From an optimization exercise on the open Yosys and OpenROAD flow, aimed at a short achievable clock period and few clock cycles; shortcuts taken in it are not production practice. RTL that was checked went through simulation tests only; none was proved equivalent to the original. Some runs may be left out. An edit can pass the tests and still lose a function that they never use. Function not checked in run 3: the RTL went through the layout flow alone.

--- flow/config.mk ---
export PLATFORM = sky130hd
export DESIGN_NAME = y86
export DESIGN_NICKNAME = y86
export VERILOG_FILES = /design/flow/design.v
export SDC_FILE = /design/flow/constraint.sdc
export NUM_CORES = 8
export LEC_CHECK = 0
export CAP_MARGIN = 20
export CORE_MARGIN = 2
export CORE_UTILIZATION = 30
export PLACE_DENSITY = 0.5
export SLEW_MARGIN = 20
--- flow/constraint.sdc ---
create_clock -name core_clock -period 12.0 [get_ports {clk}]
set_input_delay 2.4000 -clock core_clock [delete_from_list [all_inputs] [get_ports {clk}]]
set_output_delay 2.4000 -clock core_clock [all_outputs]
set_load 0.01 [all_outputs]
--- flow/design.v ---
`timescale 1ns / 1ps
module y86 (
    input             clk,
    input             rst,
    output            imem_req,
    output     [63:0] imem_addr,
    input             imem_ready,
    input      [79:0] imem_rdata,
    output            dmem_req,
    output            dmem_we,
    output     [63:0] dmem_addr,
    output     [63:0] dmem_wdata,
    input             dmem_ready,
    input      [63:0] dmem_rdata,
    output            halted,
    output     [1:0]  stat,
    output     [63:0] halt_pc,
    input      [3:0]  dbg_raddr,
    output     [63:0] dbg_rdata
);
    localparam S_FETCH  = 3'd0;
    localparam S_DECODE = 3'd1;
    localparam S_EXEC   = 3'd2;
    localparam S_MEM    = 3'd3;
    localparam S_WB     = 3'd4;
    localparam S_HALT   = 3'd5;
    localparam STAT_HLT = 2'd1;
    localparam STAT_INS = 2'd2;
    reg [2:0]  state;
    reg [63:0] pc;
    reg [79:0] ir;
    reg [63:0] valA, valB, valE, valM;
    reg        cnd;
    reg        zf, sf, of;
    reg [1:0]  stat_r;
    wire        wb_e, wb_m;
    wire [3:0]  dstE, dstM;
    wire [63:0] rf_a, rf_b;
    wire [3:0]  srcA, srcB;
    wire [3:0] icode = ir[79:76];
    wire [3:0] ifun  = ir[75:72];
    wire [3:0] rA    = ir[71:68];
    wire [3:0] rB    = ir[67:64];
    wire needRegids = (icode == 4'h2) || (icode == 4'h3) || (icode == 4'h4) ||
                      (icode == 4'h5) || (icode == 4'h6) || (icode == 4'hA) ||
                      (icode == 4'hB);
    wire needValC   = (icode == 4'h3) || (icode == 4'h4) || (icode == 4'h5) ||
                      (icode == 4'h7) || (icode == 4'h8);
    wire [63:0] valC = needRegids ? ir[63:0] : ir[71:8];
    wire [63:0] valP = pc + 64'd1 + {63'd0, needRegids} + (needValC ? 64'd8 : 64'd0);
    wire icode_valid = (icode <= 4'hB);
    wire ifun_valid  = (icode == 4'h2) ? (ifun <= 4'h6) :
                       (icode == 4'h6) ? (ifun <= 4'h3) :
                       (icode == 4'h7) ? (ifun <= 4'h6) :
                       (ifun == 4'h0);
    wire instr_valid = icode_valid & ifun_valid;
    assign srcA = (icode == 4'h9 || icode == 4'hB) ? 4'h4 : rA;
    assign srcB = (icode == 4'h8 || icode == 4'h9 || icode == 4'hA || icode == 4'hB) ? 4'h4 : rB;
    y86_regfile regs (
        .clk(clk), .rst(rst),
        .srcA(srcA), .srcB(srcB), .dbg(dbg_raddr),
        .outA(rf_a), .outB(rf_b), .outD(dbg_rdata),
        .weE(wb_e), .dstE(dstE), .valE(valE),
        .weM(wb_m), .dstM(dstM), .valM(valM)
    );
    reg  [63:0] aluA, aluB;
    reg  [1:0]  alufun;
    wire [63:0] aluOut;
    wire        alu_zf, alu_sf, alu_of;
    always @(*) begin
        aluA   = 64'd0;
        aluB   = 64'd0;
        alufun = 2'd0;
        case (icode)
            4'h2: begin aluA = valA; aluB = 64'd0; end
            4'h3: begin aluA = valC; aluB = 64'd0; end
            4'h4, 4'h5: begin aluA = valC; aluB = valB; end
            4'h6: begin aluA = valA; aluB = valB; alufun = ifun[1:0]; end
            4'h8, 4'hA: begin aluA = 64'd8; aluB = valB; alufun = 2'd1; end
            4'h9, 4'hB: begin aluA = 64'd8; aluB = valB; end
            default: ;
        endcase
    end
    y86_alu alu (
        .a(aluA), .b(aluB), .fun(alufun),
        .out(aluOut), .zf(alu_zf), .sf(alu_sf), .of(alu_of)
    );
    reg cond;
    always @(*) begin
        case (ifun)
            4'h0: cond = 1'b1;
            4'h1: cond = (sf ^ of) | zf;
            4'h2: cond = sf ^ of;
            4'h3: cond = zf;
            4'h4: cond = ~zf;
            4'h5: cond = ~(sf ^ of);
            4'h6: cond = ~(sf ^ of) & ~zf;
            default: cond = 1'b0;
        endcase
    end
    wire mem_read  = (icode == 4'h5) || (icode == 4'h9) || (icode == 4'hB);
    wire mem_write = (icode == 4'h4) || (icode == 4'h8) || (icode == 4'hA);
    assign dmem_req   = (state == S_MEM) && (mem_read || mem_write);
    assign dmem_we    = mem_write;
    assign dmem_addr  = (icode == 4'h9 || icode == 4'hB) ? valA : valE;
    assign dmem_wdata = (icode == 4'h8) ? valP : valA;
    assign wb_e = (state == S_WB) &&
                  (((icode == 4'h2) && cnd) || (icode == 4'h3) || (icode == 4'h6) ||
                   (icode == 4'h8) || (icode == 4'h9) || (icode == 4'hA) || (icode == 4'hB));
    assign dstE = (icode == 4'h8 || icode == 4'h9 || icode == 4'hA || icode == 4'hB) ? 4'h4 : rB;
    assign wb_m = (state == S_WB) && ((icode == 4'h5) || (icode == 4'hB));
    assign dstM = rA;
    assign imem_req  = (state == S_FETCH);
    assign imem_addr = pc;
    assign halted    = (state == S_HALT);
    assign stat      = stat_r;
    assign halt_pc   = pc;
    always @(posedge clk) begin
        if (rst) begin
            state  <= S_FETCH;
            pc     <= 64'd0;
            zf     <= 1'b1;
            sf     <= 1'b0;
            of     <= 1'b0;
            stat_r <= 2'd0;
        end else begin
            case (state)
                S_FETCH: begin
                    if (imem_ready) begin
                        ir    <= imem_rdata;
                        state <= S_DECODE;
                    end
                end
                S_DECODE: begin
                    if (!instr_valid) begin
                        stat_r <= STAT_INS;
                        state  <= S_HALT;
                    end else if (icode == 4'h0) begin
                        stat_r <= STAT_HLT;
                        state  <= S_HALT;
                    end else begin
                        valA  <= rf_a;
                        valB  <= rf_b;
                        state <= S_EXEC;
                    end
                end
                S_EXEC: begin
                    valE <= aluOut;
                    cnd  <= cond;
                    if (icode == 4'h6) begin
                        zf <= alu_zf;
                        sf <= alu_sf;
                        of <= alu_of;
                    end
                    state <= S_MEM;
                end
                S_MEM: begin
                    if (!(mem_read || mem_write) || dmem_ready) begin
                        if (mem_read)
                            valM <= dmem_rdata;
                        state <= S_WB;
                    end
                end
                S_WB: begin
                    if (icode == 4'h7)
                        pc <= cnd ? valC : valP;
                    else if (icode == 4'h8)
                        pc <= valC;
                    else if (icode == 4'h9)
                        pc <= valM;
                    else
                        pc <= valP;
                    state <= S_FETCH;
                end
                default: state <= S_HALT;
            endcase
        end
    end
endmodule
module y86_regfile (
    input             clk,
    input             rst,
    input      [3:0]  srcA,
    input      [3:0]  srcB,
    input      [3:0]  dbg,
    output     [63:0] outA,
    output     [63:0] outB,
    output     [63:0] outD,
    input             weE,
    input      [3:0]  dstE,
    input      [63:0] valE,
    input             weM,
    input      [3:0]  dstM,
    input      [63:0] valM
);
    reg [63:0] r [0:15];
    integer i;
    assign outA = r[srcA];
    assign outB = r[srcB];
    assign outD = r[dbg];
    always @(posedge clk) begin
        if (rst) begin
            for (i = 0; i < 16; i = i + 1)
                r[i] <= 64'd0;
        end else begin
            for (i = 0; i < 16; i = i + 1) begin
                if (weM && dstM == i[3:0])
                    r[i] <= valM;
                else if (weE && dstE == i[3:0])
                    r[i] <= valE;
            end
        end
    end
endmodule
module y86_alu (
    input      [63:0] a,
    input      [63:0] b,
    input      [1:0]  fun,
    output reg [63:0] out,
    output            zf,
    output            sf,
    output reg        of
);
    always @(*) begin
        case (fun)
            2'd0: out = b + a;
            2'd1: out = b - a;
            2'd2: out = b & a;
            default: out = b ^ a;
        endcase
        case (fun)
            2'd0: of = (a[63] == b[63]) && (out[63] != a[63]);
            2'd1: of = (a[63] != b[63]) && (out[63] != b[63]);
            default: of = 1'b0;
        endcase
    end
    assign zf = (out == 64'd0);
    assign sf = out[63];
endmodule
--- flow/run.sh ---
#!/bin/bash
# synth_recipe.tcl (not shown) runs the flow's synth.tcl, then flattens the netlist and writes it again
# the make line also repeats each setting of config.mk as NAME=value (left out here)
make -C /OpenROAD-flow-scripts/flow DESIGN_CONFIG=/design/flow/config.mk WORK_HOME=/design/flow/orfs CLKGATE_MAP_FILE= SYNTH_SCRIPT=/design/flow/synth_recipe.tcl finish
Fig. 1: run 1, placement by cell class
Fill, decap, tap and diode cells in grey.
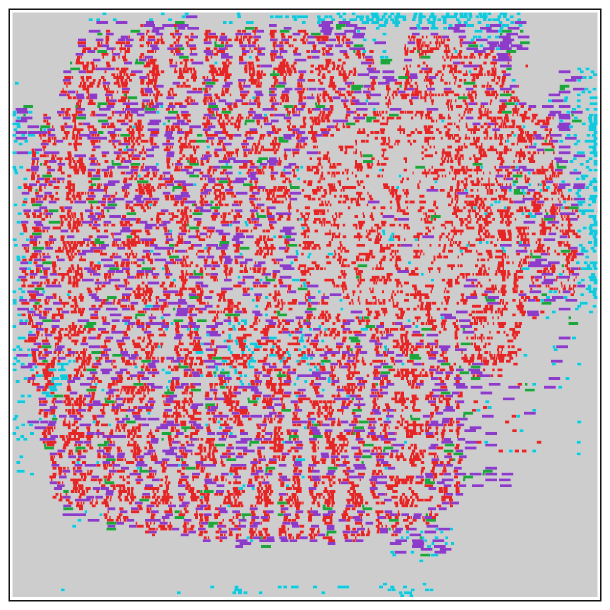
other buffers and delay cells -> cyan  # cells 770, share of their area 7.3%
flops -> purple  # cells 1433, share of their area 32%
combinational and other logic -> red  # cells 7777, share of their area 55%
clock drivers and dummy loads -> green  # cells 329, share of their area 5.9%

Fig. 2: run 1, full-chip view from the flow's report step
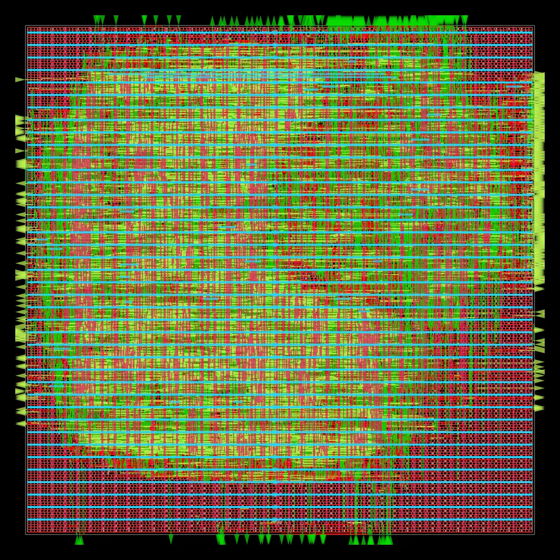
die height: 554 um
IO Count: 478
routed wire length: 613000 um
Final Core Density: 34.7%

==> out/results.txt, run 1 <==
post-synth top area cell: dfxtp_1
core area: 302000 um2
multi-input logic area: 54200 um2
max-slew violation count: 0
WHS Path Cells: 2
die area: 307000 um2
post-synthesis compound-gate area fraction: 28.0%
most common cell after layout, fill and taps aside: nor2_1
Filler cells: 30790
worst r2r src: ir[78]
R2R Setup Slk: 1.72 ns
CP Cell Sequence: buf_4 -> a21o_4 -> inv_1 -> ha_1 -> inv_1 -> ha_1 -> a31oi_1 -> nand3b_1 -> nor4_1 -> and2_1 -> and3_1 -> nand4_1 -> nor3_1 -> nand3_1 -> xor2_1 -> o21ai_0 -> clkdlybuf4s50_1
crit-path max cell delay: 1.09 ns
Finished Cell Area: 105000 um2
clock latency on the worst-skew pair: 0.92 ns
IO buf count: 477
RSZ-0062 raised after global routing: no
Worst Setup End Kind: output pin
Placed Instances: 13957
maximum clock insertion buffer count: 4
setup bufs post-CTS: 0
Tmin final: 11.20 ns
routed length per placed instance: 42.8 um
routed via count: 101529
DRT Pass-1 Iters: 15
Hold-fix buffers, CTS: 0
top_reg_cell synth: dfxtp_1
outcome: finished clean
Worst Setup Start Kind: flip-flop
WP data required: 9.60 ns
multiplexer area fraction after synthesis: 13.5%
final setup fails: 0
Testbench counts for the RTL of run 1, summed over its fixed seeds: cycles 125,636.
Fig. 3: run 1, zoomed window
The bar under the picture is 10 um long. Region (124, 401) to (154, 431) um. Cells in grey, sequential cells in the stronger grey; small squares are vias.
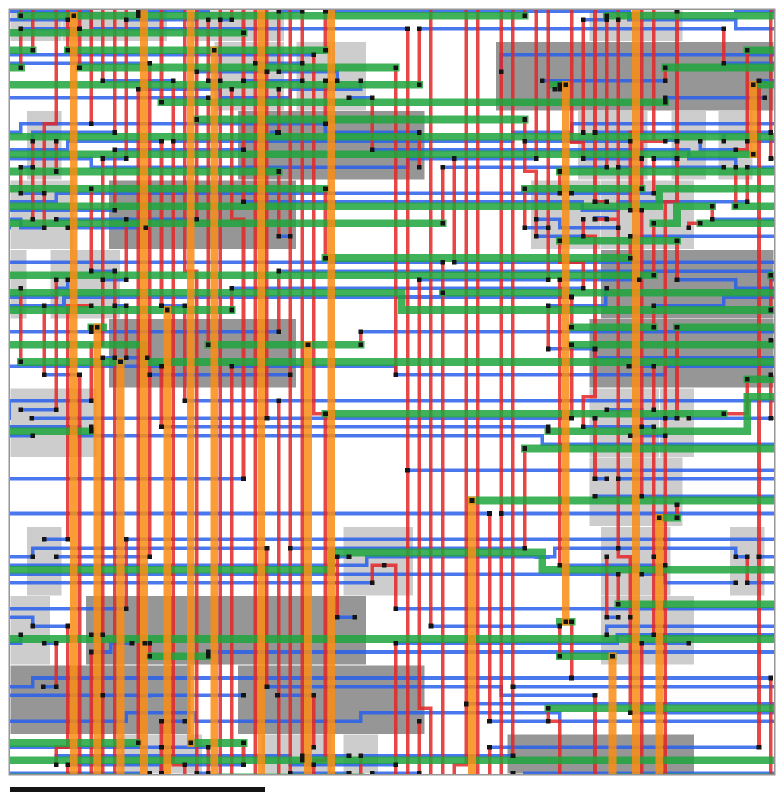
metal 1 -> blue
metal 3 -> green
metal 4 -> orange
metal 2 -> red
cells with their middle in the window = 34
most frequent = nor2_1 (9), a211oi_1 (9), dfxtp_1 (8)
netlist names of flops here include = regs.r (8)
sequential cells in the window = 10

## run 1: state kept, by name, indices dropped and copies added, names as in the netlist
name,count
cnd,1
ir,80
regs.r,1024
zf,1
valM,64
state,3
sf,1
of,1
valE,64
pc,64
valA,64
stat_r,2
valB,64
## run 1: worst register-to-register path, stage by stage (launching register included)
cell and delay [ns]:
edfxtp_1 0.96, buf_4 0.42, a21o_4 0.84, mux2i_1 0.36, a21oi_1 0.16, or3_1 0.41
or4b_1 0.67, nor3_2 0.43, nand4_2 0.30, nor4_2 0.98, and2_1 0.35, a21oi_1 0.12
xnor2_1 0.16, ha_1 0.45, a21oi_1 0.13, o21ai_0 0.55, a221oi_1 0.21, o21ai_0 0.14
a211oi_2 0.07, buf_4 0.20, o31ai_1 0.23, a311oi_1 0.25, or4b_1 0.62, nor4_1 0.55
nand4b_1 0.23, nor4_2 0.29, a221o_1 0.17
## run 1: routing by layer
metal | track usage (%) | vias to the layer above | share of wire [%]
li1 | - | 39552 | -
met1 | 48.2 | 49527 | 38
met2 | 51.4 | 9707 | 39
met3 | 17.9 | 2689 | 16
met4 | 21.8 | 54 | 7.2
met5 | 1.30 | - | 0.14
## run 1: cells in the mapped netlist, types with 11 or more instances
cell type / instances
a22o_1: 114
mux2_2: 77
buf_1: 174
xor2_1: 68
edfxtp_1: 337
mux2i_1: 1137
a211o_1: 20
nor4bb_1: 48
a222oi_1: 132
nor3_1: 79
buf_4: 67
inv_1: 68
ha_1: 131
o31ai_1: 13
a221o_1: 13
a221oi_1: 197
a21oi_1: 351
nand2b_1: 22
o211ai_1: 56
nor2b_1: 110
nand4_1: 208
nor2_1: 1368
o21a_1: 26
or3_1: 19
xnor2_1: 106
and4_1: 20
a21o_1: 44
a211oi_1: 1062
o21ai_0: 221
dfxtp_1: 1096
clkbuf_1: 1044
a22oi_1: 869
buf_2: 22
and3_1: 42
a31oi_1: 59
nor4_1: 21
and2_1: 11
o22a_1: 152
nand3_1: 178
o22ai_1: 11
or2_2: 12
nand2_1: 558
## run 1: layout make-up
class	instances	share of cell area, %
inverters	69	0.247
repair buffers	770	6.95
diodes	53	0.127
clock inverters	50	0.464
flip-flops and latches	1433	30.6
well taps	3978	4.75
multi-input cells	7708	51.7
clock buffers	279	5.13
==> run 2: a larger rewrite; changed files in full <==
==> flow/design.v <==
`timescale 1ns / 1ps
module y86 (
    input             clk,
    input             rst,
    output            imem_req,
    output     [63:0] imem_addr,
    input             imem_ready,
    input      [79:0] imem_rdata,
    output            dmem_req,
    output            dmem_we,
    output     [63:0] dmem_addr,
    output     [63:0] dmem_wdata,
    input             dmem_ready,
    input      [63:0] dmem_rdata,
    output            halted,
    output     [1:0]  stat,
    output     [63:0] halt_pc,
    input      [3:0]  dbg_raddr,
    output     [63:0] dbg_rdata
);
    localparam STAT_HLT = 2'd1;
    localparam STAT_INS = 2'd2;
    reg [63:0] pc;           
    reg        halt_r;
    reg [1:0]  stat_r;
    reg [63:0] hpc_r;
    reg        zf, sf, of;
    reg [63:0] rf [0:15];
    reg        e_v;          
    reg [1:0]  e_fun;        
    reg        e_setcc;
    reg        e_wE;
    reg [3:0]  e_dstE;
    reg        e_wM;
    reg [3:0]  e_dstM;
    reg        e_rd, e_wr;
    reg        e_addrb;      
    reg        e_ret;
    reg [63:0] e_a, e_b, e_d;
    reg  [63:0] alu_out;
    reg         alu_of;
    always @(*) begin
        case (e_fun)
            2'd0: alu_out = e_b + e_a;
            2'd1: alu_out = e_b - e_a;
            2'd2: alu_out = e_b & e_a;
            default: alu_out = e_b ^ e_a;
        endcase
        case (e_fun)
            2'd0: alu_of = (e_a[63] == e_b[63]) && (alu_out[63] != e_a[63]);
            2'd1: alu_of = (e_a[63] != e_b[63]) && (alu_out[63] != e_b[63]);
            default: alu_of = 1'b0;
        endcase
    end
    wire alu_zf = (alu_out == 64'd0);
    wire alu_sf = alu_out[63];
    wire e_mem = e_v & (e_rd | e_wr);
    wire stall = e_mem & ~dmem_ready;
    assign dmem_req   = e_mem;
    assign dmem_we    = e_wr;
    assign dmem_addr  = e_addrb ? e_b : alu_out;
    assign dmem_wdata = e_d;
    wire weE = e_v & e_wE & ~stall;
    wire weM = e_v & e_wM & ~stall;
    wire        redirect = e_v & e_ret;
    wire [63:0] fpc = redirect ? dmem_rdata : pc;
    assign imem_req  = ~halt_r;
    assign imem_addr = fpc;
    wire f_ok = imem_ready & ~halt_r & ~stall;
    wire [3:0] icode = imem_rdata[79:76];
    wire [3:0] ifun  = imem_rdata[75:72];
    wire [3:0] rA    = imem_rdata[71:68];
    wire [3:0] rB    = imem_rdata[67:64];
    wire i_halt = (icode == 4'h0);
    wire i_rr   = (icode == 4'h2);
    wire i_ir   = (icode == 4'h3);
    wire i_rm   = (icode == 4'h4);
    wire i_mr   = (icode == 4'h5);
    wire i_op   = (icode == 4'h6);
    wire i_j    = (icode == 4'h7);
    wire i_call = (icode == 4'h8);
    wire i_ret  = (icode == 4'h9);
    wire i_push = (icode == 4'hA);
    wire i_pop  = (icode == 4'hB);
    wire needRegids = i_rr | i_ir | i_rm | i_mr | i_op | i_push | i_pop;
    wire needValC   = i_ir | i_rm | i_mr | i_j | i_call;
    wire icode_valid = (icode <= 4'hB);
    wire ifun_valid  = (i_rr | i_j) ? (ifun <= 4'h6) :
                       i_op ? (ifun <= 4'h3) :
                       (ifun == 4'h0);
    wire instr_valid = icode_valid & ifun_valid;
    wire stop = ~instr_valid | i_halt;
    wire [63:0] valC = needRegids ? imem_rdata[63:0] : imem_rdata[71:8];
    wire [3:0]  ilen = needRegids ? (needValC ? 4'd10 : 4'd2) : (needValC ? 4'd9 : 4'd1);
    wire [63:0] valP = fpc + {60'd0, ilen};
    wire c_zf = (e_v & e_setcc) ? alu_zf : zf;
    wire c_sf = (e_v & e_setcc) ? alu_sf : sf;
    wire c_of = (e_v & e_setcc) ? alu_of : of;
    reg cond;
    always @(*) begin
        case (ifun)
            4'h0: cond = 1'b1;
            4'h1: cond = (c_sf ^ c_of) | c_zf;
            4'h2: cond = c_sf ^ c_of;
            4'h3: cond = c_zf;
            4'h4: cond = ~c_zf;
            4'h5: cond = ~(c_sf ^ c_of);
            4'h6: cond = ~(c_sf ^ c_of) & ~c_zf;
            default: cond = 1'b0;
        endcase
    end
    wire [63:0] npc = ((i_j & cond) | i_call) ? valC : valP;
    wire [3:0] srcA = (i_ret | i_pop) ? 4'h4 : rA;
    wire [3:0] srcB = (i_call | i_ret | i_push | i_pop) ? 4'h4 : rB;
    wire [63:0] rdA = (weM && e_dstM == srcA) ? dmem_rdata :
                      (weE && e_dstE == srcA) ? alu_out : rf[srcA];
    wire [63:0] rdB = (weM && e_dstM == srcB) ? dmem_rdata :
                      (weE && e_dstE == srcB) ? alu_out : rf[srcB];
    wire stk = i_call | i_ret | i_push | i_pop;
    always @(posedge clk) begin
        if (rst) begin
            pc     <= 64'd0;
            halt_r <= 1'b0;
            stat_r <= 2'd0;
            e_v    <= 1'b0;
            zf     <= 1'b1;
            sf     <= 1'b0;
            of     <= 1'b0;
        end else begin
            if (e_v & e_setcc) begin
                zf <= alu_zf;
                sf <= alu_sf;
                of <= alu_of;
            end
            if (!stall) begin
                e_v <= f_ok & ~stop;
                if (f_ok & stop) begin
                    halt_r <= 1'b1;
                    stat_r <= instr_valid ? STAT_HLT : STAT_INS;
                    hpc_r  <= fpc;
                end
                pc <= (f_ok & ~stop) ? npc : fpc;
            end
        end
        if (!stall) begin
            e_fun   <= i_op ? ifun[1:0] : (i_call | i_push) ? 2'd1 : 2'd0;
            e_setcc <= i_op;
            e_wE    <= i_op | (i_rr & cond) | i_ir | stk;
            e_dstE  <= stk ? 4'h4 : rB;
            e_wM    <= i_mr | i_pop;
            e_dstM  <= rA;
            e_rd    <= i_mr | i_ret | i_pop;
            e_wr    <= i_rm | i_call | i_push;
            e_addrb <= i_ret | i_pop;
            e_ret   <= i_ret;
            e_a     <= (i_ir | i_rm | i_mr) ? valC : stk ? 64'd8 : rdA;
            e_b     <= (i_rr | i_ir) ? 64'd0 : rdB;
            e_d     <= i_call ? valP : rdA;
        end
    end
    integer i;
    always @(posedge clk) begin
        if (rst) begin
            for (i = 0; i < 16; i = i + 1)
                rf[i] <= 64'd0;
        end else begin
            for (i = 0; i < 16; i = i + 1) begin
                if (weM && e_dstM == i[3:0])
                    rf[i] <= dmem_rdata;
                else if (weE && e_dstE == i[3:0])
                    rf[i] <= alu_out;
            end
        end
    end
    assign dbg_rdata = rf[dbg_raddr];
    assign halted    = halt_r;
    assign stat      = stat_r;
    assign halt_pc   = hpc_r;
endmodule
Fig. 4: run 2, full-chip view from the flow's report step
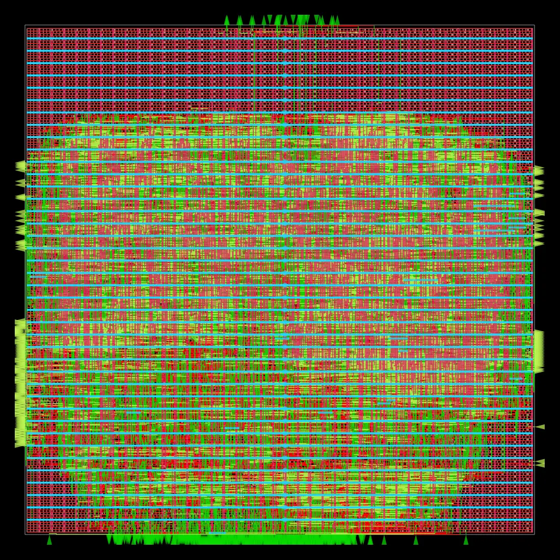
Finished Layout Cells: 16345
routed wire length: 671000 um

Fig. 5: run 2, zoomed window
The bar under the picture is 10 um long. Region (125, 406) to (155, 436) um. Cells in grey, sequential cells in the stronger grey; small squares are vias.
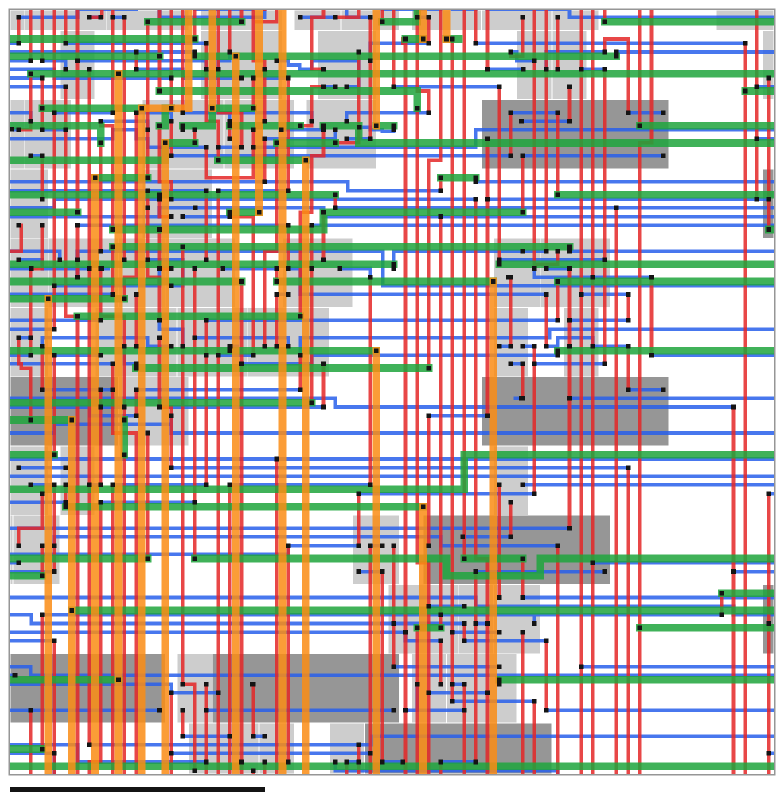
metal 3 -> green
metal 1 -> blue
metal 4 -> orange
metal 2 -> red
netlist names of flops here include = rf (7)
cells with their middle in the window = 45
sequential cells in the window = 7
most frequent = nor2_1 (10), a22oi_1 (8), dfxtp_1 (7)

==> run 2 against run 1 <==
The layout now fails its checks (antenna rules). Critical path depth rose by 4. Highest routed layer unchanged. Critical endpoint is now dmem_addr[63]. Non-clock buffer count rose by 103. Largest cell class unchanged. Clock skew fell by 0.013 ns. Fmax fell by 5.0%.
==> out/results.txt, run 2 <==
clock latency on the worst-skew pair: 0.92 ns
Placed Instances: 15963
die height: 562 um
Netlist cell types: 91
IO buf count: 477
IO Count: 478
maximum clock insertion buffer count: 4
Final Core Density: 35.0%
antenna-violating nets left: 1
max FFs per register: 1024
count leader, synth: nor2_1
Remaining DRCs: 0
DRT Pass-1 Iters: 14
WP data required: 9.60 ns
final setup fails: 0
RSZ-0062 raised after global routing: no
setup bufs post-CTS: 0
max-slew violation count: 0
top_reg_cell synth: dfxtp_1
Blocking Checks: antenna rules
outcome: finished with violations
Commonest cells post-synth: nor2_1 (1846), clkbuf_1 (1283), nand2_1 (1164), dfxtp_1 (1095), a22oi_1 (1033)
most frequent cells in the layout: nor2_1 (1797), nand2_1 (1139), dfxtp_1 (1095)
Top reg by flops: rf
Worst Setup End Kind: output pin
Testbench counts for the RTL of run 2, summed over its fixed seeds: cycles 25,156.
Fig. 6: run 2, placement by cell class
Fill, decap, tap and diode cells in grey.
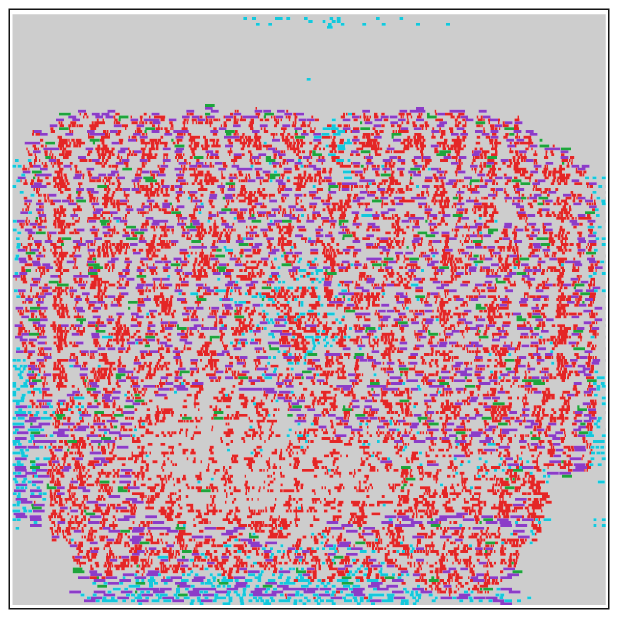
clock drivers and dummy loads -> green  # cells 311, share of their area 5.5%
other buffers and delay cells -> cyan  # cells 873, share of their area 7.9%
combinational and other logic -> red  # cells 9607, share of their area 57%
flops -> purple  # cells 1368, share of their area 29%
sequential cell area share: 27.9%
num rows: 204
core area: 309000 um2

[run 2: changes by cell type after synthesis, sizes merged, moves of 132 or more]
cell	change
a211oi	-324
a21oi	+666
a222oi	-132
a22oi	+164
clkbuf	+235
mux2i	-911
nand2	+606
nor2	+479
nor3	+174
o211ai	+428
o21ai	+255
o22ai	+143
[run 2: final timing paths]
check        startpoint       endpoint  slack, ns  cells past startpoint
max              e_a[2]  dmem_addr[63]       0.22                     21
min              halt_r         halt_r       0.51                      2
max reg2reg      e_a[2]         pc[50]       1.57                     30
min reg2reg      halt_r         halt_r       0.51                      2
[run 2: metal layers]
layer / part of all wire (%) / track usage, % / vias to the layer above
met5: 0.047 / 0.286 / -
met4: 9.7 / 29.9 / 34
met3: 15 / 17.3 / 3718
met2: 37 / 53.3 / 12137
met1: 37 / 51.2 / 56200
li1: - / - / 45866
[run 2: kinds of logic (layout without fill, tap and decap cells)]
logic type | count (synthesis) | after routing | synth area share (%)
AOI/OAI and AO/OA | 4722 | 4722 | 35.1
and+or+nand+nor | 4125 | 4125 | 19.3
buffers and inverters | 1558 | 1323 | 6.33
DFF | 1368 | 1368 | 32.3
muxes | 340 | 340 | 3.80
xor gates and xnor gates | 148 | 148 | 1.39
adders and majority gates | 133 | 133 | 1.80
other | 0 | 66 | 0
[run 2: critical path: stages, from the launching register on]
cell and delay [ns]:
edfxtp_1 0.47, nor4_1 0.61, nand2_1 0.23, or4_1 0.59
or2_2 0.36, or3_1 0.53, nor3_2 0.48, or3b_2 0.53
nor4_1 0.45, and2_1 0.32, inv_1 0.08, o21ai_0 0.24
xor2_1 0.14, ha_1 0.43, and2_1 0.23, nand3_1 0.18
or3_1 0.45, or4_1 0.44, nand4_2 0.24, o21ai_2 0.11
o21ai_1 0.67, clkdlybuf4s50_1 0.70
[run 2: area by class of cell]
| type | instances | area (um2) |
|---|---|---|
| clock buffers | 243 | 4930 |
| diodes | 66 | 165 |
| well taps | 4120 | 5150 |
| repair buffers | 873 | 8080 |
| multi-input cells | 9468 | 58400 |
| clock inverters | 68 | 699 |
| flip-flops and latches | 1368 | 30100 |
| fillers | 32136 | 201000 |
| inverters | 139 | 529 |
[run 2: timing repair]
item                                    in CTS  in global routing
hold buffers                                 0                  0
gates resized for setup                      0                  3
endpoints found under the setup margin       0                  5
## Run 3: files that changed since run 2, shown whole
removed: flow/run.sh
==> flow/design.v <==
`timescale 1ns / 1ps
module y86 (
    input             clk,
    input             rst,
    output            imem_req,
    output     [63:0] imem_addr,
    input             imem_ready,
    input      [79:0] imem_rdata,
    output            dmem_req,
    output            dmem_we,
    output     [63:0] dmem_addr,
    output     [63:0] dmem_wdata,
    input             dmem_ready,
    input      [63:0] dmem_rdata,
    output            halted,
    output     [1:0]  stat,
    output     [63:0] halt_pc,
    input      [3:0]  dbg_raddr,
    output     [63:0] dbg_rdata
);
    localparam STAT_HLT = 2'd1;
    localparam STAT_INS = 2'd2;
    reg [63:0] pc;           
    reg [63:0] fa;           
    reg [79:0] buf_r;        
    reg [10:0] avh;          
    reg        halt_r;
    reg [1:0]  stat_r;
    reg [63:0] hpc_r;
    reg        zf, sf, of;
    reg [63:0] rf [0:15];
    reg        v1, v2;                   
    reg [1:0]  fun1, fun2;               
    reg        setcc1, setcc2;
    reg        wE1, wE2;
    reg [3:0]  dstE1, dstE2;
    reg [63:0] a1, b1, a2, b2;           
    reg        mv;                       
    reg        m_rd, m_wr, m_ret, m_wM;
    reg [3:0]  m_dstM;
    reg [63:0] m_b, m_off, m_d;          
    wire [63:0] alu1, alu2;
    wire        zf1, sf1, of1, zf2, sf2, of2;
    y86_alu alu_1 (.a(a1), .b(b1), .fun(fun1), .out(alu1), .zf(zf1), .sf(sf1), .of(of1));
    y86_alu alu_2 (.a(a2), .b(b2), .fun(fun2), .out(alu2), .zf(zf2), .sf(sf2), .of(of2));
    wire [63:0] addr;
    y86_add64 addr_add (.a(m_b), .b(m_off), .cin(1'b0), .s(addr));
    wire stall = mv & ~dmem_ready;
    assign dmem_req   = mv;
    assign dmem_we    = m_wr;
    assign dmem_addr  = addr;
    assign dmem_wdata = m_d;
    wire fE1 = v1 & wE1;
    wire fE2 = v2 & wE2;
    wire fM  = mv & m_wM;
    wire weE1 = fE1 & ~stall;
    wire weE2 = fE2 & ~stall;
    wire weM  = fM & ~stall;
    wire c_zf = (v2 & setcc2) ? zf2 : (v1 & setcc1) ? zf1 : zf;
    wire c_sf = (v2 & setcc2) ? sf2 : (v1 & setcc1) ? sf1 : sf;
    wire c_of = (v2 & setcc2) ? of2 : (v1 & setcc1) ? of1 : of;
    wire        redirect = mv & m_ret;
    wire [63:0] base  = redirect ? dmem_rdata : pc;
    wire [63:0] fa_e  = redirect ? dmem_rdata : fa;
    wire [10:0] av    = redirect ? 11'd1 : avh;
    assign imem_req  = ~halt_r;
    assign imem_addr = fa_e;
    wire fetch_ok = imem_ready & ~halt_r & ~stall;
    wire [159:0] win;
    genvar j, k;
    generate
        for (j = 0; j < 20; j = j + 1) begin : wbyte
            wire [7:0] from_buf;
            if (j < 10) begin : inb
                assign from_buf = (|av[10:j+1]) ? buf_r[79 - 8 * j -: 8] : 8'd0;
            end else begin : nob
                assign from_buf = 8'd0;
            end
            wire [7:0] from_mem [0:10];
            for (k = 0; k <= 10; k = k + 1) begin : src
                if (k <= j && j - k < 10) begin : on
                    assign from_mem[k] = av[k] ? imem_rdata[79 - 8 * (j - k) -: 8] : 8'd0;
                end else begin : off
                    assign from_mem[k] = 8'd0;
                end
            end
            assign win[159 - 8 * j -: 8] = from_buf |
                from_mem[0] | from_mem[1] | from_mem[2] | from_mem[3] | from_mem[4] | from_mem[5] |
                from_mem[6] | from_mem[7] | from_mem[8] | from_mem[9] | from_mem[10];
        end
    endgenerate
    wire [3:0]  ic1, fn1, rA1, rB1, ic2, fn2, rA2, rB2;
    wire [63:0] valC1, valC2;
    wire [3:0]  len1, len2;
    wire [3:0]  lh1, lh2;      
    wire        stop1, stop2, valid1;
    y86_dec dec1 (.ins(win[159:80]), .icode(ic1), .ifun(fn1), .rA(rA1), .rB(rB1), .valC(valC1),
                  .len(len1), .lh(lh1), .valid(valid1), .stop(stop1));
    wire [79:0] ins2 = ({80{lh1[0]}} & win[151:72]) | ({80{lh1[1]}} & win[143:64]) |
                       ({80{lh1[2]}} & win[87:8])   | ({80{lh1[3]}} & win[79:0]);
    wire valid2;
    y86_dec dec2 (.ins(ins2), .icode(ic2), .ifun(fn2), .rA(rA2), .rB(rB2), .valC(valC2),
                  .len(len2), .lh(lh2), .valid(valid2), .stop(stop2));
    wire rr1 = (ic1 == 4'h2), ir1 = (ic1 == 4'h3), rm1 = (ic1 == 4'h4), mr1 = (ic1 == 4'h5);
    wire op1 = (ic1 == 4'h6), jx1 = (ic1 == 4'h7), cl1 = (ic1 == 4'h8), rt1 = (ic1 == 4'h9);
    wire ps1 = (ic1 == 4'hA), pp1 = (ic1 == 4'hB);
    wire rr2 = (ic2 == 4'h2), ir2 = (ic2 == 4'h3), rm2 = (ic2 == 4'h4), mr2 = (ic2 == 4'h5);
    wire op2 = (ic2 == 4'h6), jx2 = (ic2 == 4'h7), cl2 = (ic2 == 4'h8), rt2 = (ic2 == 4'h9);
    wire ps2 = (ic2 == 4'hA), pp2 = (ic2 == 4'hB);
    wire stk1 = cl1 | rt1 | ps1 | pp1;
    wire stk2 = cl2 | rt2 | ps2 | pp2;
    wire mem1 = rm1 | mr1 | stk1;
    wire mem2 = rm2 | mr2 | stk2;
    wire cond1 = y86_cond(fn1, c_zf, c_sf, c_of);
    wire cond2 = y86_cond(fn2, c_zf, c_sf, c_of);
    wire [10:0] avge;
    generate
        for (j = 0; j <= 10; j = j + 1) begin : ages
            assign avge[j] = |av[10:j];
        end
    endgenerate
    function integer LEN;
        input integer x;
        begin
            LEN = (x == 0) ? 1 : (x == 1) ? 2 : (x == 2) ? 9 : 10;
        end
    endfunction
    function tge;
        input integer n;
        begin
            tge = (n <= 10) ? (fetch_ok | avge[(n <= 10) ? n : 0]) : (fetch_ok & avge[(n > 10) ? n - 10 : 0]);
        end
    endfunction
    wire have1 = (lh1[0] & tge(1)) | (lh1[1] & tge(2)) | (lh1[2] & tge(9)) | (lh1[3] & tge(10));
    wire [15:0] lh2c;
    generate
        for (j = 0; j < 4; j = j + 1) begin : l2c
            wire [3:0] c = win[159 - 8 * LEN(j) -: 4];
            wire nr = (c == 4'h2) | (c == 4'h3) | (c == 4'h4) | (c == 4'h5) |
                      (c == 4'h6) | (c == 4'hA) | (c == 4'hB);
            wire nv = (c == 4'h3) | (c == 4'h4) | (c == 4'h5) | (c == 4'h7) | (c == 4'h8);
            assign lh2c[4 * j +: 4] = {nr & nv, ~nr & nv, nr & ~nv, ~nr & ~nv};
        end
    endgenerate
    wire [15:0] pair_oh;      
    wire [15:0] pair_have;
    generate
        for (j = 0; j < 4; j = j + 1) begin : pa
            for (k = 0; k < 4; k = k + 1) begin : pb
                assign pair_oh[4 * j + k]   = lh1[j] & lh2c[4 * j + k];
                assign pair_have[4 * j + k] = tge(LEN(j) + LEN(k));
            end
        end
    endgenerate
    wire have2 = |(pair_oh & pair_have);
    wire run   = ~halt_r & ~stall;
    wire any1  = run & (fetch_ok | ~av[0]);
    wire iss1  = any1 & have1 & ~stop1;
    wire take1 = (jx1 & cond1) | cl1;
    wire       wEm1 = op1 | rr1 | ir1 | stk1;
    wire [3:0] dE1  = stk1 ? 4'h4 : rB1;
    wire       wM1  = mr1 | pp1;
    wire       wEm2 = op2 | rr2 | ir2 | stk2;
    wire [3:0] dE2  = stk2 ? 4'h4 : rB2;
    wire       wM2  = mr2 | pp2;
    wire       uA2  = op2 | rr2 | rm2 | ps2;
    wire       uB2  = op2 | rm2 | mr2;
    wire raw = (wEm1 & ((uA2 & dE1 == rA2) | (uB2 & dE1 == rB2) | (stk2 & dE1 == 4'h4))) |
               (wM1  & ((uA2 & rA1 == rA2) | (uB2 & rA1 == rB2) | (stk2 & rA1 == 4'h4)));
    wire waw = (wEm1 & wEm2 & dE1 == dE2) | (wEm1 & wM2 & dE1 == rA2) |
               (wM1 & wEm2 & rA1 == dE2) | (wM1 & wM2 & rA1 == rA2);
    wire ccd = op1 & (rr2 | jx2) & (fn2 != 4'h0);
    wire iss2 = iss1 & ~take1 & ~rt1 & have2 & ~stop2 & ~raw & ~waw & ~ccd & ~(mem1 & mem2);
    wire take2 = (jx2 & cond2) | cl2;
    wire [63:0] inc [0:30];
    generate
        for (j = 0; j <= 30; j = j + 1) begin : incs
            if (j == 0) begin : z
                assign inc[j] = base;
            end else begin : nz
                y86_add64 a_inc (.a(base), .b(j), .cin(1'b0), .s(inc[j]));
            end
        end
    endgenerate
    wire [63:0] fa10;
    y86_add64 a_fa10 (.a(fa_e), .b(64'd10), .cin(1'b0), .s(fa10));
    wire [239:0] winx = {win, 80'd0};
    wire [20:0]  tot_oh = fetch_ok ? {av, 10'd0} : {10'd0, av};
    function [10:0] left_oh;
        input integer c;
        integer t;
        begin
            for (t = 0; t < 10; t = t + 1)
                left_oh[t] = (t + c <= 20) ? tot_oh[(t + c <= 20) ? t + c : 0] : 1'b0;
            left_oh[10] = 1'b0;
            for (t = 10; t <= 20; t = t + 1)
                if (t + c <= 20) left_oh[10] = left_oh[10] | tot_oh[(t + c <= 20) ? t + c : 0];
        end
    endfunction
    wire [63:0] pc_s0 = base;
    wire [63:0] fa_s0 = fetch_ok ? inc[10] : fa_e;
    wire [10:0] av_s0 = left_oh(0);
    wire [79:0] bf_s0 = winx[239 -: 80];
    reg  [63:0] pc_s1, fa_s1, pc_s2, fa_s2;
    reg  [10:0] av_s1, av_s2;
    reg  [79:0] bf_s1, bf_s2;
    integer x, y;
    always @(*) begin
        pc_s1 = 64'd0; fa_s1 = 64'd0; av_s1 = 11'd0; bf_s1 = 80'd0;
        for (x = 0; x < 4; x = x + 1)
            if (lh1[x]) begin
                pc_s1 = inc[LEN(x)];
                fa_s1 = ~fetch_ok ? fa_e : avge[LEN(x)] ? inc[LEN(x) + 10] : fa10;
                av_s1 = left_oh(LEN(x));
                bf_s1 = winx[239 - 8 * LEN(x) -: 80];
            end
        pc_s2 = 64'd0; fa_s2 = 64'd0; av_s2 = 11'd0; bf_s2 = 80'd0;
        for (x = 0; x < 4; x = x + 1)
            for (y = 0; y < 4; y = y + 1)
                if (pair_oh[4 * x + y]) begin
                    pc_s2 = inc[LEN(x) + LEN(y)];
                    fa_s2 = ~fetch_ok ? fa_e :
                            (LEN(x) + LEN(y) < 10 && avge[(LEN(x) + LEN(y) < 10) ? LEN(x) + LEN(y) + 1 : 0]) ?
                            inc[LEN(x) + LEN(y) + 10] : fa10;
                    av_s2 = left_oh(LEN(x) + LEN(y));
                    bf_s2 = winx[239 - 8 * (LEN(x) + LEN(y)) -: 80];
                end
    end
    wire [63:0] ret1 = inc[9];
    wire [63:0] ret2 = ({64{lh1[0]}} & inc[10]) | ({64{lh1[1]}} & inc[11]) |
                       ({64{lh1[2]}} & inc[18]) | ({64{lh1[3]}} & inc[19]);
    function [63:0] fwd;
        input [3:0]  r;
        input [63:0] v;
        begin
            fwd = (fM  && m_dstM == r) ? dmem_rdata :
                  (fE2 && dstE2 == r)  ? alu2 :
                  (fE1 && dstE1 == r)  ? alu1 : v;
        end
    endfunction
    wire [7:0]  rg2_0 = win[159 - 8 * 2 -: 8], rg2_1 = win[159 - 8 * 3 -: 8],
                rg2_2 = win[159 - 8 * 10 -: 8], rg2_3 = win[159 - 8 * 11 -: 8];
    wire [63:0] rfA2 = ({64{lh1[0]}} & rf[rg2_0[7:4]]) | ({64{lh1[1]}} & rf[rg2_1[7:4]]) |
                       ({64{lh1[2]}} & rf[rg2_2[7:4]]) | ({64{lh1[3]}} & rf[rg2_3[7:4]]);
    wire [63:0] rfB2 = ({64{lh1[0]}} & rf[rg2_0[3:0]]) | ({64{lh1[1]}} & rf[rg2_1[3:0]]) |
                       ({64{lh1[2]}} & rf[rg2_2[3:0]]) | ({64{lh1[3]}} & rf[rg2_3[3:0]]);
    wire [63:0] rdA1 = fwd(rA1, rf[rA1]);
    wire [63:0] rdB1 = fwd(rB1, rf[rB1]);
    wire [63:0] rdA2 = fwd(rA2, rfA2);
    wire [63:0] rdB2 = fwd(rB2, rfB2);
    wire [63:0] rdSP = fwd(4'h4, rf[4]);
    wire [63:0] m8 = 64'hffff_ffff_ffff_fff8;
    wire [63:0] a1_n = (op1 | rr1) ? rdA1 : ir1 ? valC1 : (cl1 | ps1) ? m8 : 64'd8;
    wire [63:0] b1_n = (op1 | rm1 | mr1) ? rdB1 : stk1 ? rdSP : 64'd0;
    wire [63:0] a2_n = (op2 | rr2) ? rdA2 : ir2 ? valC2 : (cl2 | ps2) ? m8 : 64'd8;
    wire [63:0] b2_n = (op2 | rm2 | mr2) ? rdB2 : stk2 ? rdSP : 64'd0;
    always @(posedge clk) begin
        if (rst) begin
            pc     <= 64'd0;
            fa     <= 64'd0;
            avh    <= 11'd1;
            halt_r <= 1'b0;
            stat_r <= 2'd0;
            v1     <= 1'b0;
            v2     <= 1'b0;
            mv     <= 1'b0;
            zf     <= 1'b1;
            sf     <= 1'b0;
            of     <= 1'b0;
        end else begin
            if (v2 & setcc2) begin
                zf <= zf2;
                sf <= sf2;
                of <= of2;
            end else if (v1 & setcc1) begin
                zf <= zf1;
                sf <= sf1;
                of <= of1;
            end
            if (!stall) begin
                v1 <= iss1;
                v2 <= iss2;
                mv <= (iss1 & mem1) | (iss2 & mem2);
                if (any1 & stop1) begin
                    halt_r <= 1'b1;
                    stat_r <= valid1 ? STAT_HLT : STAT_INS;
                    hpc_r  <= base;
                end
                if (iss1 & take1) begin
                    pc  <= valC1;
                    fa  <= valC1;
                    avh <= 11'd1;
                end else if (iss1 & rt1) begin
                    avh <= 11'd1;
                end else if (iss2 & take2) begin
                    pc  <= valC2;
                    fa  <= valC2;
                    avh <= 11'd1;
                end else if (iss2 & rt2) begin
                    avh <= 11'd1;
                end else begin
                    pc    <= iss2 ? pc_s2 : iss1 ? pc_s1 : pc_s0;
                    fa    <= iss2 ? fa_s2 : iss1 ? fa_s1 : fa_s0;
                    avh   <= iss2 ? av_s2 : iss1 ? av_s1 : av_s0;
                    buf_r <= iss2 ? bf_s2 : iss1 ? bf_s1 : bf_s0;
                end
            end
        end
        if (!stall) begin
            fun1   <= op1 ? fn1[1:0] : 2'd0;
            setcc1 <= op1;
            wE1    <= op1 | (rr1 & cond1) | ir1 | stk1;
            dstE1  <= dE1;
            a1     <= a1_n;
            b1     <= b1_n;
            fun2   <= op2 ? fn2[1:0] : 2'd0;
            setcc2 <= op2;
            wE2    <= op2 | (rr2 & cond2) | ir2 | stk2;
            dstE2  <= dE2;
            a2     <= a2_n;
            b2     <= b2_n;
            if (mem1) begin
                m_rd   <= mr1 | rt1 | pp1;
                m_wr   <= rm1 | cl1 | ps1;
                m_ret  <= rt1;
                m_wM   <= wM1;
                m_dstM <= rA1;
                m_b    <= b1_n;
                m_off  <= (rm1 | mr1) ? valC1 : (cl1 | ps1) ? m8 : 64'd0;
                m_d    <= cl1 ? ret1 : rdA1;
            end else begin
                m_rd   <= mr2 | rt2 | pp2;
                m_wr   <= rm2 | cl2 | ps2;
                m_ret  <= rt2;
                m_wM   <= wM2;
                m_dstM <= rA2;
                m_b    <= b2_n;
                m_off  <= (rm2 | mr2) ? valC2 : (cl2 | ps2) ? m8 : 64'd0;
                m_d    <= cl2 ? ret2 : rdA2;
            end
        end
    end
    integer i;
    always @(posedge clk) begin
        if (rst) begin
            for (i = 0; i < 16; i = i + 1)
                rf[i] <= 64'd0;
        end else begin
            for (i = 0; i < 16; i = i + 1) begin
                if (weM && m_dstM == i[3:0])
                    rf[i] <= dmem_rdata;
                else if (weE2 && dstE2 == i[3:0])
                    rf[i] <= alu2;
                else if (weE1 && dstE1 == i[3:0])
                    rf[i] <= alu1;
            end
        end
    end
    assign dbg_rdata = rf[dbg_raddr];
    assign halted    = halt_r;
    assign stat      = stat_r;
    assign halt_pc   = hpc_r;
    function y86_cond;
        input [3:0] f;
        input       z, s, o;
        begin
            case (f)
                4'h0: y86_cond = 1'b1;
                4'h1: y86_cond = (s ^ o) | z;
                4'h2: y86_cond = s ^ o;
                4'h3: y86_cond = z;
                4'h4: y86_cond = ~z;
                4'h5: y86_cond = ~(s ^ o);
                4'h6: y86_cond = ~(s ^ o) & ~z;
                default: y86_cond = 1'b0;
            endcase
        end
    endfunction
endmodule
module y86_dec (
    input  [79:0] ins,
    output [3:0]  icode,
    output [3:0]  ifun,
    output [3:0]  rA,
    output [3:0]  rB,
    output [63:0] valC,
    output [3:0]  len,
    output [3:0]  lh,        
    output        valid,
    output        stop       
);
    assign icode = ins[79:76];
    assign ifun  = ins[75:72];
    assign rA    = ins[71:68];
    assign rB    = ins[67:64];
    wire needRegids = (icode == 4'h2) | (icode == 4'h3) | (icode == 4'h4) | (icode == 4'h5) |
                      (icode == 4'h6) | (icode == 4'hA) | (icode == 4'hB);
    wire needValC   = (icode == 4'h3) | (icode == 4'h4) | (icode == 4'h5) | (icode == 4'h7) |
                      (icode == 4'h8);
    assign valC = needRegids ? ins[63:0] : ins[71:8];
    assign lh   = {needRegids & needValC, ~needRegids & needValC,
                   needRegids & ~needValC, ~needRegids & ~needValC};
    assign len  = needRegids ? (needValC ? 4'd10 : 4'd2) : (needValC ? 4'd9 : 4'd1);
    wire ifun_ok = ((icode == 4'h2) | (icode == 4'h7)) ? (ifun <= 4'h6) :
                   (icode == 4'h6) ? (ifun <= 4'h3) : (ifun == 4'h0);
    assign valid = (icode <= 4'hB) & ifun_ok;
    assign stop  = ~valid | (icode == 4'h0);
endmodule
module y86_alu (
    input  [63:0] a,
    input  [63:0] b,
    input  [1:0]  fun,
    output [63:0] out,
    output        zf,
    output        sf,
    output        of
);
    wire        sub = (fun == 2'd1);
    wire [63:0] ax  = a ^ {64{sub}};
    wire [63:0] sum;
    y86_add64 add (.a(b), .b(ax), .cin(sub), .s(sum));
    wire [63:0] lg = fun[0] ? (b ^ a) : (b & a);
    assign out = fun[1] ? lg : sum;
    assign of  = ~fun[1] & (ax[63] == b[63]) & (sum[63] != b[63]);
    wire [63:0] zp = ax ^ b;
    wire [63:0] zk = {ax[62:0] | b[62:0], sub};
    assign zf = fun[1] ? (lg == 64'd0) : (zp == zk);
    assign sf = out[63];
endmodule
module y86_add64 (
    input  [63:0] a,
    input  [63:0] b,
    input         cin,
    output [63:0] s
);
    wire [63:0] p = a ^ b;
    wire [63:0] g0 = a & b;
    wire [63:0] G [0:6];
    wire [63:0] P [0:6];
    assign G[0] = {g0[63:1], g0[0] | (p[0] & cin)};
    assign P[0] = p;
    genvar k, i;
    generate
        for (k = 0; k < 6; k = k + 1) begin : lvl
            for (i = 0; i < 64; i = i + 1) begin : bitk
                if (i >= (1 << k)) begin : comb
                    assign G[k+1][i] = G[k][i] | (P[k][i] & G[k][i - (1 << k)]);
                    assign P[k+1][i] = P[k][i] & P[k][i - (1 << k)];
                end else begin : pass
                    assign G[k+1][i] = G[k][i];
                    assign P[k+1][i] = P[k][i];
                end
            end
        end
    endgenerate
    assign s = p ^ {G[6][62:0], cin};
endmodule
==> flow/flow/run.sh <==
#!/bin/bash
# Layout: the standard ORFS flow (standard synthesis unchanged), with
# port buffers that resizing may change to any drive strength, timing repair
# that aims for a shorter period than the clock's, and more antenna repair
# passes in routing. All of ORFS's own logs are kept under orfs/logs.
set -euo pipefail
bash standard.sh MATCH_CELL_FOOTPRINT=0 \
  "BUFFER_PORTS_ARGS=-buffer_cell sky130_fd_sc_hd__buf_6" \
  SETUP_SLACK_MARGIN=7 \
  MAX_REPAIR_ANTENNAS_ITER_DRT=10 \
  finish > standard_flow.log 2>&1
==> flow/standard.sh <==
#!/bin/bash
# synth_recipe.tcl (not shown) runs the flow's synth.tcl, then flattens the netlist and writes it again
# the make line also repeats each setting of config.mk as NAME=value (left out here)
make -C /OpenROAD-flow-scripts/flow DESIGN_CONFIG=/design/flow/config.mk WORK_HOME=/design/flow/orfs CLKGATE_MAP_FILE= SYNTH_SCRIPT=/design/flow/synth_recipe.tcl "${@:-finish}"
==> flow/config.mk <==
export PLATFORM = sky130hd
export DESIGN_NAME = y86
export DESIGN_NICKNAME = y86
export VERILOG_FILES = /design/flow/design.v
export SDC_FILE = /design/flow/constraint.sdc
export NUM_CORES = 8
export LEC_CHECK = 0
export CAP_MARGIN = 20
export CORE_MARGIN = 2
export CORE_UTILIZATION = 35
export PLACE_DENSITY = 0.55
export SLEW_MARGIN = 20
==> run 3 against run 2 <==
The run now fails in global routing. Synthesized cell count increased to 2.8 times the previous value. Synthesized area increased to 2.6 times the previous value.
==> out/results.txt, run 3 <==
IO Count: 478
vias in the first global route: 466246
Synth top area share: 12.5%
GRT Total Usage: 109%
CTS buffer count: 275
die height: 830 um
largest net degree at the start of global routing: 142
Area contributors post-synth: a22oi_1 (12%), dfxtp_1 (9.8%), edfxtp_1 (7.7%), clkbuf_1 (7.1%), nand2_1 (5.8%)
Mean Syn Cell Area: 6.78 um2
Ys Warns: 34
outcome: did not finish
Die W: 830 um
Final HPWL DP: 2240000 um
count leader, synth: clkbuf_1
Setup WS pre-CTS: 1.88 ns
Commonest cells post-synth: clkbuf_1 (4502), a22oi_1 (3972), nand2_1 (3674), nor2_1 (2934), a21oi_1 (2625)
first-pass GRT wire length: 5230000 um
dpl cell area: 265000 um2
Initial Util: 35.1%
Tool Error: [ERROR GRT-0116] Global routing finished with congestion. Check the congestion regions in the DRC Viewer.
Hold-fix buffers, CTS: 0
remaining global-route overflow: 75022
sequential area share after synthesis: 17.6%
root buf cell: clkbuf_16
Post-synth EDFFs: 615
post-synth top area cell: a22oi_1
synthesis-stage register bit count: 1787
num rows: 303
top_reg_cell synth: dfxtp_1
asr flop ratio synth: 0%
Gate Count Post-Synth: 35215
Netlist cell types: 112
Post-Syn Area: 239000 um2
maximum clock insertion buffer count: 4
Sink Count: 1787
htree depth: 5
gpl congestion: 1.35
Stopped at: global routing
IO buf count: 477
[run 3: how the worst min path moves through the flow]
stage,from,end,cells past startpoint
after CTS,pc[55],pc[55],2
after detailed placement,pc[55],pc[55],2
after global placement,pc[55],pc[55],2
after floorplan,fa[18],fa[18],2
[run 3: logic make-up after synthesis]
family	Yosys count	synth area share, %
compound gates	15721	46.5
simple gates	10202	19.0
buf+inv	5570	8.83
flops	1787	17.6
xor+xnor	1148	4.22
fa+ha+maj	456	2.40
mux	331	1.44
[run 3: routing by layer]
layer / overflow / global-route usage, %
met3: 8239 / 97.6
met1: 13258 / 102
met4: 11104 / 109
met2: 41378 / 127
met5: 1043 / 88.8
[run 3: repair_timing]
| item | in CTS |
|---|---|
| gates cloned | 416 |
| setup endpoints to repair | 2147 |
| pin swaps | 2262 |
| resized for setup | 7921 |
| buffers inserted | 2840 |
[run 3: metrics by stage]
step	utilization (%)	setup TNS [ns]	std cells	hold slack [ns]
2_1_floorplan	-	-145.76	35215	0.437
4_1_cts	50.5	0	45918	0.477
3_5_place_dp	39.0	0	42162	0.466
3_3_place_gp	38.8	0	42113	0.466
==> inputs of run 4 (changes only) <==
--- a/flow/design.v
+++ b/flow/design.v
@@ -174,2 +174,4 @@
     wire take2 = (jx2 & cond2) | cl2;
+    wire [63:0] hi_inc;
+    y86_add64 a_hi (.a({5'd0, base[63:5]}), .b(64'd0), .cin(1'b1), .s(hi_inc));
     wire [63:0] inc [0:30];
@@ -177,7 +179,4 @@
         for (j = 0; j <= 30; j = j + 1) begin : incs
-            if (j == 0) begin : z
-                assign inc[j] = base;
-            end else begin : nz
-                y86_add64 a_inc (.a(base), .b(j), .cin(1'b0), .s(inc[j]));
-            end
+            wire [5:0] lo = {1'b0, base[4:0]} + j;
+            assign inc[j] = {lo[5] ? hi_inc[58:0] : base[63:5], lo[4:0]};
         end
@@ -240,12 +239,6 @@
     endfunction
-    wire [7:0]  rg2_0 = win[159 - 8 * 2 -: 8], rg2_1 = win[159 - 8 * 3 -: 8],
-                rg2_2 = win[159 - 8 * 10 -: 8], rg2_3 = win[159 - 8 * 11 -: 8];
-    wire [63:0] rfA2 = ({64{lh1[0]}} & rf[rg2_0[7:4]]) | ({64{lh1[1]}} & rf[rg2_1[7:4]]) |
-                       ({64{lh1[2]}} & rf[rg2_2[7:4]]) | ({64{lh1[3]}} & rf[rg2_3[7:4]]);
-    wire [63:0] rfB2 = ({64{lh1[0]}} & rf[rg2_0[3:0]]) | ({64{lh1[1]}} & rf[rg2_1[3:0]]) |
-                       ({64{lh1[2]}} & rf[rg2_2[3:0]]) | ({64{lh1[3]}} & rf[rg2_3[3:0]]);
     wire [63:0] rdA1 = fwd(rA1, rf[rA1]);
     wire [63:0] rdB1 = fwd(rB1, rf[rB1]);
-    wire [63:0] rdA2 = fwd(rA2, rfA2);
-    wire [63:0] rdB2 = fwd(rB2, rfB2);
+    wire [63:0] rdA2 = fwd(rA2, rf[rA2]);
+    wire [63:0] rdB2 = fwd(rB2, rf[rB2]);
     wire [63:0] rdSP = fwd(4'h4, rf[4]);
==> flow/flow/run.sh (replaced) <==
#!/bin/bash
# Layout: the standard ORFS flow (standard synthesis unchanged), with
# port buffers that resizing may change to any drive strength, timing repair
# that aims for a shorter period than the clock's, and antenna diodes placed
# with a margin after global routing. ORFS's own logs stay under orfs/logs.
set -euo pipefail
here=$(pwd)
bash standard.sh MATCH_CELL_FOOTPRINT=0 \
  "BUFFER_PORTS_ARGS=-buffer_cell sky130_fd_sc_hd__buf_6" \
  SETUP_SLACK_MARGIN=5 \
  POST_GLOBAL_ROUTE_TCL=$here/flow/antenna.tcl \
  MAX_REPAIR_ANTENNAS_ITER_DRT=10 \
  finish > standard_flow.log 2>&1
==> flow/flow/antenna.tcl (new file) <==
# After global routing: insert antenna diodes with a wide margin on the
# global routes, so that detailed routing leaves no antenna violation to fix
# by routing again.
repair_antennas -ratio_margin 50 -iterations 5
check_placement
--- a/flow/config.mk
+++ b/flow/config.mk
@@ -9,4 +9,4 @@
 export CORE_MARGIN = 2
-export CORE_UTILIZATION = 35
-export PLACE_DENSITY = 0.55
+export CORE_UTILIZATION = 30
+export PLACE_DENSITY = 0.5
 export SLEW_MARGIN = 20
==> run 4 against run 3 <==
The run again fails in global routing. Synthesized cell count shrank 17%. Synthesized area shrank 16%.
==> out/results.txt, run 4 <==
Initial Util: 30.1%
asr flop ratio synth: 0%
die height: 823 um
GRT Total Usage: 80.5%
Commonest cells post-synth: nand2_1 (3302), nor2_1 (2980), clkbuf_1 (2872), a21oi_1 (2637), a22oi_1 (2025)
maximum clock insertion buffer count: 4
top_reg_cell synth: dfxtp_1
htree depth: 5
Stopped at: global routing
Placed Instances: 37141
Sink Count: 1787
Die W: 823 um
post-synth top area cell: dfxtp_1
Ys Warns: 3
Mean Syn Cell Area: 6.88 um2
synthesis-stage register bit count: 1787
largest net degree at the start of global routing: 157
outcome: did not finish
remaining global-route overflow: 501
count leader, synth: nand2_1
num rows: 300
Netlist cell types: 122
root buf cell: clkbuf_16
IO Count: 478
Tool Error: [ERROR GRT-0116] Global routing finished with congestion. Check the congestion regions in the DRC Viewer.
first-pass GRT wire length: 3700000 um
IO buf count: 477
Area contributors post-synth: dfxtp_1 (12%), edfxtp_1 (9.2%), a22oi_1 (7.6%), a21oi_1 (6.6%), nand2_1 (6.2%)
dpl cell area: 227000 um2
vias in the first global route: 316951
Synth top area share: 11.7%
Final HPWL DP: 1840000 um
Post-Syn Area: 201000 um2
CTS buffer count: 267
sequential area share after synthesis: 20.8%
gpl congestion: 1.22
Gate Count Post-Synth: 29247
Post-synth EDFFs: 615
Testbench counts for the RTL of run 4, summed over its fixed seeds: cycles 19,689.
-- run 4: cell count changes after synthesis, sizes merged, moves of 75 or more --
cell,before,now
nor3,671,779
a221oi,1020,543
nand2,3675,3306
a22o,828,385
clkbuf,4503,2872
a22oi,3972,2027
a311oi,475,400
a211oi,882,1075
o221ai,732,349
nand3,1074,680
nand4,954,484
xor2,183,108
-- run 4: how the worst max path moves through the flow --
stage,start,to,slack (ns),depth (start not counted)
floorplan,dmem_ready,buf_r[0],-2.96,20
global placement,fun2[1],fa[21],1.35,21
detailed placement,imem_rdata[79],m_d[41],2.08,18
CTS,m_b[15],dmem_addr[63],3.82,20
-- run 4: what timing repair did --
action | in CTS
hold endpoints to repair | 0
pin swaps | 172
hold buffers | 0
gates resized for setup | 806
gates cloned | 49
setup buffers | 289
endpoints found under the setup margin | 921
-- run 4: logic make-up after synthesis --
family	Yosys count	share of synthesized area, %
AO/OA/AOI/OAI	12539	42.4
XOR/XNOR	1000	4.35
adder cells (fa/ha/maj)	454	2.84
buffers and inverters	3976	7.67
flip-flops	1787	20.8
multiplexers	397	2.04
AND/OR/NAND/NOR	9094	19.8
-- run 4: metal layers --
| metal | GRT overflow | GRT usage, % |
|---|---|---|
| met5 | 5 | 43.6 |
| met4 | 205 | 75.3 |
| met3 | 28 | 69.5 |
| met2 | 241 | 91.0 |
| met1 | 22 | 83.7 |
-- run 4: through the flow --
stage	util, %	setup slack (ns)	setup TNS [ns]	hold slack (ns)
2_1_floorplan	-	-2.96	-387.37	0.433
3_3_place_gp	33.8	1.35	0	0.449
4_1_cts	36.3	3.82	0	0.461
3_5_place_dp	33.9	2.08	0	0.453
==> inputs of run 5 (changes only) <==
--- a/flow/design.v
+++ b/flow/design.v
@@ -23,5 +23,3 @@
     reg [63:0] pc;           
-    reg [63:0] fa;           
-    reg [79:0] buf_r;        
-    reg [10:0] avh;          
+    wire [79:0] buf_r = 80'd0;
     reg        halt_r;
@@ -63,4 +61,4 @@
     wire [63:0] base  = redirect ? dmem_rdata : pc;
-    wire [63:0] fa_e  = redirect ? dmem_rdata : fa;
-    wire [10:0] av    = redirect ? 11'd1 : avh;
+    wire [63:0] fa_e  = base;
+    wire [10:0] av    = 11'd1;
     assign imem_req  = ~halt_r;
@@ -239,6 +237,17 @@
     endfunction
-    wire [63:0] rdA1 = fwd(rA1, rf[rA1]);
-    wire [63:0] rdB1 = fwd(rB1, rf[rB1]);
-    wire [63:0] rdA2 = fwd(rA2, rf[rA2]);
-    wire [63:0] rdB2 = fwd(rB2, rf[rB2]);
+    wire [1023:0] rf_all;
+    generate
+        for (j = 0; j < 16; j = j + 1) begin : rfa
+            assign rf_all[64 * j +: 64] = rf[j];
+        end
+    endgenerate
+    wire [63:0] rfA1, rfB1, rfA2, rfB2;
+    y86_rdmux rd_a1 (.regs(rf_all), .sel(rA1), .out(rfA1));
+    y86_rdmux rd_b1 (.regs(rf_all), .sel(rB1), .out(rfB1));
+    y86_rdmux rd_a2 (.regs(rf_all), .sel(rA2), .out(rfA2));
+    y86_rdmux rd_b2 (.regs(rf_all), .sel(rB2), .out(rfB2));
+    wire [63:0] rdA1 = fwd(rA1, rfA1);
+    wire [63:0] rdB1 = fwd(rB1, rfB1);
+    wire [63:0] rdA2 = fwd(rA2, rfA2);
+    wire [63:0] rdB2 = fwd(rB2, rfB2);
     wire [63:0] rdSP = fwd(4'h4, rf[4]);
@@ -252,4 +261,2 @@
             pc     <= 64'd0;
-            fa     <= 64'd0;
-            avh    <= 11'd1;
             halt_r <= 1'b0;
@@ -283,17 +290,8 @@
                     pc  <= valC1;
-                    fa  <= valC1;
-                    avh <= 11'd1;
                 end else if (iss1 & rt1) begin
-                    avh <= 11'd1;
                 end else if (iss2 & take2) begin
                     pc  <= valC2;
-                    fa  <= valC2;
-                    avh <= 11'd1;
                 end else if (iss2 & rt2) begin
-                    avh <= 11'd1;
                 end else begin
                     pc    <= iss2 ? pc_s2 : iss1 ? pc_s1 : pc_s0;
-                    fa    <= iss2 ? fa_s2 : iss1 ? fa_s1 : fa_s0;
-                    avh   <= iss2 ? av_s2 : iss1 ? av_s1 : av_s0;
-                    buf_r <= iss2 ? bf_s2 : iss1 ? bf_s1 : bf_s0;
                 end
@@ -351,3 +349,3 @@
     end
-    assign dbg_rdata = rf[dbg_raddr];
+    y86_rdmux rd_dbg (.regs(rf_all), .sel(dbg_raddr), .out(dbg_rdata));
     assign halted    = halt_r;
@@ -450 +448,8 @@
 endmodule
+module y86_rdmux (
+    input  [1023:0] regs,
+    input  [3:0]    sel,
+    output [63:0]   out
+);
+    assign out = regs[64 * sel +: 64];
+endmodule
--- a/flow/config.mk
+++ b/flow/config.mk
@@ -10,3 +10,4 @@
 export CORE_UTILIZATION = 30
-export PLACE_DENSITY = 0.5
+export PLACE_DENSITY = 0.45
 export SLEW_MARGIN = 20
+export SYNTH_HIERARCHICAL = 1
Fig. 7: run 5, placement by cell class
Fill, decap, tap and diode cells in grey.
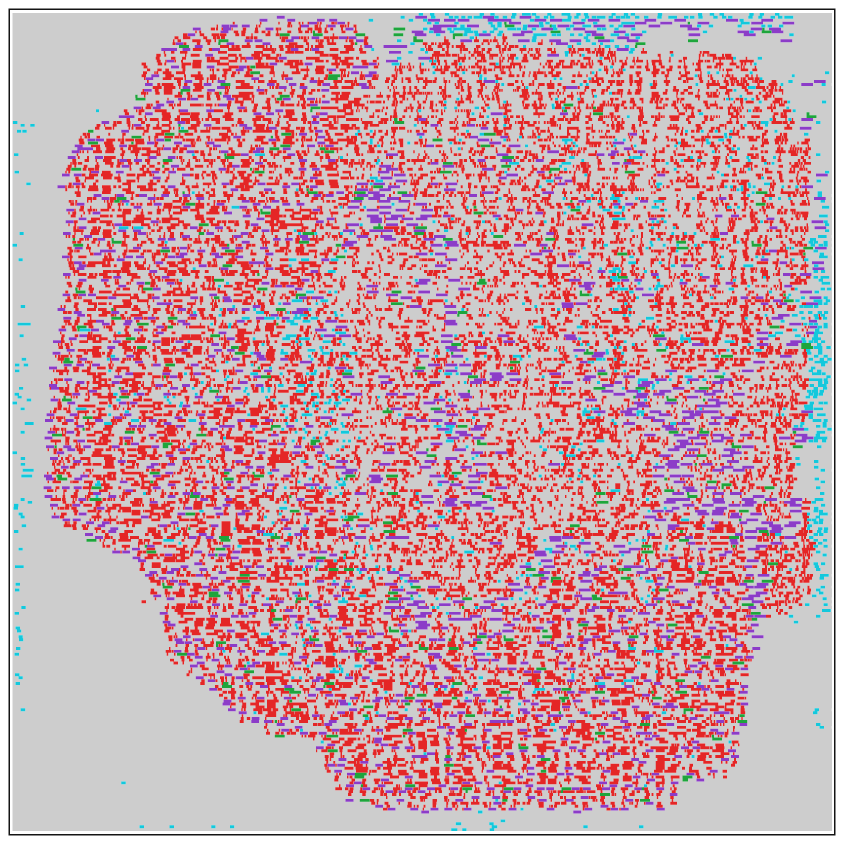
clock drivers and dummy loads -> green  # cells 427, share of their area 4.1%
flops -> purple  # cells 1632, share of their area 20%
combinational and other logic -> red  # cells 17111, share of their area 69%
other buffers and delay cells -> cyan  # cells 1332, share of their area 7.2%
Finished Cell Area: 200000 um2
num rows: 280
core area: 581000 um2

Fig. 8: run 5, full-chip view from the flow's report step
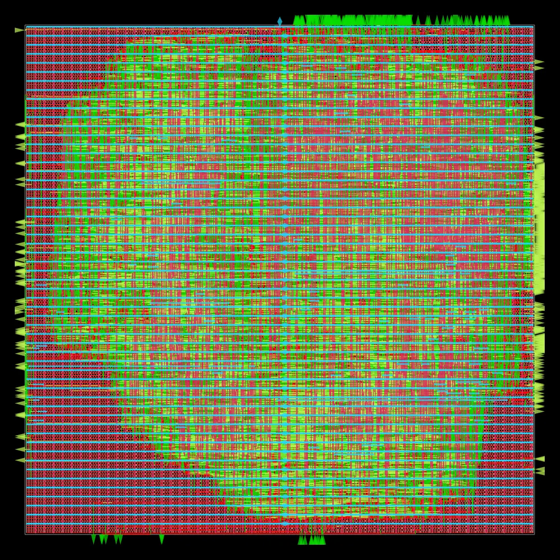
die height: 767 um
Final Core Density: 34.4%
die area: 588000 um2

==> run 5 against run 4 <==
The layout now fails its checks (capacitance limit, slew limit). Synthesized cell count decreased by 27%. Synthesized area decreased by 13%.
==> out/results.txt, run 5 <==
outcome: finished with violations
Blocking Checks: capacitance limit, slew limit
WP data required: 12.87 ns
CTS buffer count: 229
largest net degree at the start of global routing: 152
final setup fails: 0
gpl congestion: 1.07
max-slew violation count: 12
most common cell after layout, fill and taps aside: nor2_1
WHS Path Cells: 2
Gate Count Post-Synth: 21220
worst r2r src: fun2[1]
remaining global-route overflow: 0
Remaining DRCs: 0
hold wc startpoint: pc[56]
root buf cell: clkbuf_16
Top reg by flops: rf
clock latency on the worst-skew pair: 1.09 ns
Worst Setup Start Kind: input port
antenna-violating nets left: 0
Worst Setup End Kind: flip-flop
R2R Setup Slk: 4.93 ns
maximum clock insertion buffer count: 4
Die W: 767 um
Tmin final: 7.35 ns
most frequent cells in the layout: nor2_1 (2959), a21oi_1 (2467), nand2_1 (1710)
Initial Util: 30.1%
Post-Syn Area: 175000 um2
R2R Path End: m_d[54]
IO buf count: 477
Mean Syn Cell Area: 8.23 um2
setup bufs post-CTS: 66
first-pass GRT wire length: 1650000 um
Finished Layout Cells: 28517
Ys Warns: 9
vias in the first global route: 177307
Placed Instances: 27641
Max Cap Viol: 4
max FFs per register: 1024
Testbench counts for the RTL of run 5, summed over its fixed seeds: cycles 21,692.
Fig. 9: run 5, wiring by layer
The bar under the picture is 200 um long.
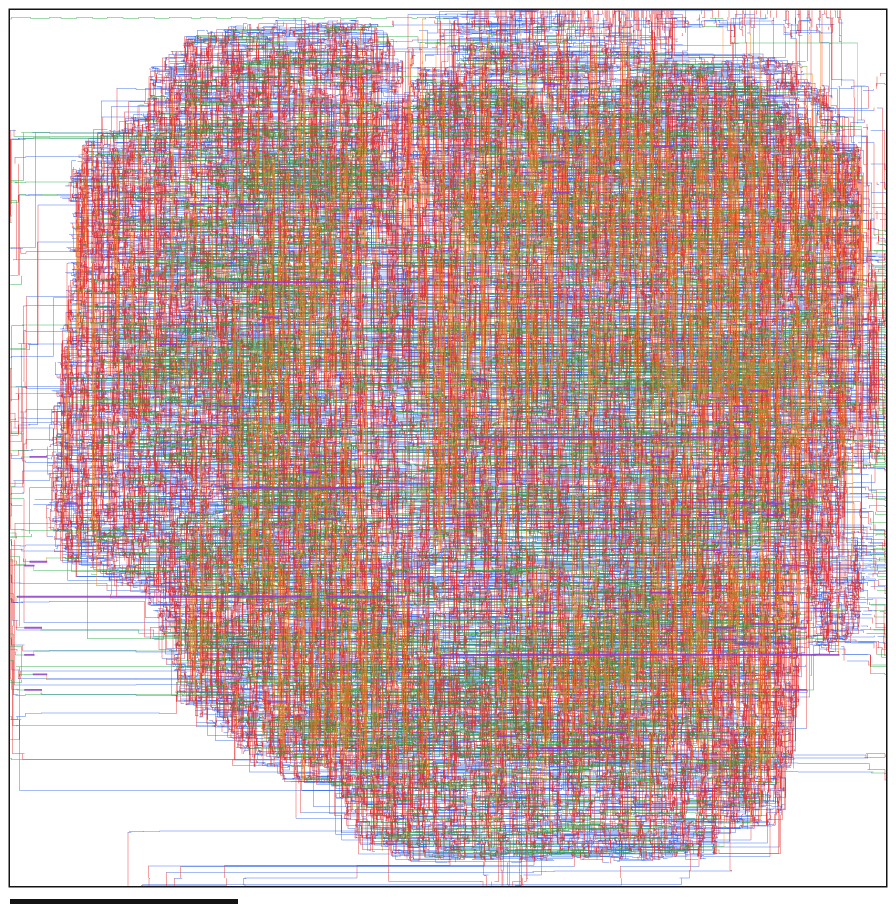
metal 1 -> blue  # wire length 466 mm
metal 2 -> red  # wire length 497 mm
metal 4 -> orange  # wire length 108 mm
metal 5 -> purple  # wire length 2110 um
metal 3 -> green  # wire length 192 mm
GRT Total Usage: 40.4%
routed length per placed instance: 44.4 um
routed via count: 200322
routed wire length: 1260000 um

## run 5: through the flow
stage,area (um2),setup WS [ns]
2_1_floorplan,175000,1.87
3_3_place_gp,187000,2.83
3_5_place_dp,187000,2.72
4_1_cts,197000,4.92
6_report,200000,4.65
## run 5: worst max-delay path, stage by stage
cell and delay (ns):
buf_6 0.22, nor2b_1 0.10, a211oi_1 0.37, a21oi_4 0.13, nor2_4 0.36, buf_6 0.40
a22o_2 0.46, buf_4 0.42, and2_4 0.53, buf_4 0.39, a22oi_1 0.11, nand2_1 0.23
mux2i_1 0.12, a211oi_1 0.88, a21oi_1 0.39, nand2_1 0.29, a21oi_1 0.10, a21oi_1 0.15
## run 5: worst max-delay path by stage
stage	start	end	slack, ns	depth (start not counted)
final	imem_rdata[77]	m_d[14]	4.65	18
after CTS	dbg_raddr[1]	dbg_rdata[8]	4.92	6
after detailed placement	dmem_rdata[5]	pc[59]	2.72	21
after global placement	dmem_rdata[5]	pc[59]	2.83	21
after floorplan	dmem_ready	a1[0]	1.87	3
## run 5: cell type report
type,instances,area (um2)
inverter,439,1680
multi-input combinational,16672,128000
fill,60910,381000
clock inverter,115,1420
timing repair buffer,1332,13600
clock buffer,312,6400
antenna,260,651
sequential,1632,38000
tap,7755,9700
## run 5: layer usage
layer  global-route usage (%)  wire, um  up-vias
li1                         -         -    78311
met1                     51.0    466000    99112
met2                     55.5    497000    18262
met4                     28.2    108000      148
met5                    0.576      2110        -
met3                     16.5    192000     4489
==> inputs of run 6 (changes only) <==
--- a/flow/flow/run.sh
+++ b/flow/flow/run.sh
@@ -3,4 +3,5 @@
 # port buffers that resizing may change to any drive strength, timing repair
-# that aims for a shorter period than the clock's, and antenna diodes placed
-# with a margin after global routing. ORFS's own logs stay under orfs/logs.
+# that aims for a shorter period than the clock's, and, after global routing,
+# a slew and capacitance repair and antenna diodes placed with a margin
+# (flow/antenna.tcl). ORFS's own logs stay under orfs/logs.
 set -euo pipefail
==> flow/flow/antenna.tcl (replaced) <==
# After global routing and its timing repair: fix the max slew and max
# capacitance that timing repair may have left (on the global routes, with
# a wide margin), then insert antenna diodes with a wide margin, so that
# detailed routing leaves no antenna violation to fix by routing again.
estimate_parasitics -global_routing
global_route -start_incremental
repair_design -slew_margin 40 -cap_margin 40
detailed_placement
global_route -end_incremental
estimate_parasitics -global_routing
repair_antennas -ratio_margin 50 -iterations 5
check_placement
Fig. 10: run 6, full-chip view from the flow's report step
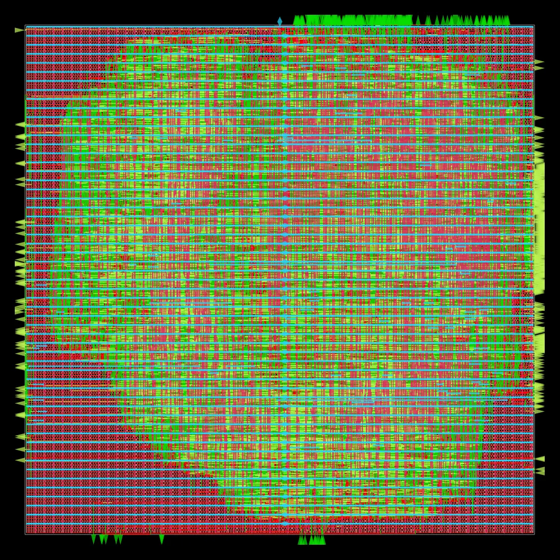
Finished Layout Cells: 28603
Die W: 767 um
routed wire length: 1270000 um
Finished Cell Area: 202000 um2

Fig. 11: run 6, placement by cell class
Fill, decap, tap and diode cells in grey.
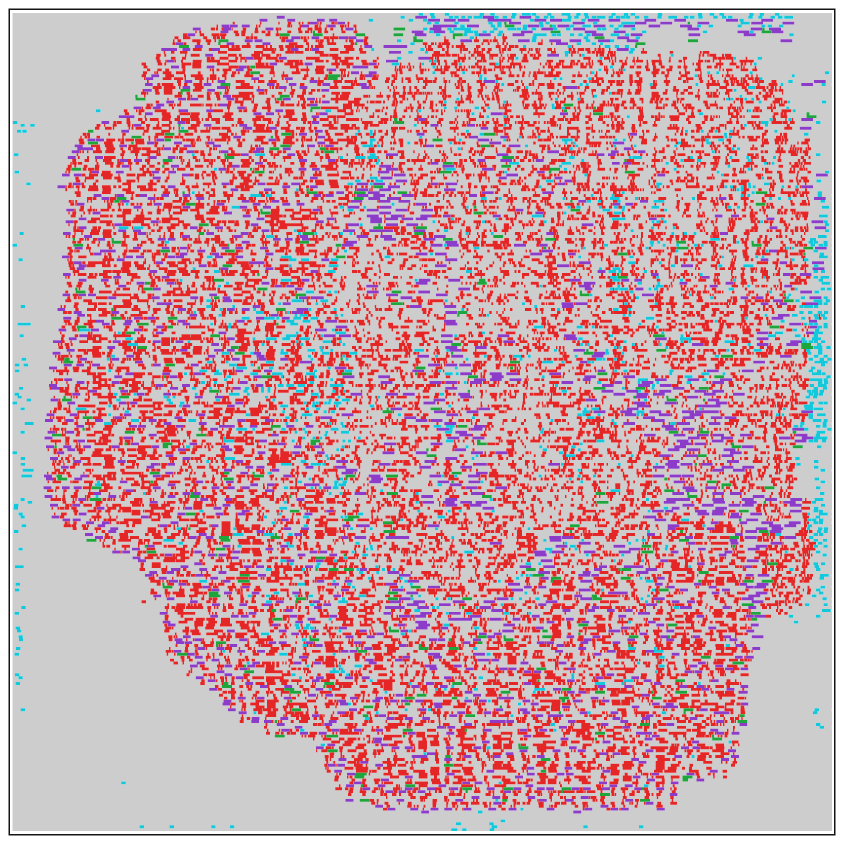
clock drivers and dummy loads -> green  # cells 427, share of their area 4.1%
other buffers and delay cells -> cyan  # cells 1404, share of their area 8.0%
flops -> purple  # cells 1632, share of their area 20%
combinational and other logic -> red  # cells 17111, share of their area 68%
Final Core Density: 34.7%
sequential cell area share: 18.8%

==> run 6 against run 5 <==
Now clean on timing, DRC and antenna. Fmax grew 0.22%. Sequential share of layout area down 0.19 points. Via count increased by 0.14%. Hold slack gained 0.0052 ns. Synthesized cell count stayed put. Routed wire length is essentially flat.
==> out/results.txt, run 6 <==
remaining global-route overflow: 0
routed length per placed instance: 44.2 um
slowest library cell on the worst path: a211oi_1
GRT Total Usage: 40.4%
Top cell by count, worst path: a21oi_1
CTS resizes: 231
routed via count: 200600
antenna-violating nets left: 0
die area: 588000 um2
clock latency on the worst-skew pair: 1.09 ns
root buf cell: clkbuf_16
most common cell after layout, fill and taps aside: nor2_1
largest net degree at the start of global routing: 152
htree depth: 4
WP data required: 12.87 ns
Filler cells: 60749
IO buf count: 477
Gate Count Post-Synth: 21220
Hold-fix buffers, CTS: 0
num rows: 280
Worst Setup End Kind: flip-flop
share of cells above drive strength 1: 19.1%
CP delay by family, top: compound AO/OA/AOI/OAI gates
Sink Count: 1632
outcome: finished clean
Max Cap Viol: 0
gpl congestion: 1.07
IO Count: 478
crit-path max cell delay: 0.92 ns
Tmin final: 7.33 ns
final setup fails: 0
R2R Setup Slk: 4.94 ns
Final HPWL DP: 840000 um
first-pass GRT wire length: 1650000 um
vias in the first global route: 177307
DRT Pass-1 Iters: 9
Initial Util: 30.1%
Top reg by flops: rf
Setup CP Type: input port to flip-flop
setup bufs post-CTS: 66
register area: 38000 um2
most frequent cells in the layout: nor2_1 (2958), a21oi_1 (2457), nand2_1 (1709)
Worst Setup Start Kind: input port
CTS buffer count: 229
Ys Warns: 9
CP Cell Sequence: buf_6 -> nor2b_1 -> a211oi_1 -> a21oi_4 -> nor2_4 -> buf_6 -> a22o_2 -> buf_4 -> and2_4 -> buf_4 -> a22oi_1 -> nand2_1 -> mux2i_1 -> a211oi_1 -> a21oi_1 -> nand2_1 -> a21oi_1 -> a21oi_1
maximum clock insertion buffer count: 4
Remaining DRCs: 0
Hold Crit Class: flip-flop to flip-flop
Mean Syn Cell Area: 8.23 um2
core area: 581000 um2
max-slew violation count: 0
max FFs per register: 1024
WP buf/inv: 4
Post-Syn Area: 175000 um2
multi-input logic area: 129000 um2
Fig. 12: run 6, wiring by layer
The bar under the picture is 200 um long.
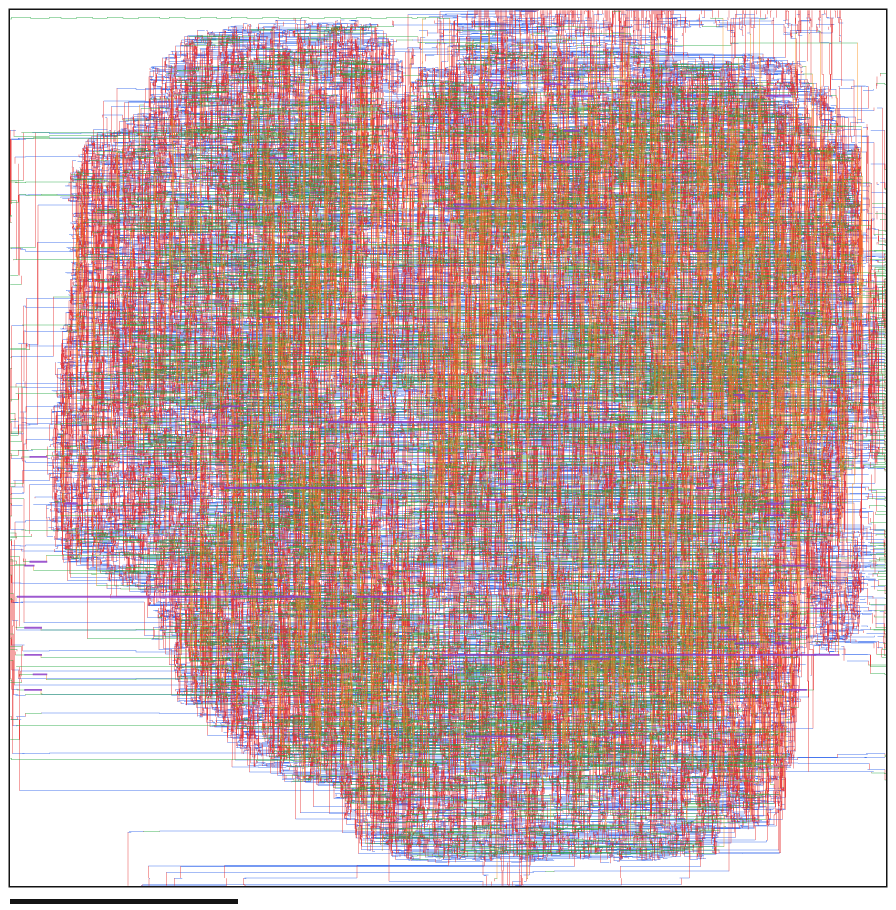
metal 2 -> red  # wire length 497 mm
metal 1 -> blue  # wire length 463 mm
metal 5 -> purple  # wire length 2130 um
metal 3 -> green  # wire length 195 mm
metal 4 -> orange  # wire length 108 mm

run 6: changes by cell type in the layout (fill, tap and decap cells not counted), moves of 10 or more:
cell | before | now
mux2i_2 | 16 | 27
buf_16 | 14 | 33
mux2i_1 | 1339 | 1324
buf_12 | 78 | 89
a21oi_1 | 2467 | 2457
buf_4 | 702 | 637
buf_6 | 499 | 566
diode_2 | 260 | 274
buf_8 | 13 | 46
run 6: worst paths after layout:
check,startpoint,end,cells after the start
max,imem_rdata[77],m_d[14],18
min,pc[33],pc[33],2
max reg2reg,fun2[1],m_d[54],24
min reg2reg,pc[33],pc[33],2
run 6: per-layer routing:
layer / part of all wire, % / global-route usage [%] / wire length [um]
met5: 0.17 / 0.576 / 2130
met4: 8.5 / 28.2 / 108000
met3: 15 / 16.5 / 195000
met2: 39 / 55.5 / 497000
met1: 37 / 51.0 / 463000
run 6: worst min-delay path, stage by stage, from the launching register on:
cell and delay, ns:
dfxtp_1 0.31, nand2_1 0.05, o31ai_1 0.05
run 6: cell type report:
class                      instances  area share [%]
antenna                          274           0.340
clock buffer                     312            3.17
clock inverter                   115           0.703
inverter                         439           0.835
multi-input combinational      16672            63.8
sequential                      1632            18.8
tap                             7755            4.81
timing repair buffer            1404            7.54
run 6: through the flow:
stage,utilization (%),setup slack [ns],cells,cell area (um2)
2_1_floorplan,-,1.87,21288,175000
3_3_place_gp,32.2,2.83,27635,187000
3_5_place_dp,32.2,2.72,27641,187000
4_1_cts,33.9,4.92,28160,197000
6_report,34.7,4.67,28603,202000
==> inputs of run 7 (changes only) <==
--- a/flow/flow/run.sh
+++ b/flow/flow/run.sh
@@ -10,3 +10,3 @@
   "BUFFER_PORTS_ARGS=-buffer_cell sky130_fd_sc_hd__buf_6" \
-  SETUP_SLACK_MARGIN=5 \
+  SETUP_SLACK_MARGIN=7 \
   POST_GLOBAL_ROUTE_TCL=$here/flow/antenna.tcl \
Fig. 13: run 7, wiring by layer
The bar under the picture is 200 um long.
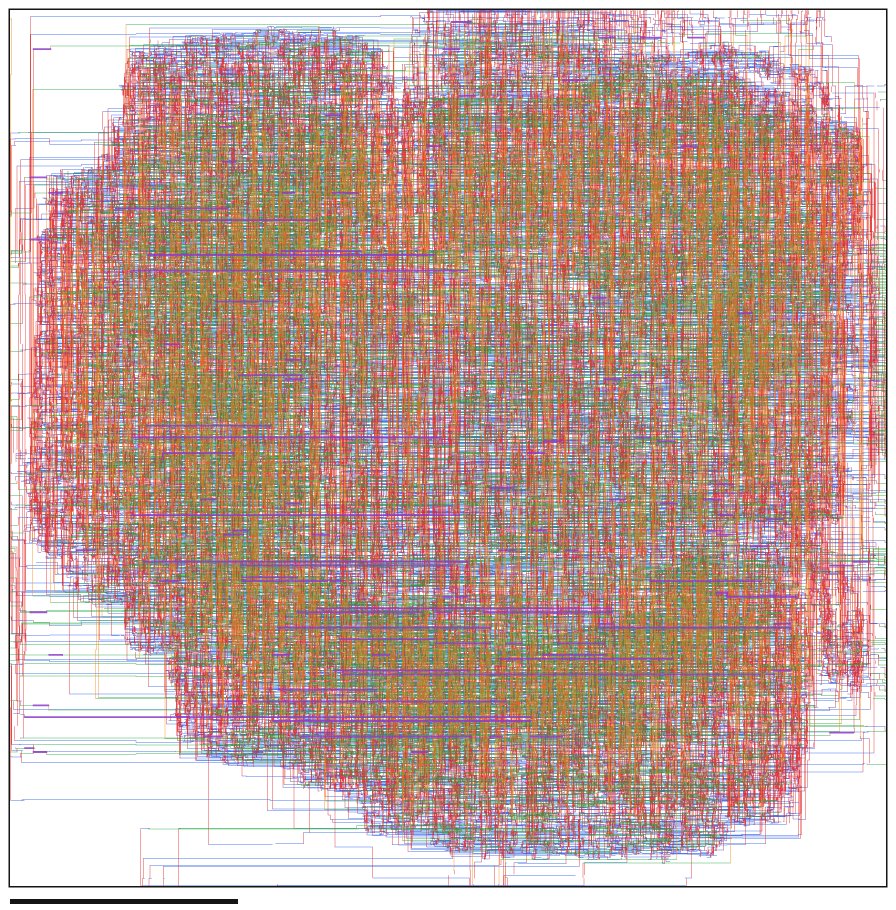
metal 1 -> blue  # wire length 516 mm
metal 2 -> red  # wire length 552 mm
metal 4 -> orange  # wire length 169 mm
metal 5 -> purple  # wire length 6270 um
metal 3 -> green  # wire length 268 mm

Fig. 14: run 7, zoomed window
The bar under the picture is 10 um long. Region (177, 560) to (207, 590) um. Cells in grey, sequential cells in the stronger grey; small squares are vias.
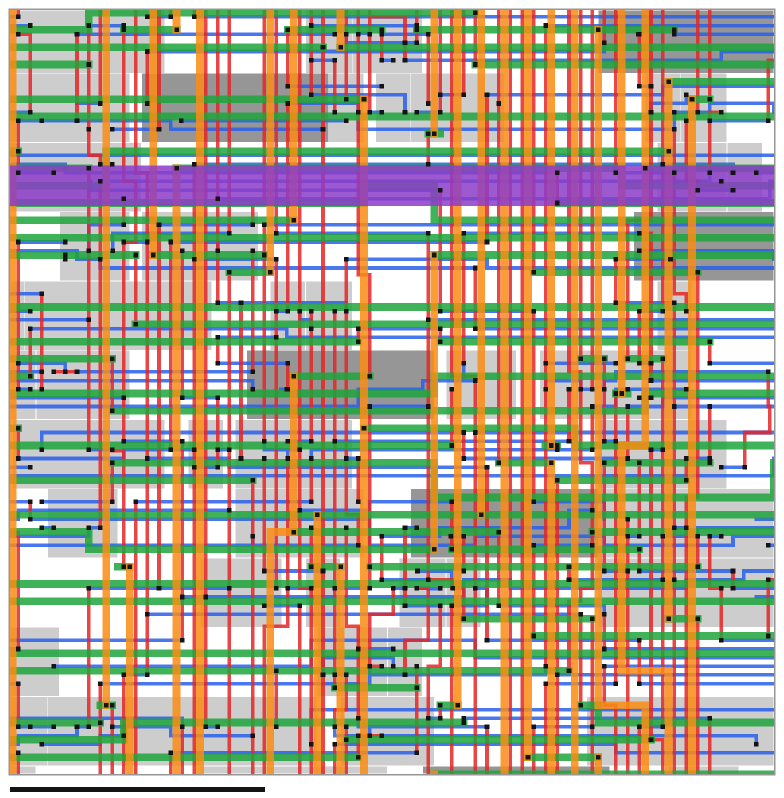
metal 3 -> green
metal 1 -> blue
metal 2 -> red
metal 5 -> purple
metal 4 -> orange
most frequent = nor2_1 (11)
cells with their middle in the window = 49
netlist names of flops here include = rf (5)
sequential cells in the window = 5

==> run 7 against run 6 <==
Highest routed layer unchanged. First-iteration DRC count increased by 15%. Sequential share of layout area shrank 3.8 points. Die area unchanged. Sequential cell count is the same. Clock skew increased by 0.0048 ns. Setup slack improved by 0.21 ns.
==> out/results.txt, run 7 <==
root buf cell: clkbuf_16
crit-path max cell delay: 0.88 ns
gpl congestion: 1.05
Max Cap Viol: 0
Filler cells: 56524
Mean Syn Cell Area: 8.23 um2
Worst Setup Start Kind: flip-flop
Sink Count: 1632
crit path launch: m_b[31]
Hold Crit Class: flip-flop to flip-flop
final setup fails: 0
num rows: 280
CP Cell Sequence: ha_2 -> inv_1 -> o21bai_1 -> a21oi_1 -> o21bai_1 -> a21oi_1 -> o21ai_0 -> o211ai_1 -> a21oi_1 -> nor3b_2 -> buf_6
Worst Setup EP: dmem_addr[57]
die area: 588000 um2
most frequent cells in the layout: nor2_1 (2736), a21oi_1 (2008), nand2_1 (1500)
vias in the first global route: 192922
Top reg by flops: rf
outcome: finished clean
Initial Util: 30.1%
depth of the most critical reg-to-reg path: 30
Worst Setup End Kind: output pin
clock latency on the worst-skew pair: 1.13 ns
first-pass GRT wire length: 1900000 um
DRT Pass-1 Iters: 13
Setup CP Type: flip-flop to output pin
share of cells above drive strength 1: 38.2%
max FFs per register: 1024
maximum clock insertion buffer count: 4
Fig. 15: run 7, full-chip view from the flow's report step
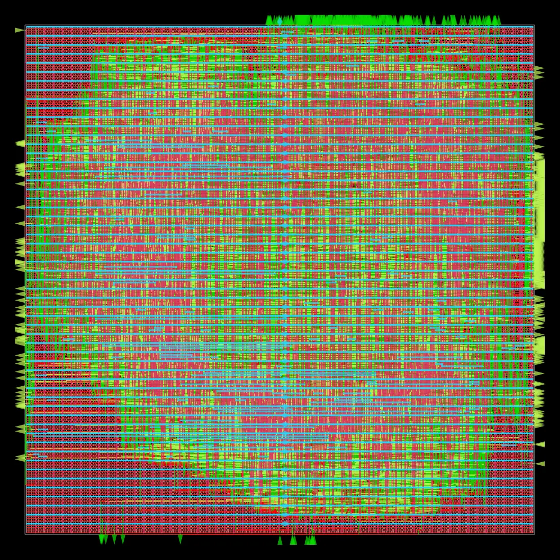
Final Core Density: 43.4%
routed wire length: 1510000 um
Finished Cell Area: 252000 um2

## run 7: cell count changes in the layout (fill, tap and decap cells not counted), sizes merged, moves of 24 or more
cell,before,now
inv,433,404
diode,274,352
buf,1373,3294
clkbuf,343,581
clkinvlp,20,51
a21oi,2676,2700
## run 7: routing by layer
layer | vias up | routed length (um) | track usage (%) | part of all wire, %
met2 | 23894 | 552000 | 61.2 | 37
li1 | 83218 | - | - | -
met1 | 110896 | 516000 | 55.7 | 34
met4 | 218 | 169000 | 39.9 | 11
met5 | - | 6270 | 4.68 | 0.41
met3 | 7346 | 268000 | 27.1 | 18
## run 7: per-stage QoR
step	hold WS (ns)	cells	worst slack (ns)	cell area [um2]	util [%]
detailed placement	0.443	27651	2.19	188000	32.3
floorplan	0.424	21288	1.87	176000	-
finish	0.466	30883	4.87	252000	43.4
global placement	0.441	27647	2.21	188000	32.3
CTS	0.463	29796	5.08	233000	40.1
## run 7: worst min-delay path by stage
| stage | from | slack [ns] | to |
|---|---|---|---|
| 2_1_floorplan | pc[30] | 0.42 | pc[30] |
| 3_3_place_gp | pc[43] | 0.44 | pc[43] |
| 3_5_place_dp | pc[42] | 0.44 | pc[42] |
| 4_1_cts | pc[36] | 0.46 | pc[36] |
| 6_report | pc[36] | 0.47 | pc[36] |
## run 7: critical path, delay by kind of cell, from the launching register on
| kind | cells | cell delay [ns] |
|---|---|---|
| simple gates | 1 | 0.33 |
| fa+ha+maj | 1 | 0.48 |
| flops | 1 | 0.88 |
| compound gates | 7 | 1.72 |
| buf+inv | 2 | 0.29 |
## run 7: final cells by class
| class | instances | area (um2) | area share, % |
|---|---|---|---|
| antenna | 352 | 881 | 0.349 |
| clock buffer | 310 | 6570 | 2.60 |
| clock inverter | 116 | 1280 | 0.507 |
| inverter | 439 | 1850 | 0.732 |
| multi-input combinational | 16711 | 147000 | 58.1 |
| sequential | 1632 | 38000 | 15.1 |
| tap | 7755 | 9700 | 3.85 |
| timing repair buffer | 3568 | 47500 | 18.8 |
==> inputs of run 8 (changes only) <==
--- a/flow/design.v
+++ b/flow/design.v
@@ -23,3 +23,6 @@
     reg [63:0] pc;           
-    wire [79:0] buf_r = 80'd0;
+    reg [63:0] fa;           
+    localparam CAP = 2;      
+    reg [8*CAP-1:0] buf_r;   
+    reg [CAP:0]     avh;     
     reg        halt_r;
@@ -61,4 +64,4 @@
     wire [63:0] base  = redirect ? dmem_rdata : pc;
-    wire [63:0] fa_e  = base;
-    wire [10:0] av    = 11'd1;
+    wire [63:0] fa_e  = redirect ? dmem_rdata : fa;
+    wire [10:0] av    = redirect ? 11'd1 : {{(10 - CAP){1'b0}}, avh};
     assign imem_req  = ~halt_r;
@@ -71,4 +74,4 @@
             wire [7:0] from_buf;
-            if (j < 10) begin : inb
-                assign from_buf = (|av[10:j+1]) ? buf_r[79 - 8 * j -: 8] : 8'd0;
+            if (j < CAP) begin : inb
+                assign from_buf = (|av[10:j+1]) ? buf_r[8 * CAP - 1 - 8 * j -: 8] : 8'd0;
             end else begin : nob
@@ -78,3 +81,3 @@
             for (k = 0; k <= 10; k = k + 1) begin : src
-                if (k <= j && j - k < 10) begin : on
+                if (k <= CAP && k <= j && j - k < 10) begin : on
                     assign from_mem[k] = av[k] ? imem_rdata[79 - 8 * (j - k) -: 8] : 8'd0;
@@ -156,3 +159,2 @@
     wire iss1  = any1 & have1 & ~stop1;
-    wire take1 = (jx1 & cond1) | cl1;
     wire       wEm1 = op1 | rr1 | ir1 | stk1;
@@ -170,4 +172,6 @@
     wire ccd = op1 & (rr2 | jx2) & (fn2 != 4'h0);
-    wire iss2 = iss1 & ~take1 & ~rt1 & have2 & ~stop2 & ~raw & ~waw & ~ccd & ~(mem1 & mem2);
-    wire take2 = (jx2 & cond2) | cl2;
+    wire iss2n = iss1 & ~cl1 & ~rt1 & have2 & ~stop2 & ~raw & ~waw & ~ccd & ~(mem1 & mem2);
+    wire jt1   = iss1 & jx1 & cond1;
+    wire jt2   = iss2n & jx2 & cond2;
+    wire iss2  = iss2n & ~jt1;
     wire [63:0] hi_inc;
@@ -185,3 +189,3 @@
     wire [20:0]  tot_oh = fetch_ok ? {av, 10'd0} : {10'd0, av};
-    function [10:0] left_oh;
+    function [CAP:0] left_oh;
         input integer c;
@@ -189,7 +193,20 @@
         begin
-            for (t = 0; t < 10; t = t + 1)
+            for (t = 0; t < CAP; t = t + 1)
                 left_oh[t] = (t + c <= 20) ? tot_oh[(t + c <= 20) ? t + c : 0] : 1'b0;
-            left_oh[10] = 1'b0;
-            for (t = 10; t <= 20; t = t + 1)
-                if (t + c <= 20) left_oh[10] = left_oh[10] | tot_oh[(t + c <= 20) ? t + c : 0];
+            left_oh[CAP] = 1'b0;
+            for (t = CAP; t <= 20; t = t + 1)
+                if (t + c <= 20) left_oh[CAP] = left_oh[CAP] | tot_oh[(t + c <= 20) ? t + c : 0];
+        end
+    endfunction
+    function [63:0] fa_after;
+        input integer c;
+        integer d;
+        begin
+            d = c + CAP - 10;
+            if (d < 0)
+                fa_after = inc[(c + CAP <= 30) ? c + CAP : 0];
+            else if (d >= CAP)
+                fa_after = fa10;
+            else
+                fa_after = avge[(d >= 0 && d < CAP) ? d + 1 : 0] ? inc[(c + CAP <= 30) ? c + CAP : 0] : fa10;
         end
@@ -197,11 +214,11 @@
     wire [63:0] pc_s0 = base;
-    wire [63:0] fa_s0 = fetch_ok ? inc[10] : fa_e;
-    wire [10:0] av_s0 = left_oh(0);
-    wire [79:0] bf_s0 = winx[239 -: 80];
+    wire [63:0] fa_s0 = fetch_ok ? inc[CAP] : fa_e;
+    wire [CAP:0] av_s0 = left_oh(0);
+    wire [8*CAP-1:0] bf_s0 = winx[239 -: 8 * CAP];
     reg  [63:0] pc_s1, fa_s1, pc_s2, fa_s2;
-    reg  [10:0] av_s1, av_s2;
-    reg  [79:0] bf_s1, bf_s2;
+    reg  [CAP:0] av_s1, av_s2;
+    reg  [8*CAP-1:0] bf_s1, bf_s2;
     integer x, y;
     always @(*) begin
-        pc_s1 = 64'd0; fa_s1 = 64'd0; av_s1 = 11'd0; bf_s1 = 80'd0;
+        pc_s1 = 64'd0; fa_s1 = 64'd0; av_s1 = 0; bf_s1 = 0;
         for (x = 0; x < 4; x = x + 1)
@@ -209,7 +226,7 @@
                 pc_s1 = inc[LEN(x)];
-                fa_s1 = ~fetch_ok ? fa_e : avge[LEN(x)] ? inc[LEN(x) + 10] : fa10;
+                fa_s1 = ~fetch_ok ? fa_e : fa_after(LEN(x));
                 av_s1 = left_oh(LEN(x));
-                bf_s1 = winx[239 - 8 * LEN(x) -: 80];
+                bf_s1 = winx[239 - 8 * LEN(x) -: 8 * CAP];
             end
-        pc_s2 = 64'd0; fa_s2 = 64'd0; av_s2 = 11'd0; bf_s2 = 80'd0;
+        pc_s2 = 64'd0; fa_s2 = 64'd0; av_s2 = 0; bf_s2 = 0;
         for (x = 0; x < 4; x = x + 1)
@@ -218,9 +235,14 @@
                     pc_s2 = inc[LEN(x) + LEN(y)];
-                    fa_s2 = ~fetch_ok ? fa_e :
-                            (LEN(x) + LEN(y) < 10 && avge[(LEN(x) + LEN(y) < 10) ? LEN(x) + LEN(y) + 1 : 0]) ?
-                            inc[LEN(x) + LEN(y) + 10] : fa10;
+                    fa_s2 = ~fetch_ok ? fa_e : fa_after(LEN(x) + LEN(y));
                     av_s2 = left_oh(LEN(x) + LEN(y));
-                    bf_s2 = winx[239 - 8 * (LEN(x) + LEN(y)) -: 80];
+                    bf_s2 = winx[239 - 8 * (LEN(x) + LEN(y)) -: 8 * CAP];
                 end
     end
+    wire kt1 = iss1 & cl1;
+    wire kt2 = iss2n & cl2;
+    wire flush = (iss1 & rt1) | (iss2n & rt2);
+    wire [63:0] pc_n0  = kt1 ? valC1 : kt2 ? valC2 : iss2n ? pc_s2 : iss1 ? pc_s1 : pc_s0;
+    wire [63:0] fa_n0  = kt1 ? valC1 : kt2 ? valC2 : iss2n ? fa_s2 : iss1 ? fa_s1 : fa_s0;
+    wire [CAP:0] avh_n0 = (kt1 | kt2 | flush) ? 1 : iss2n ? av_s2 : iss1 ? av_s1 : av_s0;
+    wire [8*CAP-1:0] buf_n0 = iss2n ? bf_s2 : iss1 ? bf_s1 : bf_s0;
     wire [63:0] ret1 = inc[9];
@@ -261,2 +283,4 @@
             pc     <= 64'd0;
+            fa     <= 64'd0;
+            avh    <= 1;
             halt_r <= 1'b0;
@@ -288,11 +312,6 @@
                 end
-                if (iss1 & take1) begin
-                    pc  <= valC1;
-                end else if (iss1 & rt1) begin
-                end else if (iss2 & take2) begin
-                    pc  <= valC2;
-                end else if (iss2 & rt2) begin
-                end else begin
-                    pc    <= iss2 ? pc_s2 : iss1 ? pc_s1 : pc_s0;
-                end
+                pc    <= jt1 ? valC1 : jt2 ? valC2 : pc_n0;
+                fa    <= jt1 ? valC1 : jt2 ? valC2 : fa_n0;
+                avh   <= (jt1 | jt2) ? 1 : avh_n0;
+                buf_r <= buf_n0;
             end
@@ -304,4 +323,2 @@
             dstE1  <= dE1;
-            a1     <= a1_n;
-            b1     <= b1_n;
             fun2   <= op2 ? fn2[1:0] : 2'd0;
@@ -310,4 +327,2 @@
             dstE2  <= dE2;
-            a2     <= a2_n;
-            b2     <= b2_n;
             if (mem1) begin
@@ -318,4 +333,2 @@
                 m_dstM <= rA1;
-                m_b    <= b1_n;
-                m_off  <= (rm1 | mr1) ? valC1 : (cl1 | ps1) ? m8 : 64'd0;
                 m_d    <= cl1 ? ret1 : rdA1;
@@ -327,4 +340,2 @@
                 m_dstM <= rA2;
-                m_b    <= b2_n;
-                m_off  <= (rm2 | mr2) ? valC2 : (cl2 | ps2) ? m8 : 64'd0;
                 m_d    <= cl2 ? ret2 : rdA2;
@@ -332,2 +343,15 @@
         end
+    end
+    wire [63:0] m_b_n   = mem1 ? b1_n : b2_n;
+    wire [63:0] m_off_n = mem1 ? ((rm1 | mr1) ? valC1 : (cl1 | ps1) ? m8 : 64'd0) :
+                                 ((rm2 | mr2) ? valC2 : (cl2 | ps2) ? m8 : 64'd0);
+    always @(posedge clk) begin
+        if (!stall) begin
+            a1    <= a1_n;
+            b1    <= b1_n;
+            a2    <= a2_n;
+            b2    <= b2_n;
+            m_b   <= m_b_n;
+            m_off <= m_off_n;
+        end
     end
--- a/flow/flow/run.sh
+++ b/flow/flow/run.sh
@@ -10,3 +10,3 @@
   "BUFFER_PORTS_ARGS=-buffer_cell sky130_fd_sc_hd__buf_6" \
-  SETUP_SLACK_MARGIN=7 \
+  SETUP_SLACK_MARGIN=5 \
   POST_GLOBAL_ROUTE_TCL=$here/flow/antenna.tcl \
--- a/flow/config.mk
+++ b/flow/config.mk
@@ -8,2 +8,4 @@
 export CAP_MARGIN = 20
+export CELL_PAD_IN_SITES_DETAIL_PLACEMENT = 1
+export CELL_PAD_IN_SITES_GLOBAL_PLACEMENT = 2
 export CORE_MARGIN = 2
Fig. 16: run 8, zoomed window
The bar under the picture is 10 um long. Region (191, 604) to (221, 634) um. Cells in grey, sequential cells in the stronger grey; small squares are vias.
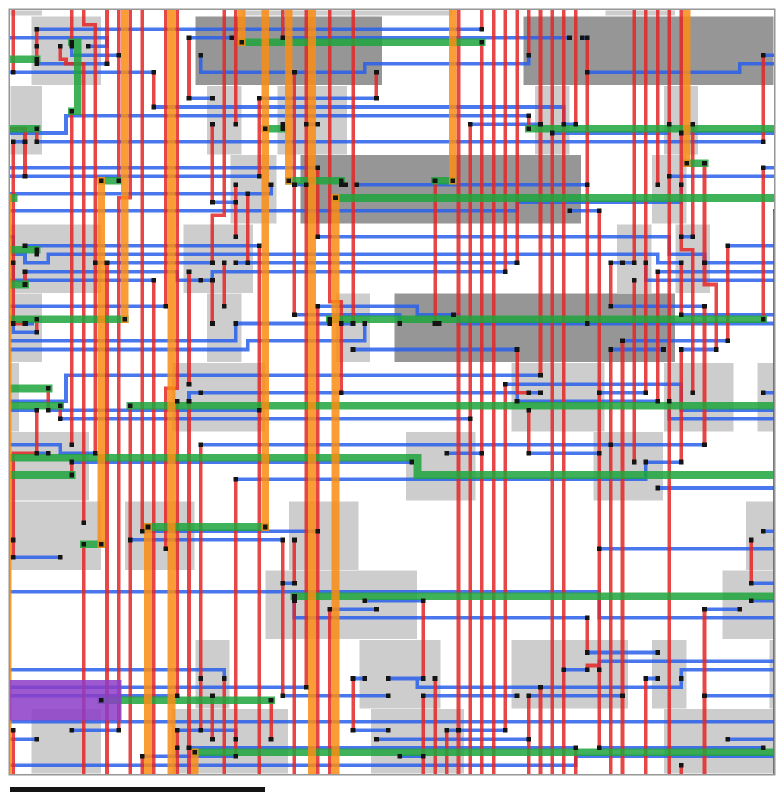
metal 1 -> blue
metal 2 -> red
metal 5 -> purple
metal 3 -> green
metal 4 -> orange
cells with their middle in the window = 35
sequential cells in the window = 4
most frequent = nor2_1 (9), buf_4 (6), mux2i_1 (4)
netlist names of flops here include = b1 (3), rf (1)

Fig. 17: run 8, wiring by layer
The bar under the picture is 200 um long.
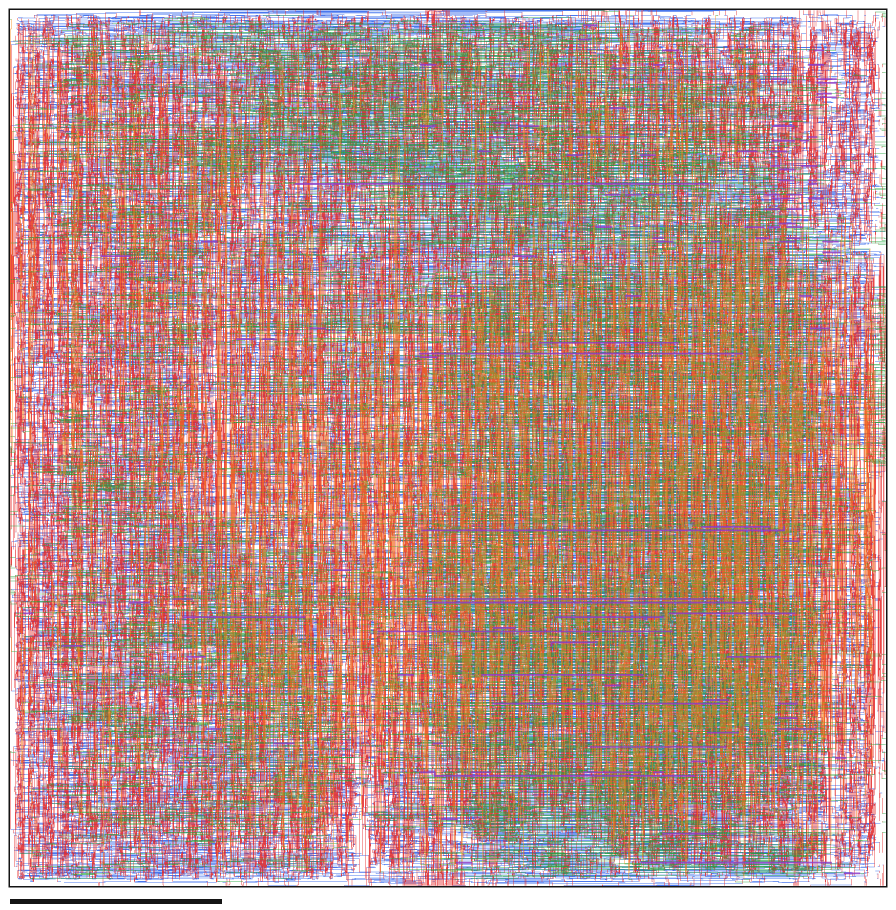
metal 4 -> orange  # wire length 203 mm
metal 3 -> green  # wire length 302 mm
metal 5 -> purple  # wire length 5080 um
metal 2 -> red  # wire length 747 mm
metal 1 -> blue  # wire length 686 mm

==> run 8 against run 7 <==
Core utilization is 7.0 points lower. Routed wire length grew 28%. Setup slack worse by 0.78 ns. Critical path depth increased by 6. Sequential cell count up 83. Sequential share of layout area grew 1.2 points. Synthesized area rose by 16%. Die area rose by 16%. First-iteration DRC count is 6.7% higher. Largest cell class unchanged.
==> out/results.txt, run 8 <==
max-slew violation count: 0
worst r2r src: mv
Setup CP Type: input port to flip-flop
Max Cap Viol: 0
core area: 672000 um2
Post-Syn Area: 202000 um2
WHS Path Cells: 2
Hold-fix buffers, CTS: 0
Hold Crit Class: flip-flop to flip-flop
max FFs per register: 1024
crit-path max cell delay: 0.93 ns
most common cell after layout, fill and taps aside: nor2_1
root buf cell: clkbuf_16
slowest library cell on the worst path: o21ai_1
Gate Count Post-Synth: 25478
routed via count: 262294
IO Count: 478
Worst Setup End Kind: flip-flop
share of cells above drive strength 1: 21.9%
first-pass GRT wire length: 2460000 um
IO buf count: 477
outcome: finished clean
crit path launch: dmem_rdata[2]
num rows: 301
hold wc startpoint: fa[37]
remaining global-route overflow: 0
gpl congestion: 1.12
Mean Syn Cell Area: 7.94 um2
vias in the first global route: 235147
GRT Total Usage: 53.9%
Initial Util: 30.1%
htree depth: 5
Remaining DRCs: 0
Top reg by flops: rf
CP Cell Sequence: buf_6 -> and3_1 -> a21oi_4 -> inv_2 -> ha_1 -> clkinv_1 -> o211ai_2 -> buf_4 -> a21oi_4 -> buf_4 -> nand3_1 -> and2_1 -> o22ai_1 -> o21ai_1 -> nand4_1 -> and3_1 -> nor4_2
largest net degree at the start of global routing: 166
DRT Pass-1 Iters: 14
Final HPWL DP: 1360000 um
register area: 39900 um2
die height: 825 um
antenna-violating nets left: 0
Die W: 825 um
Testbench counts for the RTL of run 8, summed over its fixed seeds: cycles 20,188.
Fig. 18: run 8, placement by cell class
Fill, decap, tap and diode cells in grey.
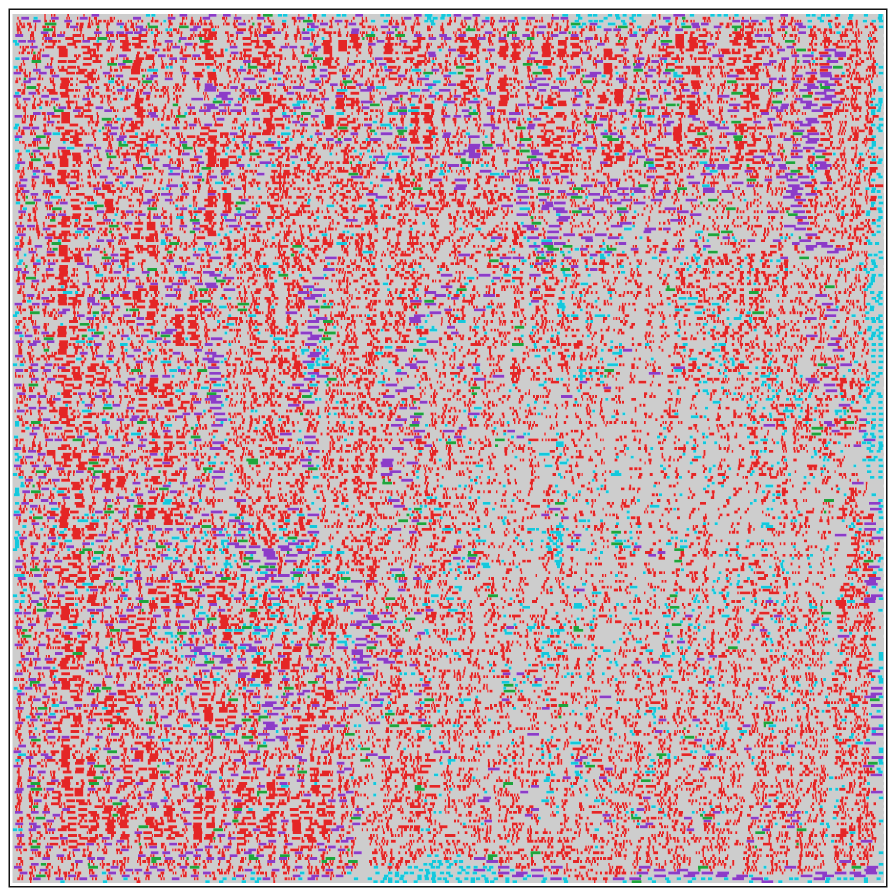
other buffers and delay cells -> cyan  # cells 2201, share of their area 9.8%
combinational and other logic -> red  # cells 20872, share of their area 69%
clock drivers and dummy loads -> green  # cells 483, share of their area 3.9%
flops -> purple  # cells 1715, share of their area 17%

run 8: layer usage:
metal	routed length, um	vias to the layer above	GRT usage (%)
li1	-	97150	-
met1	686000	133711	62.0
met2	747000	23967	72.2
met3	302000	7219	28.9
met4	203000	247	45.3
met5	5080	-	4.40
run 8: cell type report:
type | instances | share of cell area (%)
well taps | 8938 | 4.57
flip-flops and latches | 1715 | 16.3
multi-input cells | 20379 | 64.3
inverters | 485 | 0.845
diodes | 966 | 0.989
clock inverters | 128 | 0.635
repair inverters | 8 | 0.0553
repair buffers | 2201 | 9.28
clock buffers | 355 | 3.02
run 8: path summary, 6_finish.rpt:
check                end  slack, ns
setup / recovery  pc[22]       4.09
hold / removal    fa[37]       0.47
setup reg to reg  pc[22]       4.23
hold reg to reg   fa[37]       0.47
run 8: critical path: cells and delay by family:
family,cells,cell delay [ns]
and+or+nand+nor,6,2.37
buffers and inverters,5,1.90
AOI/OAI and AO/OA,5,1.74
adders and majority gates,1,0.26
run 8: stage by stage:
step / cell area [um2] / worst slack, ns / cells / util [%] / hold slack (ns)
2_1_floorplan: 203000 / 4.77 / 25604 / - / 0.425
3_3_place_gp: 221000 / 1.79 / 33275 / 32.9 / 0.464
3_5_place_dp: 221000 / 2.07 / 33282 / 32.9 / 0.459
4_1_cts: 236000 / 4.69 / 34010 / 35.2 / 0.467
6_report: 245000 / 4.09 / 35175 / 36.4 / 0.468
==> inputs of run 9 (changes only) <==
--- a/flow/flow/run.sh
+++ b/flow/flow/run.sh
@@ -10,3 +10,3 @@
   "BUFFER_PORTS_ARGS=-buffer_cell sky130_fd_sc_hd__buf_6" \
-  SETUP_SLACK_MARGIN=5 \
+  SETUP_SLACK_MARGIN=7 \
   POST_GLOBAL_ROUTE_TCL=$here/flow/antenna.tcl \
Fig. 19: run 9, placement by cell class
Fill, decap, tap and diode cells in grey.
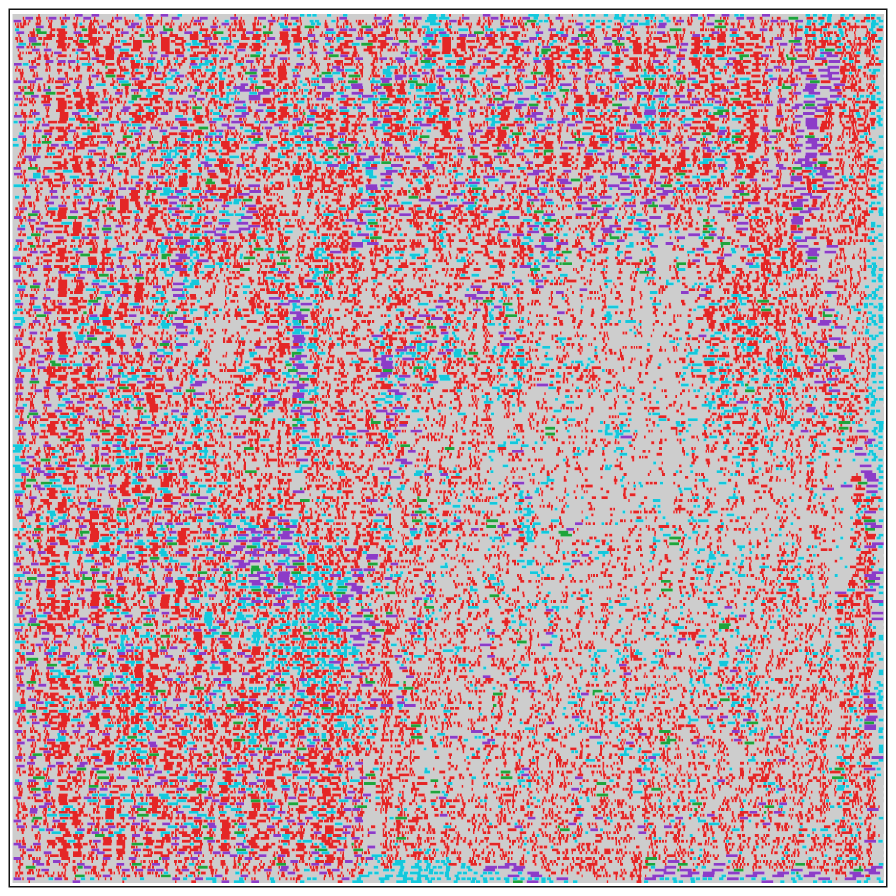
flops -> purple  # cells 1715, share of their area 14%
other buffers and delay cells -> cyan  # cells 4067, share of their area 19%
clock drivers and dummy loads -> green  # cells 479, share of their area 3.3%
combinational and other logic -> red  # cells 20912, share of their area 63%

Fig. 20: run 9, full-chip view from the flow's report step
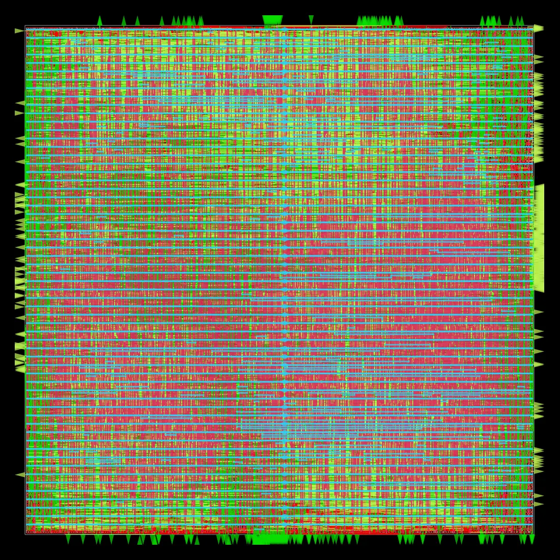
Finished Layout Cells: 37189
Final Core Density: 43.1%
Die W: 825 um

==> run 9 against run 8 <==
Still clean on timing, DRC and antenna. Sequential share of layout area is 2.5 points lower. Cell count grew 5.7%. Global-route usage rose by 4.6 points. Die area unchanged. Clock skew fell by 0.012 ns. Via count rose by 9.3%. Core utilization is 6.7 points higher. Sequential cell count unchanged. Final area rose by 18%. Largest cell class unchanged.
==> out/results.txt, run 9 <==
IO buf count: 477
die area: 681000 um2
Gate Count Post-Synth: 25478
CP delay by family, top: buffers and inverters
outcome: finished clean
final setup fails: 0
WP data required: 13.02 ns
Post-Syn Area: 202000 um2
Top cell by count, worst path: buf_4
WP buf/inv: 10
routed wire length: 2170000 um
most common cell after layout, fill and taps aside: nor2_1
vias in the first global route: 248244
Finished Cell Area: 289000 um2
Hold-fix buffers, CTS: 0
multi-input logic area: 172000 um2
routed via count: 286764
Setup CP Type: flip-flop to flip-flop
antenna-violating nets left: 0
CTS resizes: 4237
core area: 672000 um2
Sink Count: 1715
Top reg by flops: rf
first-pass GRT wire length: 2640000 um
gpl congestion: 1.11
setup bufs post-CTS: 1231
max FFs per register: 1024
Mean Syn Cell Area: 7.94 um2
num rows: 301
remaining global-route overflow: 0
Worst Setup Start Kind: flip-flop
Ys Warns: 9
hold_ws: 0.473 ns
share of cells above drive strength 1: 35.2%
Initial Util: 30.1%
dpl cell area: 222000 um2
register area: 39900 um2
Hold Crit Class: flip-flop to flip-flop
Tmin final: 7.73 ns
Filler cells: 75477
crit-path max cell delay: 0.61 ns
slowest library cell on the worst path: buf_4
IO Count: 478
root buf cell: clkbuf_16
maximum clock insertion buffer count: 4
Worst Setup End Kind: flip-flop
Fig. 21: run 9, zoomed window
The bar under the picture is 10 um long. Region (191, 604) to (221, 634) um. Cells in grey, sequential cells in the stronger grey; small squares are vias.
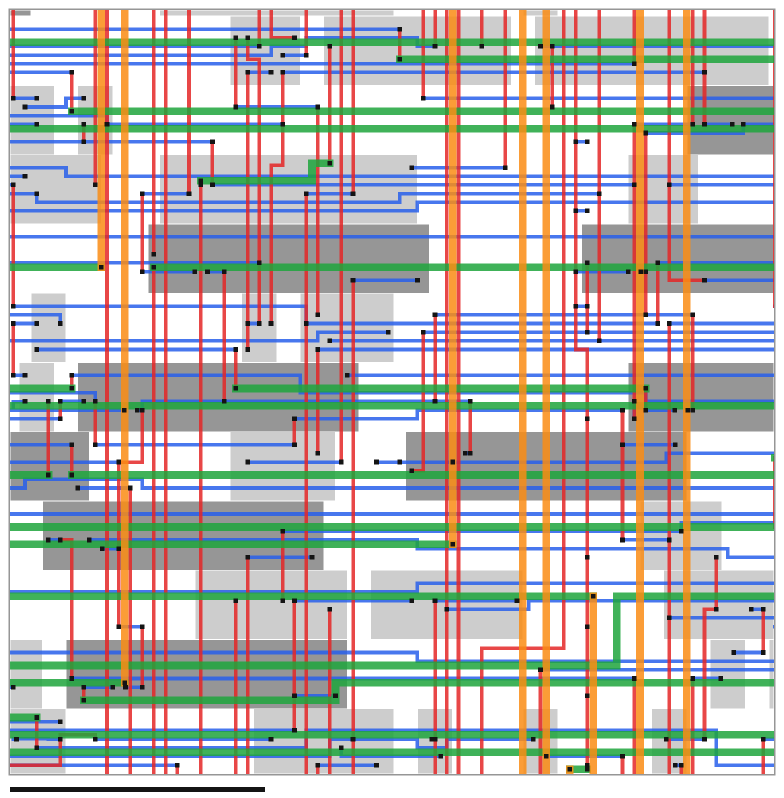
metal 4 -> orange
metal 3 -> green
metal 1 -> blue
metal 2 -> red
sequential cells in the window = 7
cells with their middle in the window = 30
netlist names of flops here include = a1 (3), m_b (2)
most frequent = edfxtp_1 (7), nor2_1 (4), inv_1 (4)

## run 9: through the flow
step | instances | setup WS [ns]
floorplan | 25604 | 4.78
global placement | 33288 | 1.28
detailed placement | 33299 | 2.06
CTS | 35266 | 4.84
finish | 37189 | 4.27
## run 9: tightest hold or removal path: cells and delay by family (launching register included)
family	cells	cell delay [ns]
flops	1	0.32
simple gates	1	0.05
compound gates	1	0.05
## run 9: path summary, 6_finish.rpt
path | from | slack [ns] | cells past startpoint | end
worst min-delay path | fa[37] | 0.47 | 2 | fa[37]
worst max-delay path | avh[2] | 4.27 | 26 | pc[22]
worst max register to register | avh[2] | 4.27 | 26 | pc[22]
worst min register to register | fa[37] | 0.47 | 2 | fa[37]
## run 9: layout make-up
cell class | instances | share of cell area, %
tap | 8938 | 3.87
sequential | 1715 | 13.8
inverter | 485 | 0.760
timing repair buffer | 4067 | 17.9
clock inverter | 125 | 0.673
multi-input combinational | 20415 | 59.5
clock buffer | 354 | 2.52
timing repair inverter | 12 | 0.0822
antenna | 1078 | 0.933
## run 9: layer usage
metal,vias to the layer above,GRT usage (%),wire length (um)
met2,30402,75.2,790000
met1,144511,64.6,722000
met3,10204,37.1,385000
li1,101287,-,-
met4,360,53.1,260000
met5,-,8.25,10700
==> inputs of run 10 (changes only) <==
--- a/flow/design.v
+++ b/flow/design.v
@@ -285,2 +285,3 @@
             avh    <= 1;
+            buf_r  <= 0;
             halt_r <= 1'b0;
@@ -318,3 +319,34 @@
         end
-        if (!stall) begin
+    end
+    wire [63:0] m_b_n   = mem1 ? b1_n : b2_n;
+    wire [63:0] m_off_n = mem1 ? ((rm1 | mr1) ? valC1 : (cl1 | ps1) ? m8 : 64'd0) :
+                                 ((rm2 | mr2) ? valC2 : (cl2 | ps2) ? m8 : 64'd0);
+    always @(posedge clk) begin
+        if (rst) begin
+            a1     <= 64'd0;
+            b1     <= 64'd0;
+            a2     <= 64'd0;
+            b2     <= 64'd0;
+            m_b    <= 64'd0;
+            m_off  <= 64'd0;
+            fun1   <= 2'd0;
+            setcc1 <= 1'b0;
+            wE1    <= 1'b0;
+            dstE1  <= 4'd0;
+            fun2   <= 2'd0;
+            setcc2 <= 1'b0;
+            wE2    <= 1'b0;
+            dstE2  <= 4'd0;
+            m_rd   <= 1'b0;
+            m_wr   <= 1'b0;
+            m_ret  <= 1'b0;
+            m_wM   <= 1'b0;
+            m_dstM <= 4'd0;
+        end else if (!stall) begin
+            a1     <= a1_n;
+            b1     <= b1_n;
+            a2     <= a2_n;
+            b2     <= b2_n;
+            m_b    <= m_b_n;
+            m_off  <= m_off_n;
             fun1   <= op1 ? fn1[1:0] : 2'd0;
@@ -333,3 +365,2 @@
                 m_dstM <= rA1;
-                m_d    <= cl1 ? ret1 : rdA1;
             end else begin
@@ -340,18 +371,6 @@
                 m_dstM <= rA2;
-                m_d    <= cl2 ? ret2 : rdA2;
             end
         end
-    end
-    wire [63:0] m_b_n   = mem1 ? b1_n : b2_n;
-    wire [63:0] m_off_n = mem1 ? ((rm1 | mr1) ? valC1 : (cl1 | ps1) ? m8 : 64'd0) :
-                                 ((rm2 | mr2) ? valC2 : (cl2 | ps2) ? m8 : 64'd0);
-    always @(posedge clk) begin
-        if (!stall) begin
-            a1    <= a1_n;
-            b1    <= b1_n;
-            a2    <= a2_n;
-            b2    <= b2_n;
-            m_b   <= m_b_n;
-            m_off <= m_off_n;
-        end
+        if (!stall)
+            m_d <= mem1 ? (cl1 ? ret1 : rdA1) : (cl2 ? ret2 : rdA2);
     end
@@ -477,3 +496,30 @@
 );
-    assign out = regs[64 * sel +: 64];
+    wire [15:0] oh;
+    y86_dec16 dec (.sel(sel), .oh(oh));
+    y86_ohmux mux (.regs(regs), .oh(oh), .out(out));
+endmodule
+module y86_dec16 (
+    input  [3:0]  sel,
+    output [15:0] oh
+);
+    genvar i;
+    generate
+        for (i = 0; i < 16; i = i + 1) begin : d
+            assign oh[i] = (sel == i);
+        end
+    endgenerate
+endmodule
+module y86_ohmux (
+    input  [1023:0] regs,
+    input  [15:0]   oh,
+    output [63:0]   out
+);
+    reg [63:0] o;
+    integer i;
+    always @(*) begin
+        o = 64'd0;
+        for (i = 0; i < 16; i = i + 1)
+            o = o | ({64{oh[i]}} & regs[64 * i +: 64]);
+    end
+    assign out = o;
 endmodule
--- a/flow/config.mk
+++ b/flow/config.mk
@@ -8,4 +8,2 @@
 export CAP_MARGIN = 20
-export CELL_PAD_IN_SITES_DETAIL_PLACEMENT = 1
-export CELL_PAD_IN_SITES_GLOBAL_PLACEMENT = 2
 export CORE_MARGIN = 2
==> run 10 against run 9 <==
The flow now stops in global routing. Synthesized area shrank 3.7%. Synthesized cell count rose by 6.6%.
==> out/results.txt, run 10 <==
remaining global-route overflow: 1
CTS buffer count: 244
num rows: 296
Initial Util: 30.0%
IO Count: 478
Die W: 810 um
htree depth: 4
die height: 810 um
gpl congestion: 1.15
IO buf count: 477
GRT Total Usage: 69.4%
Ys Warns: 10
root buf cell: clkbuf_16
Gate Count Post-Synth: 27165
Post-Syn Area: 195000 um2
outcome: did not finish
Final HPWL DP: 1450000 um
Mean Syn Cell Area: 7.17 um2
Sink Count: 1715
Hold-fix buffers, CTS: 0
Tool Error: [ERROR GRT-0232] Routing congestion too high. Check the congestion heatmap in the GUI.
Stopped at: global routing
dpl cell area: 217000 um2
Placed Instances: 34452
largest net degree at the start of global routing: 132
maximum clock insertion buffer count: 4
Testbench counts for the RTL of run 10, summed over its fixed seeds: cycles 20,188.
-- run 10: stage by stage --
step           util [%]  setup WS, ns
2_1_floorplan         -          4.80
4_1_cts            40.9          4.41
3_5_place_dp       33.5          2.37
3_3_place_gp       33.5          2.16
-- run 10: worst max path at each step --
stage / start / to / slack (ns) / cells past startpoint
2_1_floorplan: imem_rdata[77] / pc[7] / 4.80 / 29
3_3_place_gp: imem_rdata[79] / pc[59] / 2.16 / 21
3_5_place_dp: imem_rdata[79] / pc[59] / 2.37 / 19
4_1_cts: fun2[0] / pc[56] / 4.41 / 34
-- run 10: what timing repair did --
action,CTS
resized for setup,4032
setup endpoints to repair,1885
cloned,339
pin swaps,1249
buffers inserted,1495
-- run 10: metal layers --
metal	global-route usage (%)	overflow
met4	71.3	0
met1	69.2	0
met2	84.8	0
met3	53.5	1
met5	30.9	0

-- afterwards: timing with drivers on the ports --
The results above use ideal ports. As a check the final layouts listed here were re-extracted and re-timed, cells and wires unchanged.
Step 1 (the two cells are an assumption about what drives the block):
set clk [get_ports {clk}]
set_driving_cell -lib_cell sky130_fd_sc_hd__clkbuf_16 $clk
set_driving_cell -lib_cell sky130_fd_sc_hd__buf_2 [delete_from_list [all_inputs] $clk]
Step 2 moves the port delays by t, midway between the first and last clock arrival at a register: inputs arrive t later, outputs are due t later. That takes back most of the time a late clock gives input paths.
Three values: ideal ports, drivers, drivers and shift; two values: the first two.
| run | shift t [ns] | setup WS [ns] | slew at the worst register clock pin (ns) | worst data-port slew with drivers (ns) | cell pins on the clock port's net |
|---|---|---|---|---|---|
| run 1 | 0.980 | 0.802 / 0.695 / 1.675 | 0.08 / 0.08 | 0.08 | 1 |
| run 2 | 0.980 | 0.217 / 0.112 / 1.092 | 0.07 / 0.07 | 0.14 | 1 |
| run 5 | 1.166 | 4.653 / 4.601 / 3.584 | 0.07 / 0.07 | 0.44 | 1 |
| run 6 | 1.170 | 4.669 / 4.581 / 3.595 | 0.08 / 0.08 | 0.45 | 1 |
| run 7 | 1.205 | 4.875 / 4.461 / 4.300 | 0.08 / 0.08 | 0.96 | 1 |
| run 8 | 1.228 | 4.094 / 4.214 / 2.985 | 0.09 / 0.09 | 0.69 | 1 |
| run 9 | 1.248 | 4.266 / 4.266 / 3.198 | 0.08 / 0.08 | 0.82 | 1 |
The setup slack of run 8, which loses most, moves by +0.120 ns with the drivers and by -1.109 ns with both steps.
